Context: an optimization exercise on an open-source flow, tuned for a short achievable clock period and few clock cycles. The choices shown serve that exercise and are no tape-out recipe. Only simulation tests tie the RTL to the original design; equivalence was not proved. Not every run is shown, and edits may drop behaviour that the tests do not exercise. No activity file was given, so power comes from the tool's default toggle rates.

**design/flow/config.mk**
```make
export PLATFORM = sky130hd
export DESIGN_NAME = MIPS
export DESIGN_NICKNAME = MIPS
export VERILOG_FILES = /design/flow/design.v
export SDC_FILE = /design/flow/constraint.sdc
export NUM_CORES = 4
export LEC_CHECK = 0
export CAP_MARGIN = 20
export CORE_MARGIN = 2
export CORE_UTILIZATION = 40
export PLACE_DENSITY = 0.6
export SETUP_SLACK_MARGIN = 3.5
export SLEW_MARGIN = 20
```
**design/flow/constraint.sdc**
```tcl
create_clock -name core_clock -period 11.5 [get_ports {clk}]
set_input_delay 2.3000 -clock core_clock [delete_from_list [all_inputs] [get_ports {clk}]]
set_output_delay 2.3000 -clock core_clock [all_outputs]
set_load 0.01 [all_outputs]
```
**design/flow/design.v**
```verilog
`timescale 1ns/1ns
module Adder(input [31:0]a, b, output [31:0] s, c);
	assign {c, s} = a + b;
endmodule
`timescale 1ns/1ns
module Mux5bit(input [4:0] a, b, input s, output [4:0] w);
	assign w = s == 1'b0 ? a : b;
endmodule
`timescale 1ns/1ns
module Mux32bit(input [31:0]a, b, input s, output [31:0] w);
	assign w = s == 1'b0 ? a : b;
endmodule
`timescale 1ns/1ns
module Shifter(input [31:0] a, output [31:0] w);
	assign w = {a[29:0], 2'b0};
endmodule
`timescale 1ns/1ns
module Signex16(input [15:0] a, output [31:0] w);
	assign w = a[15] == 1'b0 ? {16'b0000000000000000, a} : {16'b1111111111111111, a};
endmodule
`timescale 1ns/1ns
module Signex26(input[25:0] a, output [31:0] w);
	assign w = a[25] == 1'b0 ? {6'b000000, a} : {6'b111111, a};
endmodule
`timescale 1ns/1ns
module PC(input clk, rst, input[31:0] a, output reg[31:0] w);
	always@(posedge clk, posedge rst) begin
		if(rst)
			w <= 32'b00000000000000000000000000000000;
		else
			w <= a;
	end
endmodule
module Reg(input clk,input rst,input Regwf,input [4:0]r1,input [4:0]r2,input [4:0]Regwadd,input [31:0]Regwdata,output [31:0]R1,output [31:0]R2);
  wire [31:0]register[0:31];
  assign register[0]=32'b00000000000000000000000000000000;
  genvar i;
  generate
    for(i=1;i<32;i=i+1)begin:regs
      reg [31:0]q;
      if(i==29)begin:sp
        always@(posedge clk,posedge rst)begin
          if(rst==1)
            q<=32'b00000000000000011000011010100000;
          else if(Regwf==1 && Regwadd==i)
            q<=Regwdata;
        end
      end
      else begin:gp
        always@(posedge clk)begin
          if(rst==0 && Regwf==1 && Regwadd==i)
            q<=Regwdata;
        end
      end
      assign register[i]=q;
    end
  endgenerate
  assign R1=register[r1];
  assign R2=register[r2];
endmodule
module ALU(input [31:0]a,input [31:0]b,input [2:0]ctrl,output reg zero,output reg [31:0]ALUres);
  always@(a,b,ctrl)begin
    if(ctrl==3'b000)
      ALUres=a+b;
    else if(ctrl==3'b001)
      ALUres=a-b;
    else if(ctrl==3'b010)
      ALUres=a&b;
    else if(ctrl==3'b011)
      ALUres=a|b;
    else begin
      if(a<b)
        ALUres=32'b00000000000000000000000000000001;
      else
        ALUres=32'b00000000000000000000000000000000;
    end
    if(ALUres==32'b00000000000000000000000000000000)
      zero=1;
    else
      zero=0;
  end
endmodule
`timescale 1ns/1ns
module DataPath(input clk, rst, Regwf, Memwf, input[9:0] sel, input[2:0] ALUctrl, output[5:0] opcode, func, output zero,
	output [31:0] imem_addr, input [31:0] imem_rdata,
	output [31:0] dmem_addr, output [31:0] dmem_wdata, output dmem_we, input [31:0] dmem_rdata);
	wire [31:0] FOUR = 32'b00000000000000000000000000000100;
	wire [4:0] TWENTY_NINE = 5'b11101;
	wire c1, c2;
	wire [31:0] pcIn, pcOut, insOut, Regwdata, R1, R2, se16Out, se26Out;
	wire [31:0] AluInb, ALUres, m3Out, m4Out, m5Out, m6Out, adder1Out, ShifterOut, adder2Out, Memwdata, R;
	wire [4:0] r1, r2, Regwadd, m2Out;
	PC pc(clk, rst, pcIn, pcOut);
	Adder adder1(FOUR, pcOut, adder1Out, c1);
	assign imem_addr = pcOut;
	assign insOut = imem_rdata;
	assign opcode = insOut[31:26];
	assign func = insOut[5:0];
	Mux5bit m0(TWENTY_NINE, insOut[25:21], sel[0], r1);
	assign r2 = insOut[20:16];
	Mux5bit m1(r2, insOut[15:11], sel[1], m2Out);
	Mux5bit m2(r1, m2Out, sel[2], Regwadd);
	Signex16 signex16(insOut[15:0], se16Out);
	Signex26 signex26(insOut[25:0], se26Out);
	Mux32bit m3(se16Out, se26Out, sel[3], m3Out);
	Reg regg(clk, rst, Regwf, r1, r2, Regwadd, Regwdata, R1, R2);
	Mux32bit m4(R2, m3Out, sel[4], m4Out);
	Mux32bit m5(m4Out, FOUR, sel[5], AluInb);
	Mux32bit m6(R1, m3Out, sel[6], m6Out);
	Shifter shl2(m6Out, ShifterOut);
	Adder adder2(adder1Out, ShifterOut, adder2Out, c2);
	Mux32bit m7(adder1Out, adder2Out, sel[7], pcIn);
	ALU alu(R1, AluInb, ALUctrl, zero, ALUres);
	Mux32bit m8(R2, adder1Out, sel[8], Memwdata);
	assign dmem_addr = ALUres;
	assign dmem_wdata = Memwdata;
	assign dmem_we = Memwf & ~rst;
	assign R = dmem_rdata;
	Mux32bit m9(ALUres, R, sel[9], Regwdata); 
endmodule
module Controller(input [5:0]opcode,input [5:0]func,input zero,output reg Regwf,output reg Memwf,output reg [2:0]ALUctrl,output reg [9:0]sel);
  always@(opcode,func,zero)begin
    Regwf=0;
    Memwf=0;
    ALUctrl=3'b000;
    sel=10'b0000000000;
    if(opcode==6'b000000)begin
      Regwf=1;
      Memwf=0;
      ALUctrl=func[2:0];
      sel[0]=1;
      sel[1]=1;
      sel[2]=1;
      sel[4]=0;
      sel[5]=0;
      sel[7]=0;
      sel[9]=0;
    end
    else if(opcode[5:3]==3'b001)begin
      Regwf=1;
      Memwf=0;
      ALUctrl=opcode[2:0];
      sel[0]=1;
      sel[1]=0;
      sel[2]=1;
      sel[3]=0;
      sel[4]=1;
      sel[5]=0;
      sel[7]=0;
      sel[9]=0;
    end
    else if(opcode[5:3]==3'b010)begin
      ALUctrl=3'b000;
      if(opcode[2:0]==3'b000)begin
        Regwf=1;
        Memwf=0;
      end
      else begin
        Regwf=0;
        Memwf=1;
      end
      sel[0]=1;
      sel[1]=0;
      sel[2]=1;
      sel[3]=0;
      sel[4]=1;
      sel[5]=0;
      sel[7]=0;
      sel[8]=0;
      sel[9]=1;
    end
    else if(opcode[5:3]==3'b011)begin
      if(opcode[2:0]==3'b000)begin
        Regwf=0;
        Memwf=0;
        sel[3]=1;
        sel[6]=1;
        sel[7]=1;
      end
      else if(opcode[2:0]==3'b001)begin
        Regwf=0;
        Memwf=0;
        sel[0]=1;
        sel[6]=0;
        sel[7]=1;
      end
      else if(opcode[2:0]==3'b010)begin
        Regwf=1;
        Memwf=1;
        ALUctrl=3'b000;
        sel[0]=0;
        sel[2]=0;
        sel[3]=1;
        sel[5]=1;
        sel[6]=1;
        sel[7]=1;
        sel[8]=0;
        sel[9]=0;
      end
      else begin
        Regwf=0;
        Memwf=0;
        ALUctrl=3'b001;
        sel[0]=1;
        sel[3]=0;
        sel[4]=0;
        sel[5]=0;
        sel[6]=1;
        if((opcode[2:0]==3'b011 && zero==1) || (opcode[2:0]==3'b100 && zero==0))
          sel[7]=1;
        else
          sel[7]=0;
      end
    end
  end
endmodule
module MIPS(input clk,input rst,
  output [31:0] imem_addr,input [31:0] imem_rdata,
  output [31:0] dmem_addr,output [31:0] dmem_wdata,output dmem_we,input [31:0] dmem_rdata);
  wire Regwf,Memwf,zero;
  wire[2:0]ALUctrl;
  wire[5:0] opcode,func;
  wire[9:0] sel;
  DataPath datapath(clk,rst,Regwf,Memwf,sel,ALUctrl,opcode,func,zero,imem_addr,imem_rdata,dmem_addr,dmem_wdata,dmem_we,dmem_rdata);
  Controller controller(opcode,func,zero,Regwf,Memwf,ALUctrl,sel);
endmodule
```
**design/flow/run.sh**
```bash
#!/bin/bash
# synth_recipe.tcl (not shown) runs the flow's synth.tcl, then flattens the netlist and writes it again
# the make line also repeats each setting of config.mk as NAME=value (left out here)
make -C /OpenROAD-flow-scripts/flow DESIGN_CONFIG=/design/flow/config.mk WORK_HOME=/design/flow/orfs CLKGATE_MAP_FILE= SYNTH_SCRIPT=/design/flow/synth_recipe.tcl finish
```
==> qor.yml, run 1 <==
outcome: "finished clean"
drv_slew: 0
avgSynthCellArea_sq_um: 12.47
synth_top_family_by_area: "compound AO/OA/AOI/OAI gates"
p_clk_share_pct: 25.0
cts_root_buf: "clkbuf_16"
ys_seq_area_share_pct: 60.19
drv_cap: 0
whs_ns: 0.4883
antenna_cells_inserted: 19
antenna_found_initial: 16
cp.arrival_ns: 7.67
worst_setup_path_start_kind: "input pin"
dr.pass1.iters: 14
grt_overflow: 0
crit_fanout: 5
min_period_over_period_pct: 86.72
synthMuxAreaShare_pct: 1.383
synth.cell_area_sq_um: 50480
cp.buffers_inverters: 7
num_rows: 130
cp.depth: 27
clockNetworkPower_mw: 3.66
r2r_cells: 27
p_leak_nw: 23.72
cts.repair.resized: 572
hold_end: "datapath.regg.regs[29].q[9]"
r2r_setup_slack_ns: 4.63
cts_tree: "done"
portBuffers: 160
final.setup.tns_ns: 0
preCtsSetupSlack_ns: 0.1413
die_h_microns: 359.3
hold_start: "datapath.regg.regs[29].q[9]"
power_mw: 14.63
grt_max_degree: 59
n_clock_buffer: 126
nFillCells: 10329
grt_usage_pct: 41.88
synth_fa_ha_area_share_pct: 3.242
r2r-end: "datapath.pc.w[4]"
buffer_area_share_pct: 13.45
multi_input_area_share_pct: 32.18
synth-simple-area-share_pct: 9.195
ys_seq_elements: 1022
Testbench counts for the RTL of run 1, summed over its fixed seeds: cycles 74,727.
==> run 1: placed cells by master (no fill, tap or decap), types with 25 or more instances in the layout <==
master | synthesis | layout
or3_1 | 53 | 25
o211ai_1 | 31 | 31
o21ai_0 | 68 | 34
buf_6 | 4 | 113
inv_1 | 130 | 116
buf_4 | 7 | 577
clkbuf_16 | 0 | 115
a21oi_2 | 10 | 34
nor2_1 | 255 | 145
nand4_1 | 122 | 122
ha_4 | 0 | 29
a221oi_2 | 1 | 41
dfrtp_1 | 56 | 56
a22o_1 | 210 | 207
a222oi_1 | 64 | 64
ha_1 | 126 | 87
a21oi_1 | 131 | 93
a22oi_1 | 485 | 477
nor2_4 | 0 | 98
or3_4 | 0 | 27
edfxtp_1 | 960 | 960
a221oi_1 | 214 | 173
nand2_1 | 182 | 166
nor3_1 | 31 | 25
clkdlybuf4s50_1 | 0 | 112
mux2_2 | 43 | 42
xnor2_1 | 44 | 39
buf_12 | 0 | 84
nand3_1 | 149 | 140
==> run 1: Yosys cell counts, types with 19 or more instances <==
cell type | number | share of area [%]
a211oi_1 | 19 | 0.28
a21oi_1 | 131 | 1.3
a221oi_1 | 214 | 3.7
a222oi_1 | 64 | 1.3
a22o_1 | 210 | 3.6
a22oi_1 | 485 | 7.2
buf_1 | 32 | 0.24
clkbuf_1 | 229 | 1.7
dfrtp_1 | 56 | 2.8
edfxtp_1 | 960 | 57
ha_1 | 126 | 3.1
inv_1 | 130 | 0.97
mux2_2 | 43 | 0.96
nand2_1 | 182 | 1.4
nand2b_1 | 23 | 0.29
nand3_1 | 149 | 1.5
nand4_1 | 122 | 1.5
nor2_1 | 255 | 1.9
nor2b_1 | 19 | 0.24
nor3_1 | 31 | 0.31
o211ai_1 | 31 | 0.46
o21ai_0 | 68 | 0.67
o22ai_1 | 22 | 0.27
or3_1 | 53 | 0.66
or4_1 | 28 | 0.42
xnor2_1 | 44 | 0.76
xor2_1 | 23 | 0.40
==> run 1: metal layers <==
metal  vias up  GRT usage, %  routed length (microns)
met5         -        0.2960                      111
met4        12         29.56                    28230
met3      1855         21.30                    51870
met2      5625         58.44                   111200
met1     23675         49.68                    91410
li1      18159             -                        -
==> run 1: flip-flops by register name, summed over array words and instances (netlist names) <==
| register | cells |
|---|---|
| datapath.pc.w | 30 |
| datapath.regg.regs.q | 992 |
### Met4 routing, run 1

Scale: 2 px per micron.
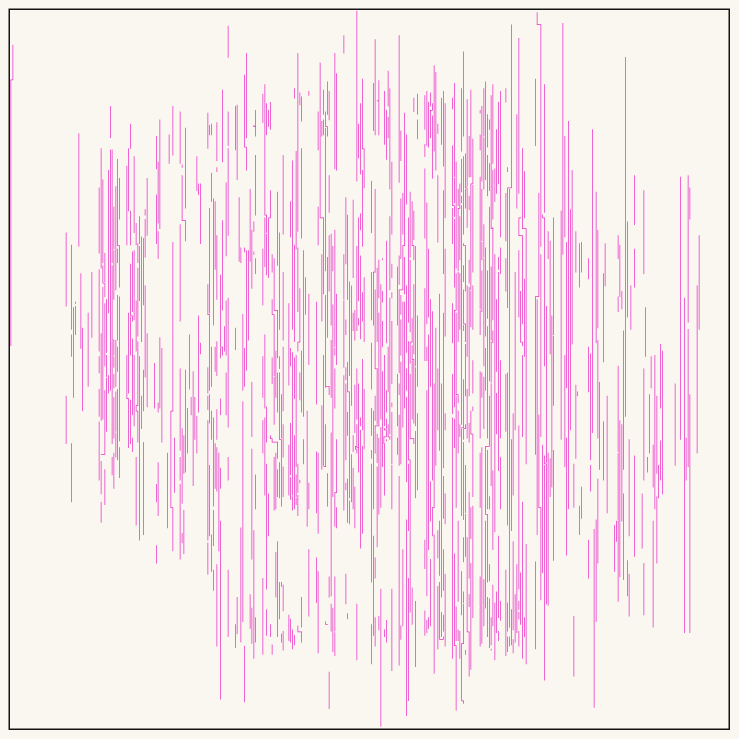
longest straight run: 219 microns
main direction: vertical
Via Count: 49,326
WL final: 282,900 microns

### Sequential cells coloured by netlist name, run 1

Scale: 1 px per micron. Other cells in grey.
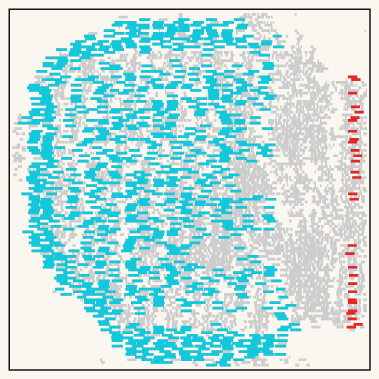
legend:
  red:
    name_in_the_netlist: `datapath.pc.w`
    flops: 30
  cyan:
    name_in_the_netlist: `datapath.regg.regs.q`
    flops: 992
Power Sequential: 5.13 mW
sequential cell area share: 45.09%
FF/Latch Area: 30,390 sq um

### Cell sizes after repair, run 1

Scale: 1.5 px per micron.
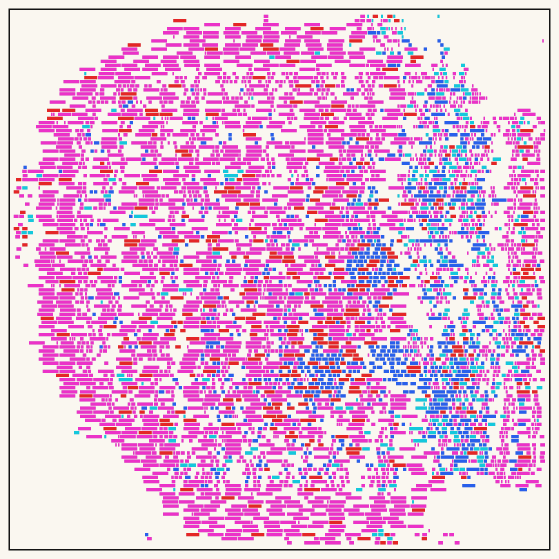
legend:
  red:
    size: _6 and larger
    cells: 361
    share: 7.4%
  blue:
    size: _3 and _4 cells
    cells: 866
    share: 18%
  magenta:
    size: _0 and _1 cells
    cells: 3,378
    share: 69%
  cyan:
    size: _2 cells
    cells: 297
    share: 6.1%
post-route cell area: 67,390 sq um
post-route setup slack: 1.527 ns
Area Overhead vs Synth: 33.49%
Plain + repair buffers: 932

### Clock nets, run 1

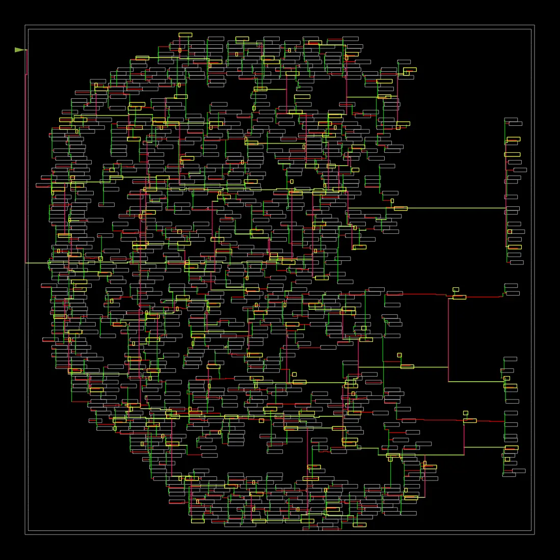

--- run 2 (changed files replaced; the others as in run 1) ---
==> design/flow/design.v <==
module MIPS(input clk,input rst,
  output [31:0] imem_addr,input [31:0] imem_rdata,
  output [31:0] dmem_addr,output [31:0] dmem_wdata,output dmem_we,input [31:0] dmem_rdata);
  reg  [31:0] pcF;
  assign imem_addr = pcF;
  reg         bv0, bv1, bptr;
  reg  [31:0] bt0, bt1, bg0, bg1;
  wire        h0 = bv0 && (bt0 == pcF);
  wire        h1 = bv1 && (bt1 == pcF);
  wire        bhit = h0 | h1;
  wire [31:0] btgt = h0 ? bg0 : bg1;
  wire [31:0] pc4F = pcF + 32'd4;
  reg         vD, predD;
  reg  [31:0] irD, pcD;
  wire [5:0] opD = irD[31:26];
  wire [4:0] rsD = irD[25:21];
  wire [4:0] rtD = irD[20:16];
  wire [4:0] rdD = irD[15:11];
  wire isR   = (opD == 6'b000000);
  wire isI   = (opD[5:3] == 3'b001);
  wire isLd  = (opD == 6'b010000);
  wire isSt  = (opD[5:3] == 3'b010) && (opD[2:0] != 3'b000);
  wire isJ   = (opD == 6'b011000);
  wire isJr  = (opD == 6'b011001);
  wire isPj  = (opD == 6'b011010);
  wire isBeq = (opD == 6'b011011);
  wire isBne = (opD == 6'b011100);
  wire isBr  = isBeq | isBne;
  wire [4:0] srcA = isPj ? 5'd29 : rsD;
  wire [4:0] srcB = rtD;
  wire useA = isR | isI | isLd | isSt | isJr | isBr | isPj;
  wire useB = isR | isSt | isBr | isPj;
  wire [4:0] dstD = isR ? rdD : (isPj ? 5'd29 : rtD);
  wire wenD = (isR | isI | isLd | isPj) && (dstD != 5'd0);
  wire [2:0] fD = isR ? irD[2:0] : (isI ? opD[2:0] : 3'b000);
  wire [31:0] immD = {{16{irD[15]}}, irD[15:0]};
  wire [31:0] offD = {{6{irD[25]}}, irD[25:0]};
  wire [31:0] rf [0:31];
  assign rf[0] = 32'd0;
  genvar g;
  reg         wenW;
  reg  [4:0]  dstW;
  reg  [31:0] resW;
  wire [31:0] rfA = rf[srcA];
  wire [31:0] rfB = rf[srcB];
  wire [31:0] rdA = (wenW && dstW == srcA) ? resW : rfA;
  wire [31:0] rdB = (wenW && dstW == srcB) ? resW : rfB;
  reg         vE, wenE, ldE, stE, brE, beqE, jrE, predE, bhE;
  reg  [4:0]  dstE;
  reg  [2:0]  fE;
  reg  [31:0] aE, bE, sE, pc4E, tgtE;
  reg         fAM, fAW, fBM, fBW, fSM, fSW;
  reg         wenM, ldM, weM;
  reg  [4:0]  dstM;
  reg  [31:0] aluM, wdM;
  wire ldUse = vD && ldE && ((useA && srcA == dstE) || (useB && srcB == dstE));
  wire [31:0] pc4D = pcD + 32'd4;
  wire backBr = isBr && irD[15];
  wire jmpD = isJ | isPj;
  wire [31:0] tgtD = pc4D + {(jmpD ? offD[29:0] : immD[29:0]), 2'b00};
  wire redirD = vD && ((!predD && (jmpD || backBr)) || (predD && !isBr));
  wire [31:0] redirDtgt = (predD && !isBr) ? pc4D : tgtD;
  wire [31:0] a  = fAM ? aluM : (fAW ? resW : aE);
  wire [31:0] b  = fBM ? aluM : (fBW ? resW : bE);
  wire [31:0] sd = fSM ? aluM : (fSW ? resW : sE);
  wire [31:0] sum  = a + b;
  wire [32:0] diff = {1'b0, a} - {1'b0, b};
  reg  [31:0] alu;
  always @(*) begin
    case (fE)
      3'b000: alu = sum;
      3'b001: alu = diff[31:0];
      3'b010: alu = a & b;
      3'b011: alu = a | b;
      default: alu = {31'd0, diff[32]};
    endcase
  end
  wire eq = (a == sd);
  wire takenE = brE && (beqE ? eq : !eq);
  wire mispE = brE && (takenE != predE);
  wire redirE = mispE | jrE;
  wire [31:0] jrT = pc4E + {a[29:0], 2'b00};
  wire [31:0] redirEtgt = jrE ? jrT : (takenE ? tgtE : pc4E);
  integer i;
  always @(posedge clk or posedge rst) begin
    if (rst) begin
      pcF <= 32'd0;
      vD <= 1'b0;
      vE <= 1'b0; wenE <= 1'b0; ldE <= 1'b0; stE <= 1'b0; brE <= 1'b0; jrE <= 1'b0;
      wenM <= 1'b0; ldM <= 1'b0; weM <= 1'b0;
      wenW <= 1'b0;
      bv0 <= 1'b0; bv1 <= 1'b0; bptr <= 1'b0;
    end else begin
      if (redirE) begin
        pcF <= redirEtgt;
        vD <= 1'b0;
      end else if (ldUse) begin
      end else if (redirD) begin
        pcF <= redirDtgt;
        vD <= 1'b0;
      end else begin
        pcF <= bhit ? btgt : pc4F;
        vD <= 1'b1;
      end
      if (redirE || ldUse || !vD) begin
        vE <= 1'b0; wenE <= 1'b0; ldE <= 1'b0; stE <= 1'b0; brE <= 1'b0; jrE <= 1'b0;
      end else begin
        vE <= 1'b1; wenE <= wenD; ldE <= isLd && wenD; stE <= isSt | isPj; brE <= isBr; jrE <= isJr;
      end
      wenM <= wenE; ldM <= ldE; weM <= stE;
      wenW <= wenM;
      if (brE && takenE && !bhE) begin
        if (bptr) bv1 <= 1'b1; else bv0 <= 1'b1;
        bptr <= ~bptr;
      end
    end
  end
  always @(posedge clk) begin
    if (!redirE && !ldUse && !redirD) begin
      irD <= imem_rdata;
      pcD <= pcF;
      predD <= bhit;
    end
    beqE <= isBeq;
    predE <= predD | (backBr && !predD);
    bhE <= predD;
    dstE <= dstD;
    fE <= fD;
    aE <= rdA;
    bE <= isR ? rdB : (isPj ? 32'd4 : immD);
    sE <= rdB;
    pc4E <= pc4D;
    tgtE <= tgtD;
    fAM <= wenE && dstE == srcA;
    fAW <= !(wenE && dstE == srcA) && wenM && dstM == srcA;
    fBM <= isR && wenE && dstE == srcB;
    fBW <= isR && !(wenE && dstE == srcB) && wenM && dstM == srcB;
    fSM <= wenE && dstE == srcB;
    fSW <= !(wenE && dstE == srcB) && wenM && dstM == srcB;
    dstM <= dstE;
    aluM <= alu;
    wdM <= sd;
    dstW <= dstM;
    resW <= ldM ? dmem_rdata : aluM;
    if (brE && takenE && !bhE) begin
      if (bptr) begin bt1 <= pc4E - 32'd4; bg1 <= tgtE; end
      else      begin bt0 <= pc4E - 32'd4; bg0 <= tgtE; end
    end
  end
  generate
    for (g = 1; g < 32; g = g + 1) begin : regs
      reg [31:0] q;
      if (g == 29) begin : sp
        always @(posedge clk or posedge rst)
          if (rst) q <= 32'h000186A0;
          else if (wenW && dstW == g) q <= resW;
      end else begin : gp
        always @(posedge clk)
          if (wenW && dstW == g) q <= resW;
      end
      assign rf[g] = q;
    end
  endgenerate
  assign dmem_addr  = aluM;
  assign dmem_wdata = wdM;
  assign dmem_we    = weM;
endmodule
==> design/flow/config.mk <==
export PLATFORM = sky130hd
export DESIGN_NAME = MIPS
export DESIGN_NICKNAME = MIPS
export VERILOG_FILES = /design/flow/design.v
export SDC_FILE = /design/flow/constraint.sdc
export NUM_CORES = 4
export LEC_CHECK = 0
export ABC_CLOCK_PERIOD_IN_PS = 3000
export CAP_MARGIN = 20
export CORE_MARGIN = 2
export CORE_UTILIZATION = 40
export PLACE_DENSITY = 0.6
export SETUP_SLACK_MARGIN = 5
export SLEW_MARGIN = 20
### Clock nets, run 2

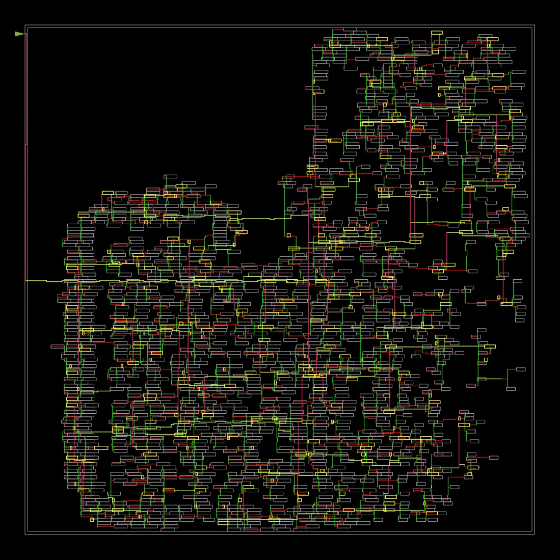
clock network power: 5.28 mW
Worst-Skew Late Latency: 0.82 ns

### Sequential cells coloured by netlist name, run 2

Scale: 1 px per micron. Other sequential cells in the stronger grey, the rest of the logic in the fainter grey.
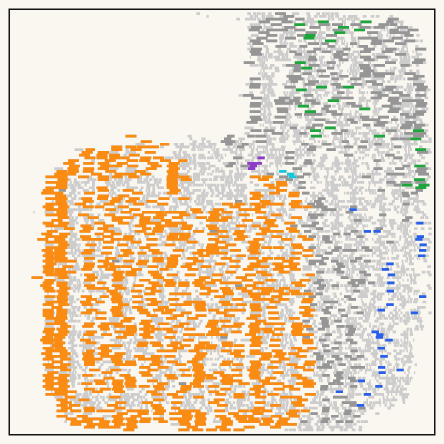
legend:
  cyan:
    name_in_the_netlist: `fE`
    flops: 3
  blue:
    name_in_the_netlist: `aluM`
    flops: 32
  orange:
    name_in_the_netlist: `regs.q`
    flops: 992
  green:
    name_in_the_netlist: `bg0`
    flops: 30
    where: upper right
  purple:
    name_in_the_netlist: `dstE`
    flops: 5
not coloured: 445
final core utilization: 46.16%
Power Sequential: 8.80 mW
sequential cell area share: 51.89%

### Met4 routing, run 2

Scale: 1.5 px per micron.
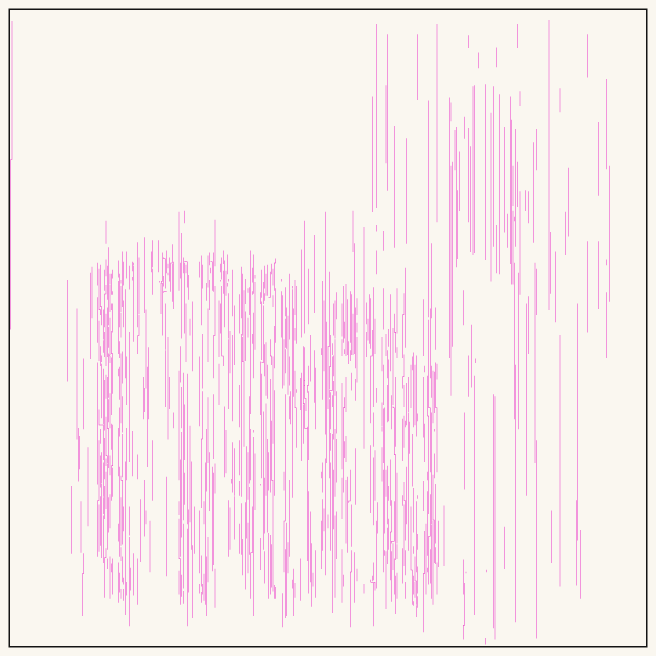
longest straight run: 193 microns
wire length on this layer: 24.9 mm
Via Count: 58,667
WL final: 320,300 microns

==> run 2 against run 1 <==
  * Still clean on timing, DRC and antenna
  * Global-route usage shrank 7.4 points
  * Cell count rose by 27%
  * Sequential share of layout area grew 6.8 points
  * Worst hold slack got worse by 0.12 ns
  * Fmax is 75% higher
  * Critical path type is now reg -> reg
  * Largest power group unchanged
==> qor.yml, run 2 <==
grt_usage_pct: 34.46  # -7.4 points
final_common_cell: "edfxtp_1"
final.setup.tns_ns: 0  # unchanged
synth_top_area_share_pct: 48.92  # -8.2 points
portBuffers: 162  # +1.3%
synth_top_family_by_area: "compound AO/OA/AOI/OAI gates"
synth.cell_area_sq_um: 70540  # +40%
antenna_found_initial: 18  # +2
dr.pass1.iters: 14  # unchanged
ys_seq_area_share_pct: 59.63  # -0.56 points
min_period_over_period_pct: 49.68  # -37 points
cts_tree: "done"
synthMuxAreaShare_pct: 3.890  # +2.5 points
drv_slew: 0  # unchanged
final_area_sq_um: 81120  # +20%
p_leak_nw: 27.52  # +16%
crit_fanout: 33  # +28
yosysMostFrequentCell: "edfxtp_1"
layout_common_cells: "1,149 x edfxtp_1, 433 x a22oi_1, 290 x nand2_1, 271 x a22o_1, 259 x dfxtp_1"
drv_cap: 0  # unchanged
cts.repair.resized: 0  # -100%
grt_max_degree: 65  # +10%
worst_setup_path_start_kind: "flop"
ys_seq_elements: 1507  # +47%
die_h_microns: 423.9  # +18%
synth-simple-area-share_pct: 8.763  # -0.43 points
outcome: "finished clean"
synth_fa_ha_area_share_pct: 2.969  # -0.27 points
top_register: "regs.q"
largest_reg_flops: 992  # unchanged
Testbench counts for the RTL of run 2, summed over its fixed seeds: cycles 80,954.
## run 2: cell type report
cell class                 count  area (sq um)  area share, %
clock inverter                94          1069          1.317
inverter                     139         524.3         0.6463
tap                         2340          2928          3.609
sequential                  1507         42090          51.89
multi-input combinational   3716         27350          33.71
clock buffer                 200          4254          5.244
timing repair buffer         329          2875          3.544
antenna                       13         32.53        0.04010
## run 2: cells by family (layout without fill, tap and decap cells)
group | Yosys count | count (layout)
simple gates | 1269 | 1269
other cells | 0 | 13
xor+xnor | 278 | 278
mux | 252 | 252
compound gates | 1752 | 1752
fa+ha+maj | 165 | 165
buf+inv | 511 | 762
flops | 1507 | 1507
## run 2: path summary, 6_finish.rpt
path,depth (start not counted),endpoint,from
setup / recovery,14,stE,fAW
hold / removal,0,tgtE[0],pcD[0]
setup reg to reg,14,stE,fAW
hold reg to reg,0,tgtE[0],pcD[0]
max in group asynchronous,3,regs[29].q[2],rst
min in group asynchronous,2,weM,rst
## run 2: routing by layer
layer,global-route usage (%),vias up,part of all wire (%)
met5,0.2688,-,0.089
met4,20.85,24,7.8
met3,13.93,1592,15
met2,50.30,5697,42
met1,42.62,28350,35
li1,-,23004,-
## run 2: power groups by stage
stage | Sequential [mW] | Clock [mW] | Combinational (mW)
finish | 8.80 | 5.28 | 9.05
global route | 8.84 | 5.50 | 9.49
CTS | 8.73 | 5.28 | 8.63
detailed placement | 8.83 | 0 | 8.59
global placement | 8.82 | 0 | 8.53
floorplan | 8.26 | 0 | 5.18
## run 2: through the flow
stage	setup WS (ns)	cells
floorplan	5.390	5734
global placement	5.828	8030
detailed placement	5.810	8031
CTS	5.735	8325
global route	5.316	8326
finish	5.787	8338
## run 2: critical path: stages (launching register included)
cell and delay (ns):
dfxtp_2 0.31, buf_4 0.46, mux2i_1 0.29, nor2_1 0.06, a21oi_1 0.88, xor2_1 0.23, nand4_1 0.13, nor3_2 0.51
mux2i_4 0.31, buf_4 0.49, nor2_1 0.20, nor3_2 0.60, buf_4 0.46, nand3_1 0.22, a2111oi_0 0.33
--- run 3 (changed files replaced; the others as in run 2) ---
removed: design/flow/run.sh
==> design/flow/design.v <==
module Adder(input [31:0] a, input [31:0] b, input cin, output [31:0] s, output cout);
  wire [31:0] g [0:5];
  wire [31:0] p [0:5];
  wire [31:0] p0 = a ^ b;
  assign g[0] = {a[31:1] & b[31:1], (a[0] & b[0]) | (p0[0] & cin)};
  assign p[0] = p0;
  genvar k, i;
  generate
    for (k = 1; k <= 5; k = k + 1) begin : lvl
      for (i = 0; i < 32; i = i + 1) begin : bt
        if (i >= (1 << (k - 1))) begin : op
          assign g[k][i] = g[k-1][i] | (p[k-1][i] & g[k-1][i - (1 << (k - 1))]);
          assign p[k][i] = p[k-1][i] & p[k-1][i - (1 << (k - 1))];
        end else begin : pass
          assign g[k][i] = g[k-1][i];
          assign p[k][i] = p[k-1][i];
        end
      end
    end
  endgenerate
  assign s = p0 ^ {g[5][30:0], cin};
  assign cout = g[5][31];
endmodule
module MIPS(input clk,input rst,
  output [31:0] imem_addr,input [31:0] imem_rdata,
  output [31:0] dmem_addr,output [31:0] dmem_wdata,output dmem_we,input [31:0] dmem_rdata);
  reg  [31:0] pcF;
  assign imem_addr = pcF;
  reg         bv0, bv1, bptr;
  reg  [31:0] bt0, bt1, bg0, bg1;
  wire        h0 = bv0 && (bt0 == pcF);
  wire        h1 = bv1 && (bt1 == pcF);
  wire        bhit = h0 | h1;
  wire [31:0] btgt = h0 ? bg0 : bg1;
  wire [31:0] pc4F = pcF + 32'd4;
  wire [31:0] ins = imem_rdata;
  wire [5:0] op = ins[31:26];
  wire [4:0] rs = ins[25:21];
  wire [4:0] rt = ins[20:16];
  wire [4:0] rd = ins[15:11];
  wire isR   = (op == 6'b000000);
  wire isI   = (op[5:3] == 3'b001);
  wire isLd  = (op == 6'b010000);
  wire isSt  = (op[5:3] == 3'b010) && (op[2:0] != 3'b000);
  wire isJ   = (op == 6'b011000);
  wire isJr  = (op == 6'b011001);
  wire isPj  = (op == 6'b011010);
  wire isBeq = (op == 6'b011011);
  wire isBne = (op == 6'b011100);
  wire isBr  = isBeq | isBne;
  wire [4:0] srcA = isPj ? 5'd29 : rs;
  wire useA = isR | isI | isLd | isSt | isJr | isBr | isPj;
  wire useB = isR | isSt | isBr | isPj;
  wire [4:0] dst = isR ? rd : (isPj ? 5'd29 : rt);
  wire wen = (isR | isI | isLd | isPj) && (dst != 5'd0);
  wire [2:0] fsel = isR ? ins[2:0] : (isI ? op[2:0] : 3'b000);
  wire [31:0] imm = {{16{ins[15]}}, ins[15:0]};
  wire [31:0] off = {{6{ins[25]}}, ins[25:0]};
  wire [31:0] rf [0:31];
  assign rf[0] = 32'd0;
  wire [31:0] rfA = rf[rs];
  wire [31:0] rfB = rf[rt];
  reg         wenE, ldE, stE, brE, beqE, jE, jrE, bhE;
  reg  [4:0]  dstE;
  reg  [4:0]  fE;
  reg  [31:0] aE, bE, sE, pcE, pc4E, tE;
  reg         fAM, fAW, fBM, fBW, fSM, fSW;
  reg         stallE;    
  reg         insV; reg [31:0] insT, insG;    
  reg         wenM, ldM, weM;
  reg  [4:0]  dstM;
  reg  [31:0] aluM, wdM, resW;
  wire ldDep = ldE && ((useA && srcA == dstE) || (useB && rt == dstE));
  wire [31:0] a  = fAM ? aluM : (fAW ? resW : aE);
  wire [31:0] b  = fBM ? aluM : (fBW ? resW : bE);
  wire [31:0] sd = fSM ? aluM : (fSW ? resW : sE);
  wire [31:0] sum, diff;
  wire        cSum, cDiff;
  Adder addE(a, b, 1'b0, sum, cSum);
  Adder subE(a, ~b, 1'b1, diff, cDiff);
  wire [31:0] alu = ({32{fE[0]}} & sum) | ({32{fE[1]}} & diff) | ({32{fE[2]}} & (a & b)) |
                    ({32{fE[3]}} & (a | b)) | {31'd0, fE[4] & !cDiff};
  wire eq = (a == sd);
  wire takenE = brE && (beqE ? eq : !eq);
  wire mispE = brE && (takenE != bhE);
  wire redirE = !stallE && (mispE | jE | jrE);
  wire [31:0] tgtE;
  wire        cTgt;
  Adder tgtA(pc4E, {tE[29:0], 2'b00}, 1'b0, tgtE, cTgt);
  wire [31:0] jrT;
  wire        cJr;
  Adder jrA(pc4E, {a[29:0], 2'b00}, 1'b0, jrT, cJr);
  wire [31:0] redirTgt = jrE ? jrT : ((takenE | jE) ? tgtE : pc4E);
  wire btbIns = !stallE && brE && takenE && !bhE;
  wire [31:0] wb = ldM ? dmem_rdata : aluM;
  always @(posedge clk or posedge rst) begin
    if (rst) begin
      pcF <= 32'd0;
      wenE <= 1'b0; ldE <= 1'b0; stE <= 1'b0; brE <= 1'b0; jE <= 1'b0; jrE <= 1'b0; stallE <= 1'b0;
      wenM <= 1'b0; ldM <= 1'b0; weM <= 1'b0;
      bv0 <= 1'b0; bv1 <= 1'b0; bptr <= 1'b0; insV <= 1'b0;
    end else begin
      if (redirE)
        pcF <= redirTgt;
      else if (!stallE)
        pcF <= bhit ? btgt : pc4F;
      if (stallE) begin
        stallE <= 1'b0;
      end else if (redirE) begin
        wenE <= 1'b0; ldE <= 1'b0; stE <= 1'b0; brE <= 1'b0; jE <= 1'b0; jrE <= 1'b0;
      end else begin
        wenE <= wen; ldE <= isLd && wen; stE <= isSt | isPj; brE <= isBr; jE <= isJ | isPj; jrE <= isJr;
        stallE <= ldDep;
      end
      wenM <= wenE && !stallE; ldM <= ldE && !stallE; weM <= stE && !stallE;
      insV <= btbIns;
      if (insV) begin
        if (bptr) bv1 <= 1'b1; else bv0 <= 1'b1;
        bptr <= ~bptr;
      end
    end
  end
  always @(posedge clk) begin
    if (stallE) begin
      aE  <= a;  fAM <= 1'b0; fAW <= fAM;
      bE  <= b;  fBM <= 1'b0; fBW <= fBM;
      sE  <= sd; fSM <= 1'b0; fSW <= fSM;
    end else begin
      beqE <= isBeq;
      bhE  <= bhit;
      dstE <= dst;
      fE   <= {fsel[2], fsel == 3'b011, fsel == 3'b010, fsel == 3'b001, fsel == 3'b000};
      aE   <= isPj ? rf[29] : rfA;
      bE   <= isR ? rfB : (isPj ? 32'd4 : imm);
      sE   <= rfB;
      pcE  <= pcF;
      pc4E <= pc4F;
      tE   <= (isJ | isPj) ? off : imm;
      fAM  <= wenE && dstE == srcA;
      fAW  <= !(wenE && dstE == srcA) && wenM && dstM == srcA;
      fBM  <= isR && wenE && dstE == rt;
      fBW  <= isR && !(wenE && dstE == rt) && wenM && dstM == rt;
      fSM  <= wenE && dstE == rt;
      fSW  <= !(wenE && dstE == rt) && wenM && dstM == rt;
    end
    dstM <= dstE;
    aluM <= alu;
    wdM  <= sd;
    resW <= wb;
    insT <= pcE;
    insG <= tgtE;
    if (insV) begin
      if (bptr) begin bt1 <= insT; bg1 <= insG; end
      else      begin bt0 <= insT; bg0 <= insG; end
    end
  end
  genvar g;
  generate
    for (g = 1; g < 32; g = g + 1) begin : regs
      reg [31:0] q;
      if (g == 29) begin : sp
        always @(posedge clk or posedge rst)
          if (rst) q <= 32'h000186A0;
          else if (wenM && dstM == g) q <= wb;
      end else begin : gp
        always @(posedge clk)
          if (wenM && dstM == g) q <= wb;
      end
      assign rf[g] = q;
    end
  endgenerate
  assign dmem_addr  = aluM;
  assign dmem_wdata = wdM;
  assign dmem_we    = weM;
endmodule
==> design/flow/flow/run.sh <==
#!/bin/bash
set -euo pipefail
work=$(pwd)
bash standard.sh SYNTH_SCRIPT="$work/flow/synth_fast.tcl" ADDER_MAP_FILE= SETUP_SLACK_MARGIN=8.5 finish > make_finish.log 2>&1
==> design/flow/flow/synth_fast.tcl <==
proc synth {args} { yosys synth -nofsm -noshare {*}$args }
# Map with a delay-driven ABC script in place of ORFS's abc_speed script.
proc abc {args} {
  set i [lsearch $args -script]
  set args [lreplace $args $i [expr {$i + 1}] -script "+strash;balance;rewrite;refactor;balance;rewrite,-z;refactor,-z;balance;dch,-f;map,-D,400;buffer,-c;topo;upsize,-c;dnsize,-c"]
  yosys abc {*}$args
}
source $::env(SCRIPTS_DIR)/synth.tcl
# left out here: clear keep_hierarchy, flatten, clean up, hide names made inside functions, write 1_2_yosys.v
==> design/flow/standard.sh <==
#!/bin/bash
# synth_recipe.tcl (not shown) runs the flow's synth.tcl, then flattens the netlist and writes it again
# the make line also repeats each setting of config.mk as NAME=value (left out here)
make -C /OpenROAD-flow-scripts/flow DESIGN_CONFIG=/design/flow/config.mk WORK_HOME=/design/flow/orfs CLKGATE_MAP_FILE= SYNTH_SCRIPT=/design/flow/synth_recipe.tcl "${@:-finish}"
==> design/flow/config.mk <==
export PLATFORM = sky130hd
export DESIGN_NAME = MIPS
export DESIGN_NICKNAME = MIPS
export VERILOG_FILES = /design/flow/design.v
export SDC_FILE = /design/flow/constraint.sdc
export NUM_CORES = 4
export LEC_CHECK = 0
export CAP_MARGIN = 20
export CORE_MARGIN = 2
export CORE_UTILIZATION = 40
export PLACE_DENSITY = 0.6
export SETUP_SLACK_MARGIN = 5
export SLEW_MARGIN = 20
### Met4 routing, run 3

Scale: 1.5 px per micron.
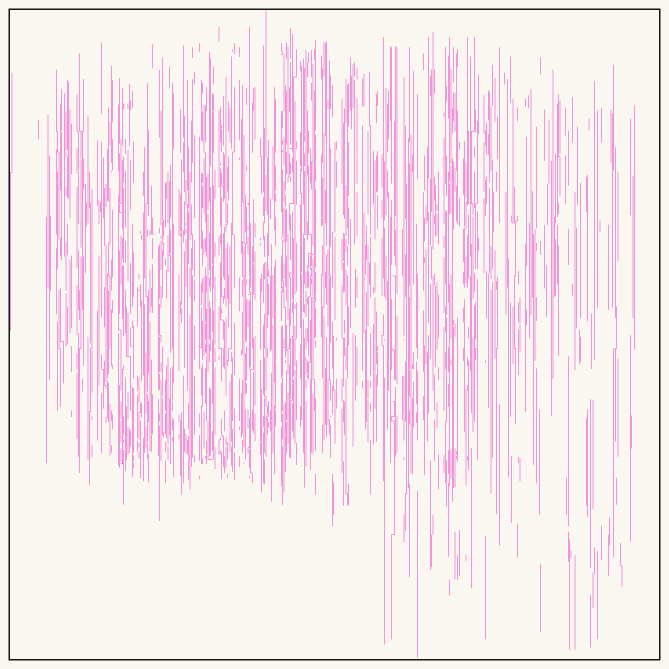
nets with wire on the layer: 662
main direction: vertical
wire length on this layer: 45.7 mm
longest straight run: 233 microns
share of all routed wire: 11%
WL final: 414,100 microns
Via Count: 75,729

### Sequential cells coloured by netlist name, run 3

Scale: 1 px per micron. Other sequential cells in the stronger grey, the rest of the logic in the fainter grey.
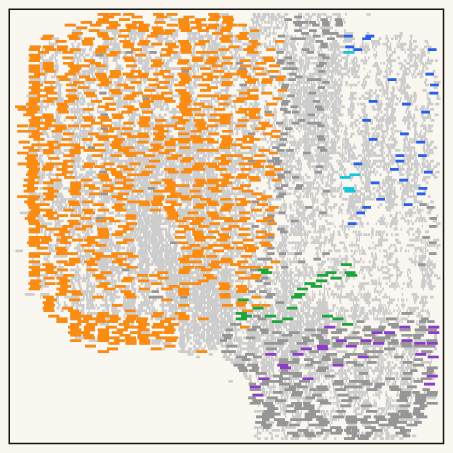
legend:
  orange:
    name_in_the_netlist: `regs.q`
    flops: 992
  purple:
    name_in_the_netlist: `bg0`
    flops: 30
    where: lower right
  cyan:
    name_in_the_netlist: `fE`
    flops: 5
    where: middle right
  blue:
    name_in_the_netlist: `aluM`
    flops: 32
  green:
    name_in_the_netlist: `tE`
    flops: 26
not coloured: 442
sequential cell area share: 42.89%
final core utilization: 54.84%
FF/Latch Area: 43,020 sq um
Power Sequential: 7.46 mW

==> run 3 against run 2 <==
  * Critical path depth down 1
  * Fmax up 41%
  * Sequential power down 15%
  * Die area up 4.2%
  * Worst hold slack worse by 0.034 ns
  * Critical path type is now in -> reg
==> qor.yml, run 3 <==
finalNonFillerCells: 10906  # +31%
die_h_microns: 432.7  # +2.1%
r2r_cells: 23  # +9
cts.sinks: 1527
min_path_type: "reg -> reg"
largest_reg_flops: 992  # unchanged
p_leak_nw: 37.25  # +35%
multiInputGateArea_sq_um: 33000  # +21%
final.setup.tns_ns: 0  # unchanged
final_common_cell: "nand2_1"
worst_setup_path_start_kind: "input pin"
clk_transition_reported_paths_ns: 0.06
layout_common_cells: "1,216 x nand2_1, 1,184 x edfxtp_1, 626 x a22oi_1, 528 x inv_1, 525 x buf_4"
timing.rr.start: "fAW"
hold_start: "pcE[19]"
drv_cap: 0  # unchanged
ir_worst_vdd_mv: 0.1263
cts_tree: "done"
antenna_found_initial: 36  # +18
htree_levels: 4
drt-initial-drc-count: 15228
setup_viol: 0
min_path_cells: 0  # unchanged
grt_max_degree: 135  # +110%
grt_usage_pct: 41.73  # +7.3 points
drv_slew: 0  # unchanged
ys_seq_area_share_pct: 58.25  # -1.4 points
synth_top_area_share_pct: 48.37  # -0.55 points
yosys.cell_types.count: 81
hpwl_microns: 236400
min_period_over_period_pct: 35.15  # -15 points
p_clk_share_pct: 29.8
yosysMostFrequentCell: "nand2_1"
die_area_sq_um: 187200
crit_fanout: 8  # -76%
cts_root_buf: "clkbuf_16"
portBuffers: 162  # unchanged
finalCriticalPeriod_ns: 4.042
critPathLaunch: "imem_rdata[20]"
crit_type: "in -> reg"
clock_latency_ns: 0.90  # +0.08 ns
ys_seq_elements: 1527  # +1.3%
dr.pass1.iters: 15  # +1
synth.cell_area_sq_um: 73510  # +4.2%
synth_ff_type: "edfxtp_1"
area_delta_synth_final_pct: 36.45
top_register: "regs.q"
place_inst: 9779  # +22%
outcome: "finished clean"
whs_ns: 0.3388
nNetsFinal: 8340
final_area_sq_um: 100300  # +24%
Testbench counts for the RTL of run 3, summed over its fixed seeds: cycles 78,462.
### Clock nets, run 3

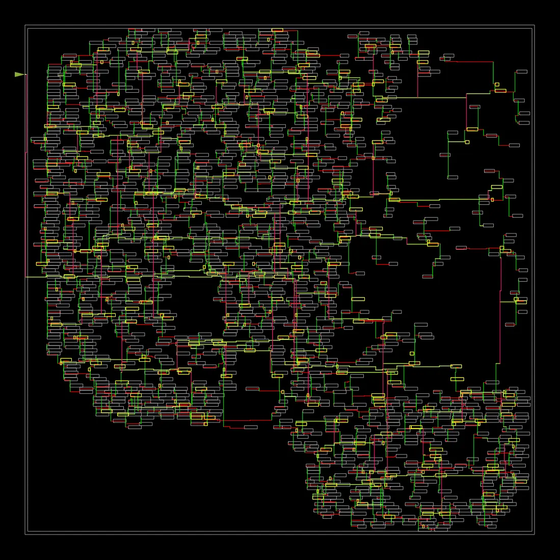
clock skew: 0.08142 ns
Num CTS Buffers: 165
Seq cells: 1,527

==> run 3: layer usage <==
| metal | global-route usage, % | wire, microns | vias up |
|---|---|---|---|
| li1 | - | - | 29443 |
| met3 | 19.00 | 67590 | 2475 |
| met2 | 59.00 | 165800 | 7637 |
| met5 | 1.561 | 1596 | - |
| met4 | 34.12 | 45670 | 48 |
| met1 | 48.23 | 133400 | 36126 |
==> run 3: final cells by class <==
cell class | count | area share [%]
diodes | 28 | 0.06986
clock buffers | 209 | 4.352
clock inverters | 98 | 1.131
inverters | 639 | 2.938
multi-input cells | 4862 | 32.90
flip-flops and latches | 1527 | 42.89
well taps | 2464 | 3.074
repair buffers | 1067 | 12.49
repair inverters | 12 | 0.1522
==> run 3: final timing paths <==
kind / endpoint / slack [ns]
worst max register to register: pcF[5] / 7.84
min in group asynchronous: pcF[10] / 2.03
worst min register to register: insT[19] / 0.34
max in group asynchronous: regs[29].q[7] / 8.66
worst max-delay path: sE[31] / 7.46
worst min-delay path: insT[19] / 0.34
==> run 3: per-stage QoR <==
step | setup WS, ns | total power, mW
global placement | 4.829 | 11.41
finish | 7.458 | 18.48
CTS | 7.703 | 17.78
global route | 7.491 | 18.85
detailed placement | 4.887 | 11.44
floorplan | 7.440 | 9.481
==> run 3: cell families (layout without fill, tap and decap cells) <==
kind of cell | Yosys count | after routing | share of synthesized area (%)
AOI/OAI and AO/OA | 2102 | 2104 | 19.54
other | 0 | 28 | 0
and+or+nand+nor | 2701 | 2703 | 16.10
xor gates and xnor gates | 55 | 55 | 0.6553
DFF | 1527 | 1527 | 58.25
buffers and inverters | 996 | 2025 | 5.460
==> run 3: power by group through the flow <==
stage	registers, mW	logic, mW	clock network, mW
finish	7.46	5.51	5.51
global route	7.46	5.69	5.69
CTS	7.42	4.90	5.47
detailed placement	7.64	3.80	0
global placement	7.64	3.78	0
floorplan	7.27	2.21	0
==> run 3: critical path: stages <==
cell and delay (ns):
buf_12 0.12, buf_16 0.18, inv_12 0.07, nand2_4 0.09, nor3_2 0.06, buf_12 0.17, buf_16 0.19, a22oi_1 0.21
nand4_1 0.14, a2111oi_2 0.32, nand4_1 0.48, nand2_1 0.24, o21ai_1 0.09
==> run 3: what timing repair did <==
action                                  in CTS  in global routing
gates cloned                                66                  8
setup buffers                              566                152
resized for setup                         1990                530
endpoints found under the setup margin     711                783
pin swaps                                  365                354
--- run 4 (changed files replaced; the others as in run 3) ---
==> design/flow/design.v <==
module Adder(input [31:0] a, input [31:0] b, input cin, output [31:0] s, output cout);
  wire [31:0] g [0:5];
  wire [31:0] p [0:5];
  wire [31:0] p0 = a ^ b;
  assign g[0] = {a[31:1] & b[31:1], (a[0] & b[0]) | (p0[0] & cin)};
  assign p[0] = p0;
  genvar k, i;
  generate
    for (k = 1; k <= 5; k = k + 1) begin : lvl
      for (i = 0; i < 32; i = i + 1) begin : bt
        if (i >= (1 << (k - 1))) begin : op
          assign g[k][i] = g[k-1][i] | (p[k-1][i] & g[k-1][i - (1 << (k - 1))]);
          assign p[k][i] = p[k-1][i] & p[k-1][i - (1 << (k - 1))];
        end else begin : pass
          assign g[k][i] = g[k-1][i];
          assign p[k][i] = p[k-1][i];
        end
      end
    end
  endgenerate
  assign s = p0 ^ {g[5][30:0], cin};
  assign cout = g[5][31];
endmodule
module MIPS(input clk,input rst,
  output [31:0] imem_addr,input [31:0] imem_rdata,
  output [31:0] dmem_addr,output [31:0] dmem_wdata,output dmem_we,input [31:0] dmem_rdata);
  reg  [31:0] pcF;
  reg  [31:0] pcO;
  assign imem_addr = pcO;
  reg         bv0, bv1, bptr;
  reg  [31:0] bt0, bt1, bg0, bg1;
  wire        h0 = bv0 && (bt0 == pcF);
  wire        h1 = bv1 && (bt1 == pcF);
  wire        bhit = h0 | h1;
  wire [31:0] btgt = h0 ? bg0 : bg1;
  wire [31:0] pc4F = pcF + 32'd4;
  reg         vD, predD;
  reg  [31:0] irD, pcD;
  wire [5:0] op = irD[31:26];
  wire [4:0] rs = irD[25:21];
  wire [4:0] rt = irD[20:16];
  wire [4:0] rd = irD[15:11];
  wire isR   = (op == 6'b000000);
  wire isI   = (op[5:3] == 3'b001);
  wire isLd  = (op == 6'b010000);
  wire isSt  = (op[5:3] == 3'b010) && (op[2:0] != 3'b000);
  wire isJ   = (op == 6'b011000);
  wire isJr  = (op == 6'b011001);
  wire isPj  = (op == 6'b011010);
  wire isBeq = (op == 6'b011011);
  wire isBne = (op == 6'b011100);
  wire isBr  = isBeq | isBne;
  wire jmp   = isJ | isPj;
  wire [4:0] srcA = isPj ? 5'd29 : rs;
  wire useA = isR | isI | isLd | isSt | isJr | isBr | isPj;
  wire useB = isR | isSt | isBr | isPj;
  wire [4:0] dst = isR ? rd : (isPj ? 5'd29 : rt);
  wire wen = (isR | isI | isLd | isPj) && (dst != 5'd0);
  wire [2:0] fsel = isR ? irD[2:0] : (isI ? op[2:0] : 3'b000);
  wire [31:0] imm = {{16{irD[15]}}, irD[15:0]};
  wire [31:0] off = {{6{irD[25]}}, irD[25:0]};
  wire [31:0] rf [0:31];
  assign rf[0] = 32'd0;
  wire [31:0] rzf;
  assign rzf[0] = 1'b1;
  wire [31:0] rfA = rf[rs];
  wire [31:0] rfB = rf[rt];
  wire [31:0] pc4D = pcD + 32'd4;
  wire [31:0] tgtD;
  wire        cTgt;
  Adder tgtA(pc4D, {(jmp ? off[29:0] : imm[29:0]), 2'b00}, 1'b0, tgtD, cTgt);
  wire backBr = isBr && irD[15];
  reg         wenE, ldE, stE, brE, beqE, jrE, predE, bhE;
  reg         addIE;     
  reg         addIM, zSumM;    
  reg  [4:0]  dstE;
  reg  [4:0]  fE;
  reg  [31:0] aE, bE, sE, pcE, pc4E, tgtE;
  reg         fAM, fAW, fBM, fBW, fSM, fSW;
  reg         stallE;    
  reg         insV; reg [31:0] insT, insG;    
  reg         wenM, ldM, weM;
  reg  [4:0]  dstM;
  reg  [31:0] aluO, wdM, resW;
  reg  [31:0] aluMn;
  wire [31:0] aluM = ~aluMn;
  wire ldDep = vD && ldE && ((useA && srcA == dstE) || (useB && rt == dstE));
  wire [31:0] a  = fAM ? aluM : (fAW ? resW : aE);
  wire [31:0] b  = fBM ? aluM : (fBW ? resW : bE);
  wire [31:0] sd = fSM ? aluM : (fSW ? resW : sE);
  wire [31:0] sum, diff;
  wire        cSum, cDiff;
  Adder addE(a, b, 1'b0, sum, cSum);
  Adder subE(a, ~b, 1'b1, diff, cDiff);
  wire [31:0] alu = ({32{fE[0]}} & sum) | ({32{fE[1]}} & diff) | ({32{fE[2]}} & (a & b)) |
                    ({32{fE[3]}} & (a | b)) | {31'd0, fE[4] & !cDiff};
  wire eqEE = (aE == sE),   eqEM = (aE == aluM),   eqEW = (aE == resW);
  wire eqME = (aluM == sE), eqMW = (aluM == resW), eqWE = (resW == sE);
  wire eqA_E = fSM ? eqEM : (fSW ? eqEW : eqEE);
  wire eqA_M = fSM ? 1'b1 : (fSW ? eqMW : eqME);
  wire eqA_W = fSM ? eqMW : (fSW ? 1'b1 : eqWE);
  wire eq = fAM ? eqA_M : (fAW ? eqA_W : eqA_E);
  wire takenE = brE && (beqE ? eq : !eq);
  wire mispE = brE && (takenE != predE);
  wire redirE = !stallE && (mispE | jrE);
  wire [31:0] jrTE, jrTM, jrTW;
  wire        cJrE, cJrM, cJrW;
  Adder jrAE(pc4E, {aE[29:0], 2'b00}, 1'b0, jrTE, cJrE);
  Adder jrAM(pc4E, {aluM[29:0], 2'b00}, 1'b0, jrTM, cJrM);
  Adder jrAW(pc4E, {resW[29:0], 2'b00}, 1'b0, jrTW, cJrW);
  wire [31:0] jrT = fAM ? jrTM : (fAW ? jrTW : jrTE);
  wire btbIns = !stallE && brE && takenE && !bhE;
  wire [31:0] wb = ldM ? dmem_rdata : aluM;
  wire [4:0]  rz   = (rs == 5'd0) ? rt : rs;
  wire        zCmp = isBr && (rs == 5'd0 || rt == 5'd0);
  wire        hitE = wenE && dstE == rz;
  wire        hitM = wenM && dstM == rz;
  wire        sumZE = &((aE ^ bE) ~^ {aE[30:0] | bE[30:0], 1'b0});
  wire        sumZM = &((aluM ^ bE) ~^ {aluM[30:0] | bE[30:0], 1'b0});
  wire        sumZW = &((resW ^ bE) ~^ {resW[30:0] | bE[30:0], 1'b0});
  wire        sumZ = fAM ? sumZM : (fAW ? sumZW : sumZE);
  wire        zRF  = rzf[rz];
  wire        zVal = (rz == 5'd0) | (hitE ? sumZ : (hitM ? zSumM : zRF));
  wire        resD = zCmp && (rz == 5'd0 || (hitE ? addIE : (hitM ? addIM : 1'b1)));
  wire        takenD = isBeq ? zVal : !zVal;
  wire        wantT = jmp | (isBr && (resD ? takenD : (predD | backBr)));
  wire redirD = vD && (wantT != predD);
  wire [31:0] seqPC = bhit ? btgt : pc4F;
  wire [31:0] xT = (vD && !predD) ? tgtD : seqPC;    
  wire [31:0] xN = (vD && predD) ? pc4D : seqPC;     
  wire        brR = brE && !stallE;
  wire        jrR = jrE && !stallE;
  wire [31:0] tTT = predE ? xT : tgtE;
  wire [31:0] tTN = predE ? xN : tgtE;
  wire [31:0] tNT = predE ? pc4E : xT;
  wire [31:0] tNN = predE ? pc4E : xN;
  wire [31:0] oT  = jrR ? jrT : (stallE ? pcF : xT);
  wire [31:0] oN  = jrR ? jrT : (stallE ? pcF : xN);
  wire [31:0] nextPC = brR ? (takenE ? (wantT ? tTT : tTN) : (wantT ? tNT : tNN))
                           : (wantT ? oT : oN);
  always @(posedge clk)
    pcO <= rst ? 32'd0 : nextPC;
  always @(posedge clk or posedge rst) begin
    if (rst) begin
      pcF <= 32'd0;
      vD <= 1'b0;
      wenE <= 1'b0; ldE <= 1'b0; stE <= 1'b0; brE <= 1'b0; jrE <= 1'b0; stallE <= 1'b0;
      wenM <= 1'b0; ldM <= 1'b0; weM <= 1'b0; addIM <= 1'b0;
      bv0 <= 1'b0; bv1 <= 1'b0; bptr <= 1'b0; insV <= 1'b0;
    end else begin
      pcF <= nextPC;
      if (redirE)
        vD <= 1'b0;
      else if (!stallE)
        vD <= !redirD;
      if (stallE) begin
        stallE <= 1'b0;
      end else if (redirE || !vD) begin
        wenE <= 1'b0; ldE <= 1'b0; stE <= 1'b0; brE <= 1'b0; jrE <= 1'b0;
      end else begin
        wenE <= wen; ldE <= isLd && wen; stE <= isSt | isPj; brE <= isBr; jrE <= isJr;
        stallE <= ldDep;
      end
      wenM <= wenE && !stallE; ldM <= ldE && !stallE; weM <= stE && !stallE;
      addIM <= addIE && !stallE;
      insV <= btbIns;
      if (insV) begin
        if (bptr) bv1 <= 1'b1; else bv0 <= 1'b1;
        bptr <= ~bptr;
      end
    end
  end
  always @(posedge clk) begin
    if (!stallE) begin
      irD   <= imem_rdata;
      pcD   <= pcF;
      predD <= bhit;
    end
    if (stallE) begin
      aE  <= a;  fAM <= 1'b0; fAW <= fAM;
      bE  <= b;  fBM <= 1'b0; fBW <= fBM;
      sE  <= sd; fSM <= 1'b0; fSW <= fSM;
    end else begin
      beqE  <= isBeq;
      addIE <= (isI && op[2:0] == 3'b000) || isPj;
      predE <= wantT;
      bhE   <= predD;
      dstE  <= dst;
      fE    <= {fsel[2], fsel == 3'b011, fsel == 3'b010, fsel == 3'b001, fsel == 3'b000};
      aE    <= isPj ? rf[29] : rfA;
      bE    <= isR ? rfB : (isPj ? 32'd4 : imm);
      sE    <= rfB;
      pcE   <= pcD;
      pc4E  <= pc4D;
      tgtE  <= tgtD;
      fAM   <= wenE && dstE == srcA;
      fAW   <= !(wenE && dstE == srcA) && wenM && dstM == srcA;
      fBM   <= isR && wenE && dstE == rt;
      fBW   <= isR && !(wenE && dstE == rt) && wenM && dstM == rt;
      fSM   <= wenE && dstE == rt;
      fSW   <= !(wenE && dstE == rt) && wenM && dstM == rt;
    end
    dstM <= dstE;
    zSumM <= sumZ;
    aluO  <= alu;
    aluMn <= ~alu;
    wdM  <= sd;
    resW <= wb;
    insT <= pcE;
    insG <= tgtE;
    if (insV) begin
      if (bptr) begin bt1 <= insT; bg1 <= insG; end
      else      begin bt0 <= insT; bg0 <= insG; end
    end
  end
  genvar g;
  generate
    for (g = 1; g < 32; g = g + 1) begin : regs
      reg [31:0] q;
      reg        z;
      if (g == 29) begin : sp
        always @(posedge clk or posedge rst)
          if (rst) begin
            q <= 32'h000186A0;
            z <= 1'b0;
          end else if (wenM && dstM == g) begin
            q <= wb;
            z <= ~|wb;
          end
      end else begin : gp
        always @(posedge clk)
          if (wenM && dstM == g) begin
            q <= wb;
            z <= ~|wb;
          end
      end
      assign rf[g] = q;
      assign rzf[g] = z;
    end
  endgenerate
  assign dmem_addr  = aluO;
  assign dmem_wdata = wdM;
  assign dmem_we    = weM;
endmodule
==> design/flow/flow/run.sh <==
#!/bin/bash
set -euo pipefail
work=$(pwd)
bash standard.sh SYNTH_SCRIPT="$work/flow/synth_fast.tcl" ADDER_MAP_FILE= SETUP_SLACK_MARGIN=8.5 MATCH_CELL_FOOTPRINT=0 finish > make_finish.log 2>&1
### Met4 routing, run 4

Scale: 1.5 px per micron.
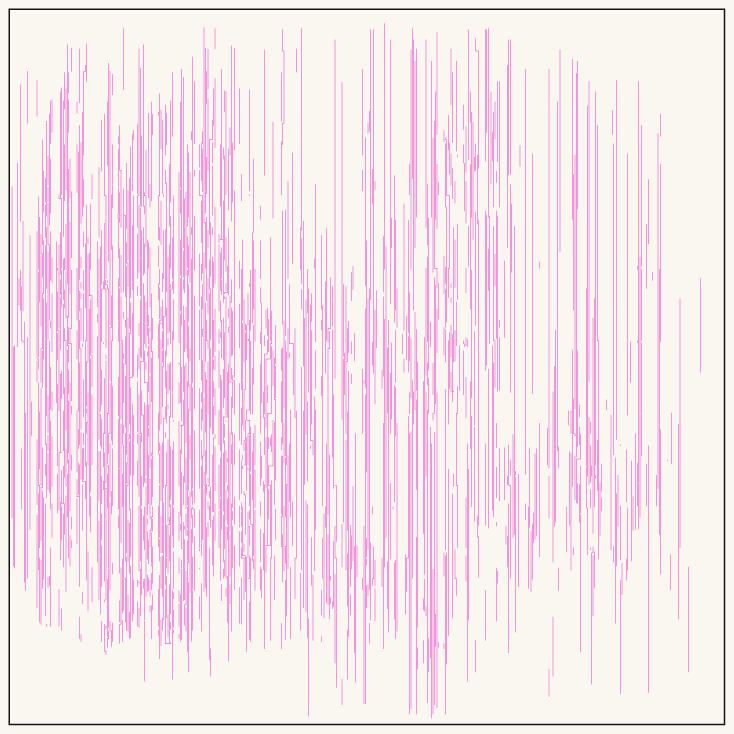
wire length on this layer: 62.5 mm
longest straight run: 270 microns
main direction: vertical
share of all routed wire: 11%
nets with wire on the layer: 771
WL final: 567,500 microns
Via Count: 97,077

### Sequential cells coloured by netlist name, run 4

Scale: 1 px per micron. Other sequential cells in the stronger grey, the rest of the logic in the fainter grey.
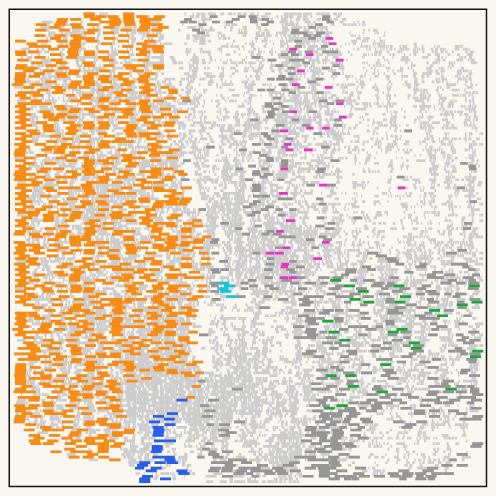
legend:
  magenta:
    name_in_the_netlist: `resW`
    flops: 32
  cyan:
    name_in_the_netlist: `fE`
    flops: 5
    where: centre
  orange:
    name_in_the_netlist: `regs.q`
    flops: 992
  blue:
    name_in_the_netlist: `regs.z`
    flops: 31
  green:
    name_in_the_netlist: `bg0`
    flops: 30
not coloured: 605
final core utilization: 55.16%
sequential cell area share: 39.00%

### Clock nets, run 4

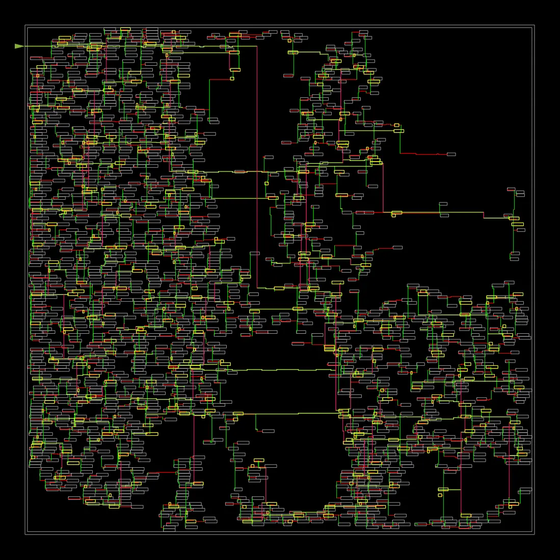
clock skew: 0.1108 ns
Seq cells: 1,695
clock network power: 6.26 mW

==> run 4 against run 3 <==
  * Sequential power increased by 21%
  * Wire length increased by 37%
  * Fmax increased by 7.7%
  * Register-to-register slack got worse by 0.04 ns
  * Power increased by 38%
  * First-iteration DRC count increased by 23%
  * Non-clock buffer count increased by 347
  * Synthesized cell count increased by 31%
  * Combinational power increased by 85%
  * Die area increased by 21%
  * Still clean on timing, DRC and antenna
  * Largest cell class unchanged
  * Sequential share of layout area decreased by 3.9 points
  * Count of clock-buffer cells in the layout increased by 22
==> qor.yml, run 4 <==
cts_tree: "done"
synth.cell_area_sq_um: 89020  # +21%
crit_type: "reg -> out"
synth_ff_type: "edfxtp_1"
synth_top_area_share_pct: 43.35  # -5.0 points
layout_common_cells: "1,449 x nand2_1, 1,285 x edfxtp_1, 885 x inv_1, 776 x buf_4, 675 x nor2_1"
cts_buffers: 185  # +12%
hpwl_microns: 353300  # +49%
cts.sinks: 1695  # +11%
ys_seq_area_share_pct: 53.02  # -5.2 points
drt-initial-drc-count: 18751  # +23%
cp.buffers_inverters: 1  # -4
top_register: "regs.q"
crit_fanout: 1  # -7
area_delta_synth_final_pct: 37.34
crit_slowest_cell: "dfxtp_4"
dr.pass1.iters: 14  # -1
grt_max_degree: 69  # -49%
setup_viol: 0  # unchanged
htree_levels: 4  # unchanged
cts_root_buf: "clkbuf_16"
ir_worst_vdd_mv: 0.1845  # +46%
clk_transition_reported_paths_ns: 0.07  # about the same
crit_chain: "buf_6"
largest_reg_flops: 992  # unchanged
finalCriticalPeriod_ns: 3.753  # -0.2888 ns
clock_latency_ns: 0.91  # about the same
p_clk_share_pct: 24.6  # -5.2 points
nNetsFinal: 10937  # +31%
crit_family: "flip-flops"
critical-path-max-stage-delay_ns: 0.42  # -0.06 ns
place_inst: 12623  # +29%
drv_cap: 0  # unchanged
antenna_found_initial: 52  # +44%
min_path_type: "reg -> reg"
die_area_sq_um: 226300  # +21%
outcome: "finished clean"
finalNonFillerCells: 14043  # +29%
ys_seq_elements: 1695  # +11%
worst_setup_path_start_kind: "flop"
Testbench counts for the RTL of run 4, summed over its fixed seeds: cycles 78,946.
## run 4: area by class of cell
type | count | area (sq um)
flip-flops and latches | 1695 | 47690
multi-input cells | 6558 | 44570
diodes | 39 | 97.59
inverters | 1015 | 4124
clock inverters | 114 | 1335
repair buffers | 1414 | 15760
repair inverters | 2 | 22.52
well taps | 2975 | 3722
fillers | 19178 | 99390
clock buffers | 231 | 4946
## run 4: kinds of logic after synthesis
| logic type | synth area share [%] |
|---|---|
| compound gates | 20.46 |
| flops | 53.02 |
| buf+inv | 6.484 |
| xor+xnor | 1.555 |
| simple gates | 18.24 |
| mux | 0.2347 |
## run 4: metrics by stage
step	hold WS [ns]	power (mW)	setup slack, ns
6_report	0.3184	25.48	7.747
5_1_grt	0.3131	25.99	7.721
4_1_cts	0.3023	24.13	7.743
3_5_place_dp	0.3269	16.16	6.077
3_3_place_gp	0.3246	16.18	6.070
2_1_floorplan	0.3233	12.51	7.897
## run 4: power groups by stage
| stage | clock network [mW] | registers (mW) | logic [mW] |
|---|---|---|---|
| 3_5_place_dp | 0 | 9.06 | 7.10 |
| 5_1_grt | 6.47 | 8.97 | 10.6 |
| 3_3_place_gp | 0 | 9.05 | 7.13 |
| 4_1_cts | 6.22 | 8.90 | 9.01 |
| 6_report | 6.26 | 9.00 | 10.2 |
| 2_1_floorplan | 0 | 8.23 | 4.28 |
## run 4: layer usage
layer	up-vias	wire length (microns)	GRT usage [%]	part of all wire, %
li1	37933	-	-	-
met1	46848	193300	56.51	34
met2	9318	225300	66.42	40
met3	2936	85790	18.41	15
met4	42	62490	38.93	11
met5	-	636	1.258	0.11
## run 4: worst paths after layout
path / to / cells after the start / startpoint / slack [ns]
max in group asynchronous: regs[29].q[15] / 4 / rst / 8.46
worst min-delay path: insT[14] / 0 / pcE[14] / 0.32
worst min register to register: insT[14] / 0 / pcE[14] / 0.32
worst max register to register: pcO[14] / 18 / resW[13] / 7.80
worst max-delay path: dmem_addr[7] / 1 / aluO[7] / 7.75
min in group asynchronous: pcF[1] / 3 / rst / 2.08
## run 4: timing repair
action	CTS	global route
buffers inserted	640	300
cloned	76	19
endpoints found under the setup margin	598	460
pin swaps	374	383
gates resized for setup	2377	891
--- run 5 (diff from run 4) ---
==> design/flow/flow/run.sh (replaced) <==
#!/bin/bash
set -euo pipefail
work=$(pwd)
bash standard.sh SYNTH_SCRIPT="$work/flow/synth_fast.tcl" ADDER_MAP_FILE= SETUP_SLACK_MARGIN=9 MATCH_CELL_FOOTPRINT=0 finish > make_finish.log 2>&1
### Sequential cells coloured by netlist name, run 5

Scale: 1 px per micron. Other sequential cells in the stronger grey, the rest of the logic in the fainter grey.
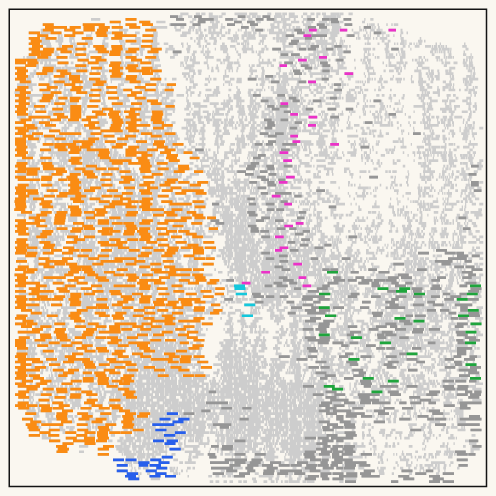
legend:
  green:
    name_in_the_netlist: `bg0`
    flops: 30
  cyan:
    name_in_the_netlist: `fE`
    flops: 5
    where: centre
  magenta:
    name_in_the_netlist: `resW`
    flops: 32
  blue:
    name_in_the_netlist: `regs.z`
    flops: 31
  orange:
    name_in_the_netlist: `regs.q`
    flops: 992
not coloured: 605
FF/Latch Area: 47,750 sq um
Power Sequential: 9.04 mW
sequential cell area share: 36.68%
final core utilization: 58.72%

### Met4 routing, run 5

Scale: 1.5 px per micron.
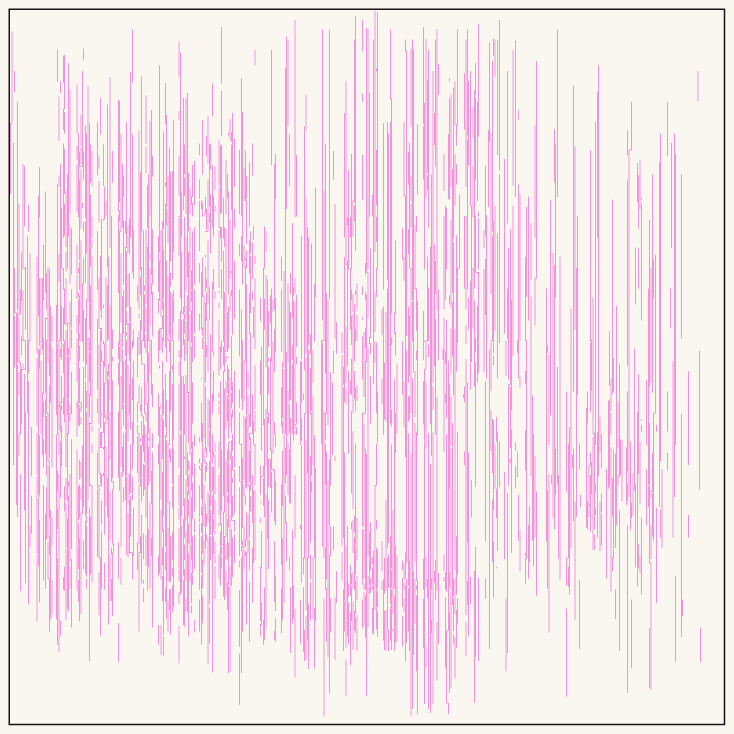
nets with wire on the layer: 911
wire length on this layer: 70.1 mm
main direction: vertical
longest straight run: 274 microns
share of all routed wire: 12%
WL final: 583,200 microns
Via Count: 99,684

==> run 5 against run 4 <==
  * The layout now fails its checks (max-capacitance violations, max-slew violations)
  * Sequential share of layout area shrank 2.3 points
  * Power rose by 4.7%
  * Setup slack worse by 0.031 ns
  * Non-clock buffer count rose by 310
  * Worst hold slack worse by 0.023 ns
  * Register-to-register slack improved by 0.03 ns
  * Clock skew decreased by 0.0094 ns
  * Utilization rose by 3.6 points
  * Sequential power grew 0.4%
  * Die area unchanged
  * Highest routed layer unchanged
==> qor.yml, run 5 <==
inv_count: 1019  # +0.20%
buffer_area_share_pct: 15.03  # +2.1 points
cp.buffers_inverters: 1  # unchanged
use_met3_pct: 19.97  # +1.6 points
outcome: "failed layout checks"
min_path_cells: 0  # unchanged
crit_type: "reg -> out"
hold_end: "insT[30]"
final-clk-cell-share_pct: 4.883  # -0.25 points
antenna_found_initial: 55  # +5.8%
synth_ff_type: "edfxtp_1"
drt-initial-drc-count: 18745  # -0.032%
r2r-end: "pcO[28]"
grt_max_degree: 117  # +70%
hpwl_microns: 351000  # -0.64%
ys_seq_area_share_pct: 53.02  # unchanged
nNetsFinal: 11244  # +2.8%
r2r_cells: 20  # +2
crit_chain: "buf_2"
die_area_sq_um: 226300  # unchanged
clock_latency_ns: 0.92  # about the same
crit_slowest_cell: "dfrtp_1"
nFlopsAndLatches: 1695  # unchanged
synth.cell_area_sq_um: 89020  # unchanged
cts_root_buf: "clkbuf_16"
grt.busiest_layer: "met2"
crit_family: "flip-flops"
crit_fanout: 1  # unchanged
nWellTaps: 2975  # unchanged
largest_class: "multi-input gates"
area_delta_synth_final_pct: 46.22
r2r_setup_slack_ns: 7.83  # +0.03 ns
largest_reg_flops: 992  # unchanged
layout_common_cells: "1,364 x nand2_1, 1,285 x edfxtp_1, 855 x buf_4, 843 x inv_1, 636 x nor2_1"
antenna_cells_inserted: 36  # -7.7%
clk_transition_reported_paths_ns: 0.07  # about the same
synth-simple-area-share_pct: 18.24  # unchanged
synth_compound_area_share_pct: 20.46  # unchanged
synth_xor_area_share_pct: 1.555  # unchanged
multi_input_gates: 6553  # -0.076%
synthMuxAreaShare_pct: 0.2347  # unchanged
drv_slew: 2
ir_worst_vdd_mv: 0.1586  # -14%
multiInputGateArea_sq_um: 48310  # +8.4%
nFillCells: 18235  # -4.9%
critical-path-max-stage-delay_ns: 0.43  # about the same
preCtsSetupSlack_ns: 5.855  # -0.2218 ns
ys_seq_elements: 1695  # unchanged
synth_top_family_by_area: "compound AO/OA/AOI/OAI gates"
drv_cap: 1  # +1
global_route.usage.met1_pct: 57.85  # +1.3 points
failed_checks: "max-capacitance violations, max-slew violations"
min_path_type: "reg -> reg"
### Clock nets, run 5

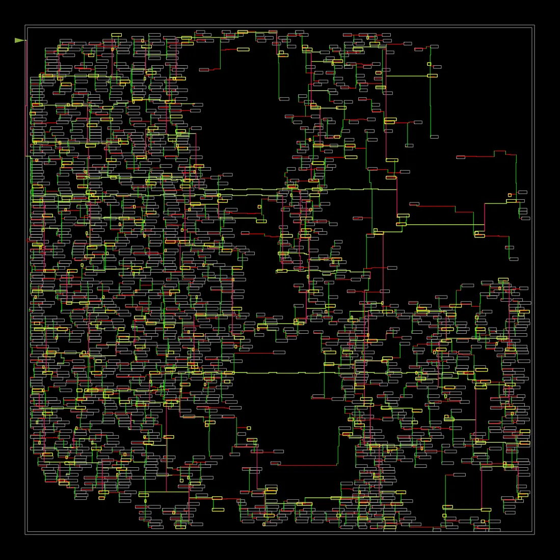
Num CTS Buffers: 185
clkbuf count: 267
clock skew: 0.1014 ns
CTS Sinks: 1,695
clock network power: 6.35 mW

-- run 5: cell types whose count changed in the layout (fill, tap and decap cells not counted), moves of 37 or more --
| cell | previous run | this run |
|---|---|---|
| buf_6 | 250 | 452 |
| inv_1 | 885 | 843 |
| nand2_2 | 152 | 193 |
| nand3_1 | 358 | 311 |
| o21ai_0 | 249 | 212 |
| nor2_4 | 166 | 208 |
| nand2_1 | 1449 | 1364 |
| buf_4 | 776 | 855 |
| nor2_1 | 675 | 636 |
| a22oi_1 | 623 | 568 |
| a22oi_2 | 70 | 125 |
-- run 5: report_power, final --
part / internal, mW / switching (mW)
Clock: 3.57 / 2.77
Combinational: 4.00 / 7.30
Sequential: 7.78 / 1.26
Total: 15.4 / 11.3
-- run 5: per-stage QoR --
| stage | cells | hold slack (ns) | util, % | area (sq um) | power, mW |
|---|---|---|---|---|---|
| detailed placement | 12627 | 0.3269 | 43.38 | 96140 | 16.23 |
| global route | 14319 | 0.2892 | 58.69 | 130100 | 27.18 |
| global placement | 12625 | 0.3242 | 43.35 | 96090 | 16.24 |
| floorplan | 9698 | 0.3233 | - | 90390 | 12.59 |
| finish | 14353 | 0.2949 | 58.72 | 130200 | 26.68 |
| CTS | 13977 | 0.2716 | 55.23 | 122400 | 24.97 |
-- run 5: repair_timing --
item                       4_1_cts  5_1_grt
pin swaps                      626      682
gates resized for setup       3068     1072
buffers inserted               910      324
gates cloned                    89       16
setup endpoints to repair     2112     1071
-- run 5: worst max-delay path by stage --
stage | startpoint | endpoint | slack (ns) | cells after the start
floorplan | dmem_rdata[29] | regs[10].z | 7.93 | 5
global placement | aluMn[19] | pcO[20] | 5.68 | 16
detailed placement | irD[25] | pcO[21] | 5.86 | 18
CTS | weM | dmem_we | 7.69 | 1
global route | weM | dmem_we | 7.68 | 1
finish | weM | dmem_we | 7.72 | 1
-- run 5: kinds of logic (layout without fill, tap and decap cells) --
| kind of cell | Yosys count | after routing |
|---|---|---|
| buffers and inverters | 1459 | 3094 |
| multiplexers | 19 | 19 |
| AO/OA/AOI/OAI | 2695 | 2697 |
| flip-flops | 1695 | 1695 |
| XOR/XNOR | 131 | 131 |
| AND/OR/NAND/NOR | 3699 | 3706 |
| other | 0 | 36 |
-- run 5: per-layer routing --
layer | part of all wire (%) | vias up
met3 | 15 | 3372
met5 | 0.16 | -
met1 | 33 | 47911
li1 | - | 38573
met4 | 12 | 43
met2 | 39 | 9785
--- run 6 (diff from run 5) ---
==> design/flow/flow/run.sh (replaced) <==
#!/bin/bash
set -euo pipefail
work=$(pwd)
args=(SYNTH_SCRIPT="$work/flow/synth_fast.tcl" ADDER_MAP_FILE= SETUP_SLACK_MARGIN=8.5 MATCH_CELL_FOOTPRINT=0)
bash standard.sh "${args[@]}" place > make_place.log 2>&1
res="$work/orfs/results/$FLOW_PLATFORM/MIPS/base"
cp "$res/3_place.odb" "$res/3_place_unmoved.odb"
ODB_IN="$res/3_place_unmoved.odb" ODB_OUT="$res/3_place.odb" openroad -no_init -exit "$work/flow/move_out_ffs.tcl" > move_out_ffs.log 2>&1
touch "$res/3_place.odb" "$res/3_place.sdc"
bash standard.sh "${args[@]}" finish > make_finish.log 2>&1
==> design/flow/flow/move_out_ffs.tcl (new file) <==
# Move each flip-flop that drives an output port's buffer next to that buffer,
# then legalize. Reads ODB_IN, writes ODB_OUT.
read_db $::env(ODB_IN)
set block [ord::get_db_block]
set moved 0
foreach bterm [$block getBTerms] {
  if {[$bterm getIoType] != "OUTPUT"} { continue }
  set net [$bterm getNet]
  set buf ""
  foreach it [$net getITerms] { if {[$it isOutputSignal]} { set buf [$it getInst] } }
  if {$buf == ""} { continue }
  set ff ""
  foreach it [$buf getITerms] {
    if {[$it isInputSignal]} {
      set n2 [$it getNet]
      if {$n2 == "NULL" || $n2 == ""} { continue }
      foreach it2 [$n2 getITerms] { if {[$it2 isOutputSignal]} { set ff [$it2 getInst] } }
    }
  }
  if {$ff == ""} { continue }
  set m [[$ff getMaster] getName]
  if {![string match "*df*" $m]} { continue }
  set loc [$buf getLocation]
  $ff setLocation [lindex $loc 0] [lindex $loc 1]
  incr moved
}
puts "moved $moved flip-flops"
detailed_placement
check_placement
write_db $::env(ODB_OUT)
### Met4 routing, run 6

Scale: 1.5 px per micron.
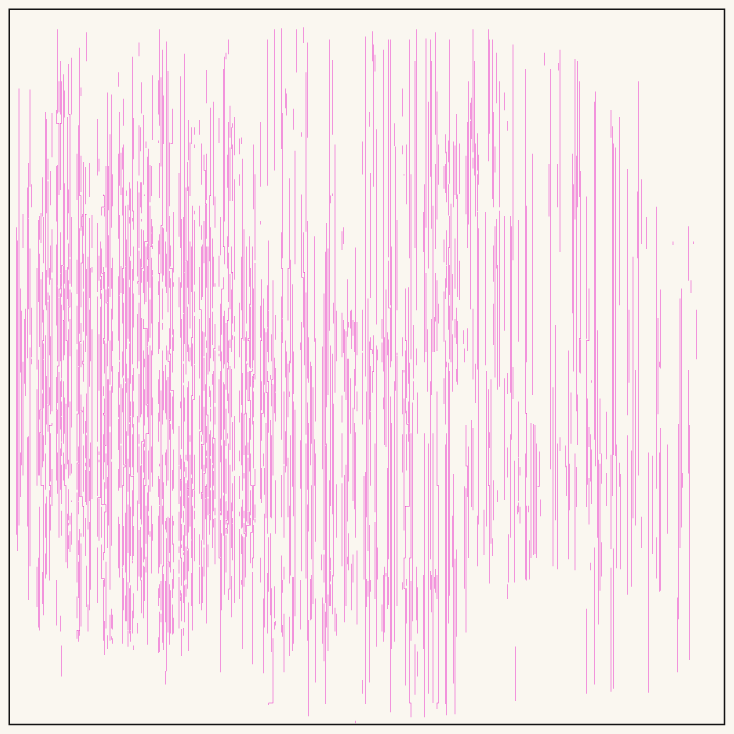
share of all routed wire: 11%
main direction: vertical
Via Count: 96,477
WL final: 566,400 microns

### Sequential cells coloured by netlist name, run 6

Scale: 1 px per micron. Other sequential cells in the stronger grey, the rest of the logic in the fainter grey.
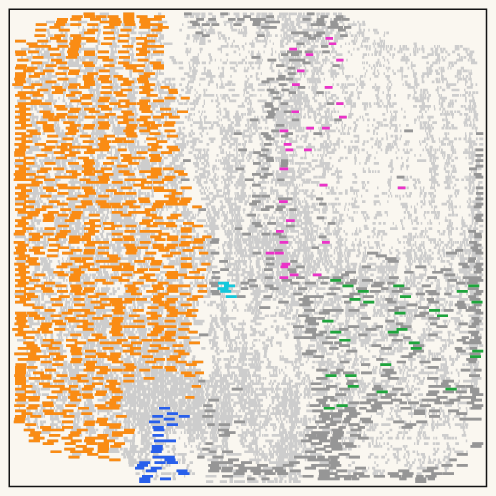
legend:
  blue:
    name_in_the_netlist: `regs.z`
    flops: 31
  magenta:
    name_in_the_netlist: `resW`
    flops: 32
  green:
    name_in_the_netlist: `bg0`
    flops: 30
  orange:
    name_in_the_netlist: `regs.q`
    flops: 992
  cyan:
    name_in_the_netlist: `fE`
    flops: 5
    where: centre
FF/Latch Area: 47,650 sq um
Power Sequential: 8.92 mW
sequential cell area share: 38.79%

### Clock nets, run 6

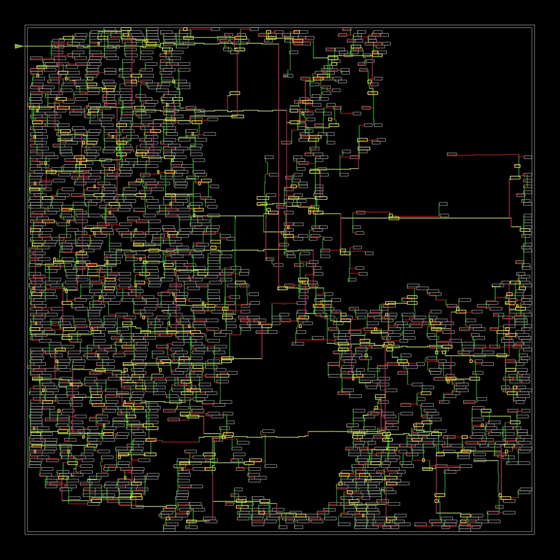
clock network power: 6.43 mW
Worst-Skew Late Latency: 0.95 ns

==> run 6 against run 5 <==
  * Sequential cell count did not move
  * Sequential power fell by 1%
  * Fmax grew 0.79%
  * Design area fell by 5.6%
  * The run now finishes clean
  * Clock power grew 1%
  * Sequential share of layout area grew 2.1 points
  * Clock skew is 0.053 ns lower
  * Die area did not move
  * Count of clock-buffer cells in the layout down 32
  * Cell count decreased by 2.1%
  * Highest routed layer unchanged
==> qor.yml, run 6 <==
preCtsSetupSlack_ns: 6.077  # +0.2218 ns
crit_chain: "inv_2 > buf_4 > a31oi_2 > nand4_1 > nor2_1 > nand4_1 > a21oi_2 > buf_6 > o21ai_4 > nand4_1 > nand2_2 > o21ai_4 > buf_12 > nand2_8 > buf_12 > o21ai_2 > o211ai_1 > a211oi_4"
critical-path-max-stage-delay_ns: 0.46  # +0.03 ns
grt_max_degree: 69  # -41%
area_delta_synth_final_pct: 37.99
die_w_microns: 475.8
crit_fanout: 23  # +22
crit_family: "compound AO/OA/AOI/OAI gates"
wl_met1_microns: 193800  # -0.32%
fin_ws_ns: 7.746
place_area_sq_um: 95340  # -0.83%
crit_type: "reg -> reg"
antenna_found_initial: 56  # +1.8%
top_layer: "met5"
nFillCells: 19177  # +5.2%
dr.pass1.iters: 12
synth.cell_area_sq_um: 89020  # unchanged
finalCriticalPeriod_ns: 3.755
cts.sinks: 1695  # unchanged
synth_ff_type: "edfxtp_1"
drv_cap: 0  # -1
grt_usage_pct: 47.11
worst_setup_path_start_kind: "flop"
power_mw: 25.76  # -3.4%
clk_transition_reported_paths_ns: 0.07  # about the same
met2WireLength_microns: 226900  # -0.59%
cts_buffers: 183  # -1.1%
nNetsFinal: 10945  # -2.7%
outcome: "finished clean"
crit_slowest_cell: "dfxtp_4"
min_path_type: "reg -> reg"
layout_common_cells: "1,462 x nand2_1, 1,285 x edfxtp_1, 868 x inv_1, 793 x buf_4, 698 x nor2_1"
final_area_sq_um: 122800  # -5.6%
drv_slew: 0  # -2
ir_worst_vdd_mv: 0.1684  # +6.2%
finalNonFillerCells: 14046  # -2.1%
post-route-util_pct: 55.42  # -3.3 points
whs_ns: 0.3380  # +0.04312 ns
place_inst: 12623  # -0.032%
die_area_sq_um: 226300  # unchanged
die_h_microns: 475.8
cp.buffers_inverters: 5  # +4
ys_seq_elements: 1695  # unchanged
clock_skew_ns: 0.04797  # -0.05342 ns
largest_reg_flops: 992  # unchanged
cts_root_buf: "clkbuf_16"
grt_pass1_wl_microns: 727500
run 6: layer usage:
metal	GRT usage, %	up-vias
li1	-	37929
met5	0.4264	-
met4	37.18	36
met2	67.04	9124
met1	57.11	46582
met3	17.65	2806
run 6: worst register-to-register path, cell delays in order (launching register included):
cell,delay [ns]
dfxtp_4,0.46
inv_2,0.14
buf_4,0.27
a31oi_2,0.30
nand4_1,0.15
nor2_1,0.13
nand4_1,0.14
a21oi_2,0.19
buf_6,0.22
o21ai_4,0.09
nand4_1,0.10
nand2_2,0.09
o21ai_4,0.19
buf_12,0.16
nand2_8,0.12
buf_12,0.18
o21ai_2,0.06
o211ai_1,0.16
a211oi_4,0.44
run 6: logic make-up (layout without fill, tap and decap cells):
logic type / count (synthesis) / after routing / synth area share, %
simple gates: 3699 / 3706 / 18.24
flops: 1695 / 1695 / 53.02
buf+inv: 1459 / 2785 / 6.484
mux: 19 / 19 / 0.2347
other cells: 0 / 33 / 0
compound gates: 2695 / 2702 / 20.46
xor+xnor: 131 / 131 / 1.555
run 6: path summary, 6_finish.rpt:
| path | slack, ns | depth (start not counted) | from | end |
|---|---|---|---|---|
| min in group asynchronous | 2.10 | 3 | rst | weM |
| worst max-delay path | 7.75 | 18 | fAW | pcO[20] |
| max in group asynchronous | 8.47 | 4 | rst | regs[29].q[25] |
| worst max register to register | 7.75 | 18 | fAW | pcO[20] |
| worst min register to register | 0.34 | 0 | pcE[2] | insT[2] |
| worst min-delay path | 0.34 | 0 | pcE[2] | insT[2] |
run 6: repair_timing:
item | CTS | global route
gates resized for setup | 2303 | 984
pin swaps | 348 | 443
setup buffers | 647 | 305
gates cloned | 74 | 20
setup endpoints to repair | 594 | 420
run 6: layout make-up:
class | count | area (sq um) | share of cell area (%)
Clock inverter | 109 | 1391 | 1.133
Sequential cell | 1695 | 47650 | 38.79
Clock buffer | 235 | 5102 | 4.154
Multi-Input combinational cell | 6558 | 44890 | 36.54
Timing Repair Buffer | 1422 | 15740 | 12.82
Antenna cell | 33 | 82.58 | 0.06722
Timing Repair inverter | 4 | 58.81 | 0.04787
Inverter | 1015 | 4207 | 3.424
Tap cell | 2975 | 3722 | 3.030
run 6: power by group:
part           internal (mW)  switching [mW]
Sequential              7.76            1.17
Combinational           3.47            6.95
Clock                   3.69            2.74
Total                   14.9            10.9

==> port drivers added, routing unchanged <==
The flow's constraints put no driver on any port. The routed layouts listed below were extracted and timed again, unchanged, in two steps. Step 1 (the two cells are an assumption about what drives the block):
set clk [get_ports {clk}]
set_driving_cell -lib_cell sky130_fd_sc_hd__clkbuf_16 $clk
set_driving_cell -lib_cell sky130_fd_sc_hd__buf_2 [delete_from_list [all_inputs] $clk]
Step 2 moves the port delays by t, midway between the first and last clock arrival at a register: inputs arrive t later, outputs are due t later. That takes back most of the time a late clock gives input paths. a / b / c = ideal / step 1 / step 2; a / b = the first two.
run | shift t [ns] | setup WS [ns] | worst hold slack (ns) | worst setup path at the end
run 1 | 0.794 | 1.527 / 1.483 / 1.483 | 0.488 / 0.488 / 0.488 | input to output
run 2 | 0.885 | 5.787 / 5.787 / 5.787 | 0.372 / 0.372 / 0.372 | register to register
run 3 | 0.943 | 7.458 / 7.367 / 6.424 | 0.339 / 0.339 / 0.339 | input to register
run 4 | 0.961 | 7.747 / 7.642 / 7.268 | 0.318 / 0.318 / 0.318 | input to register
run 5 | 0.972 | 7.716 / 7.611 / 7.353 | 0.295 / 0.295 / 0.295 | input to register
run 6 | 1.024 | 7.745 / 7.688 / 7.023 | 0.338 / 0.338 / 0.338 | input to register
For run 3, which loses most, drivers alone change the setup slack by -0.091 ns; drivers and shift together by -1.034 ns.
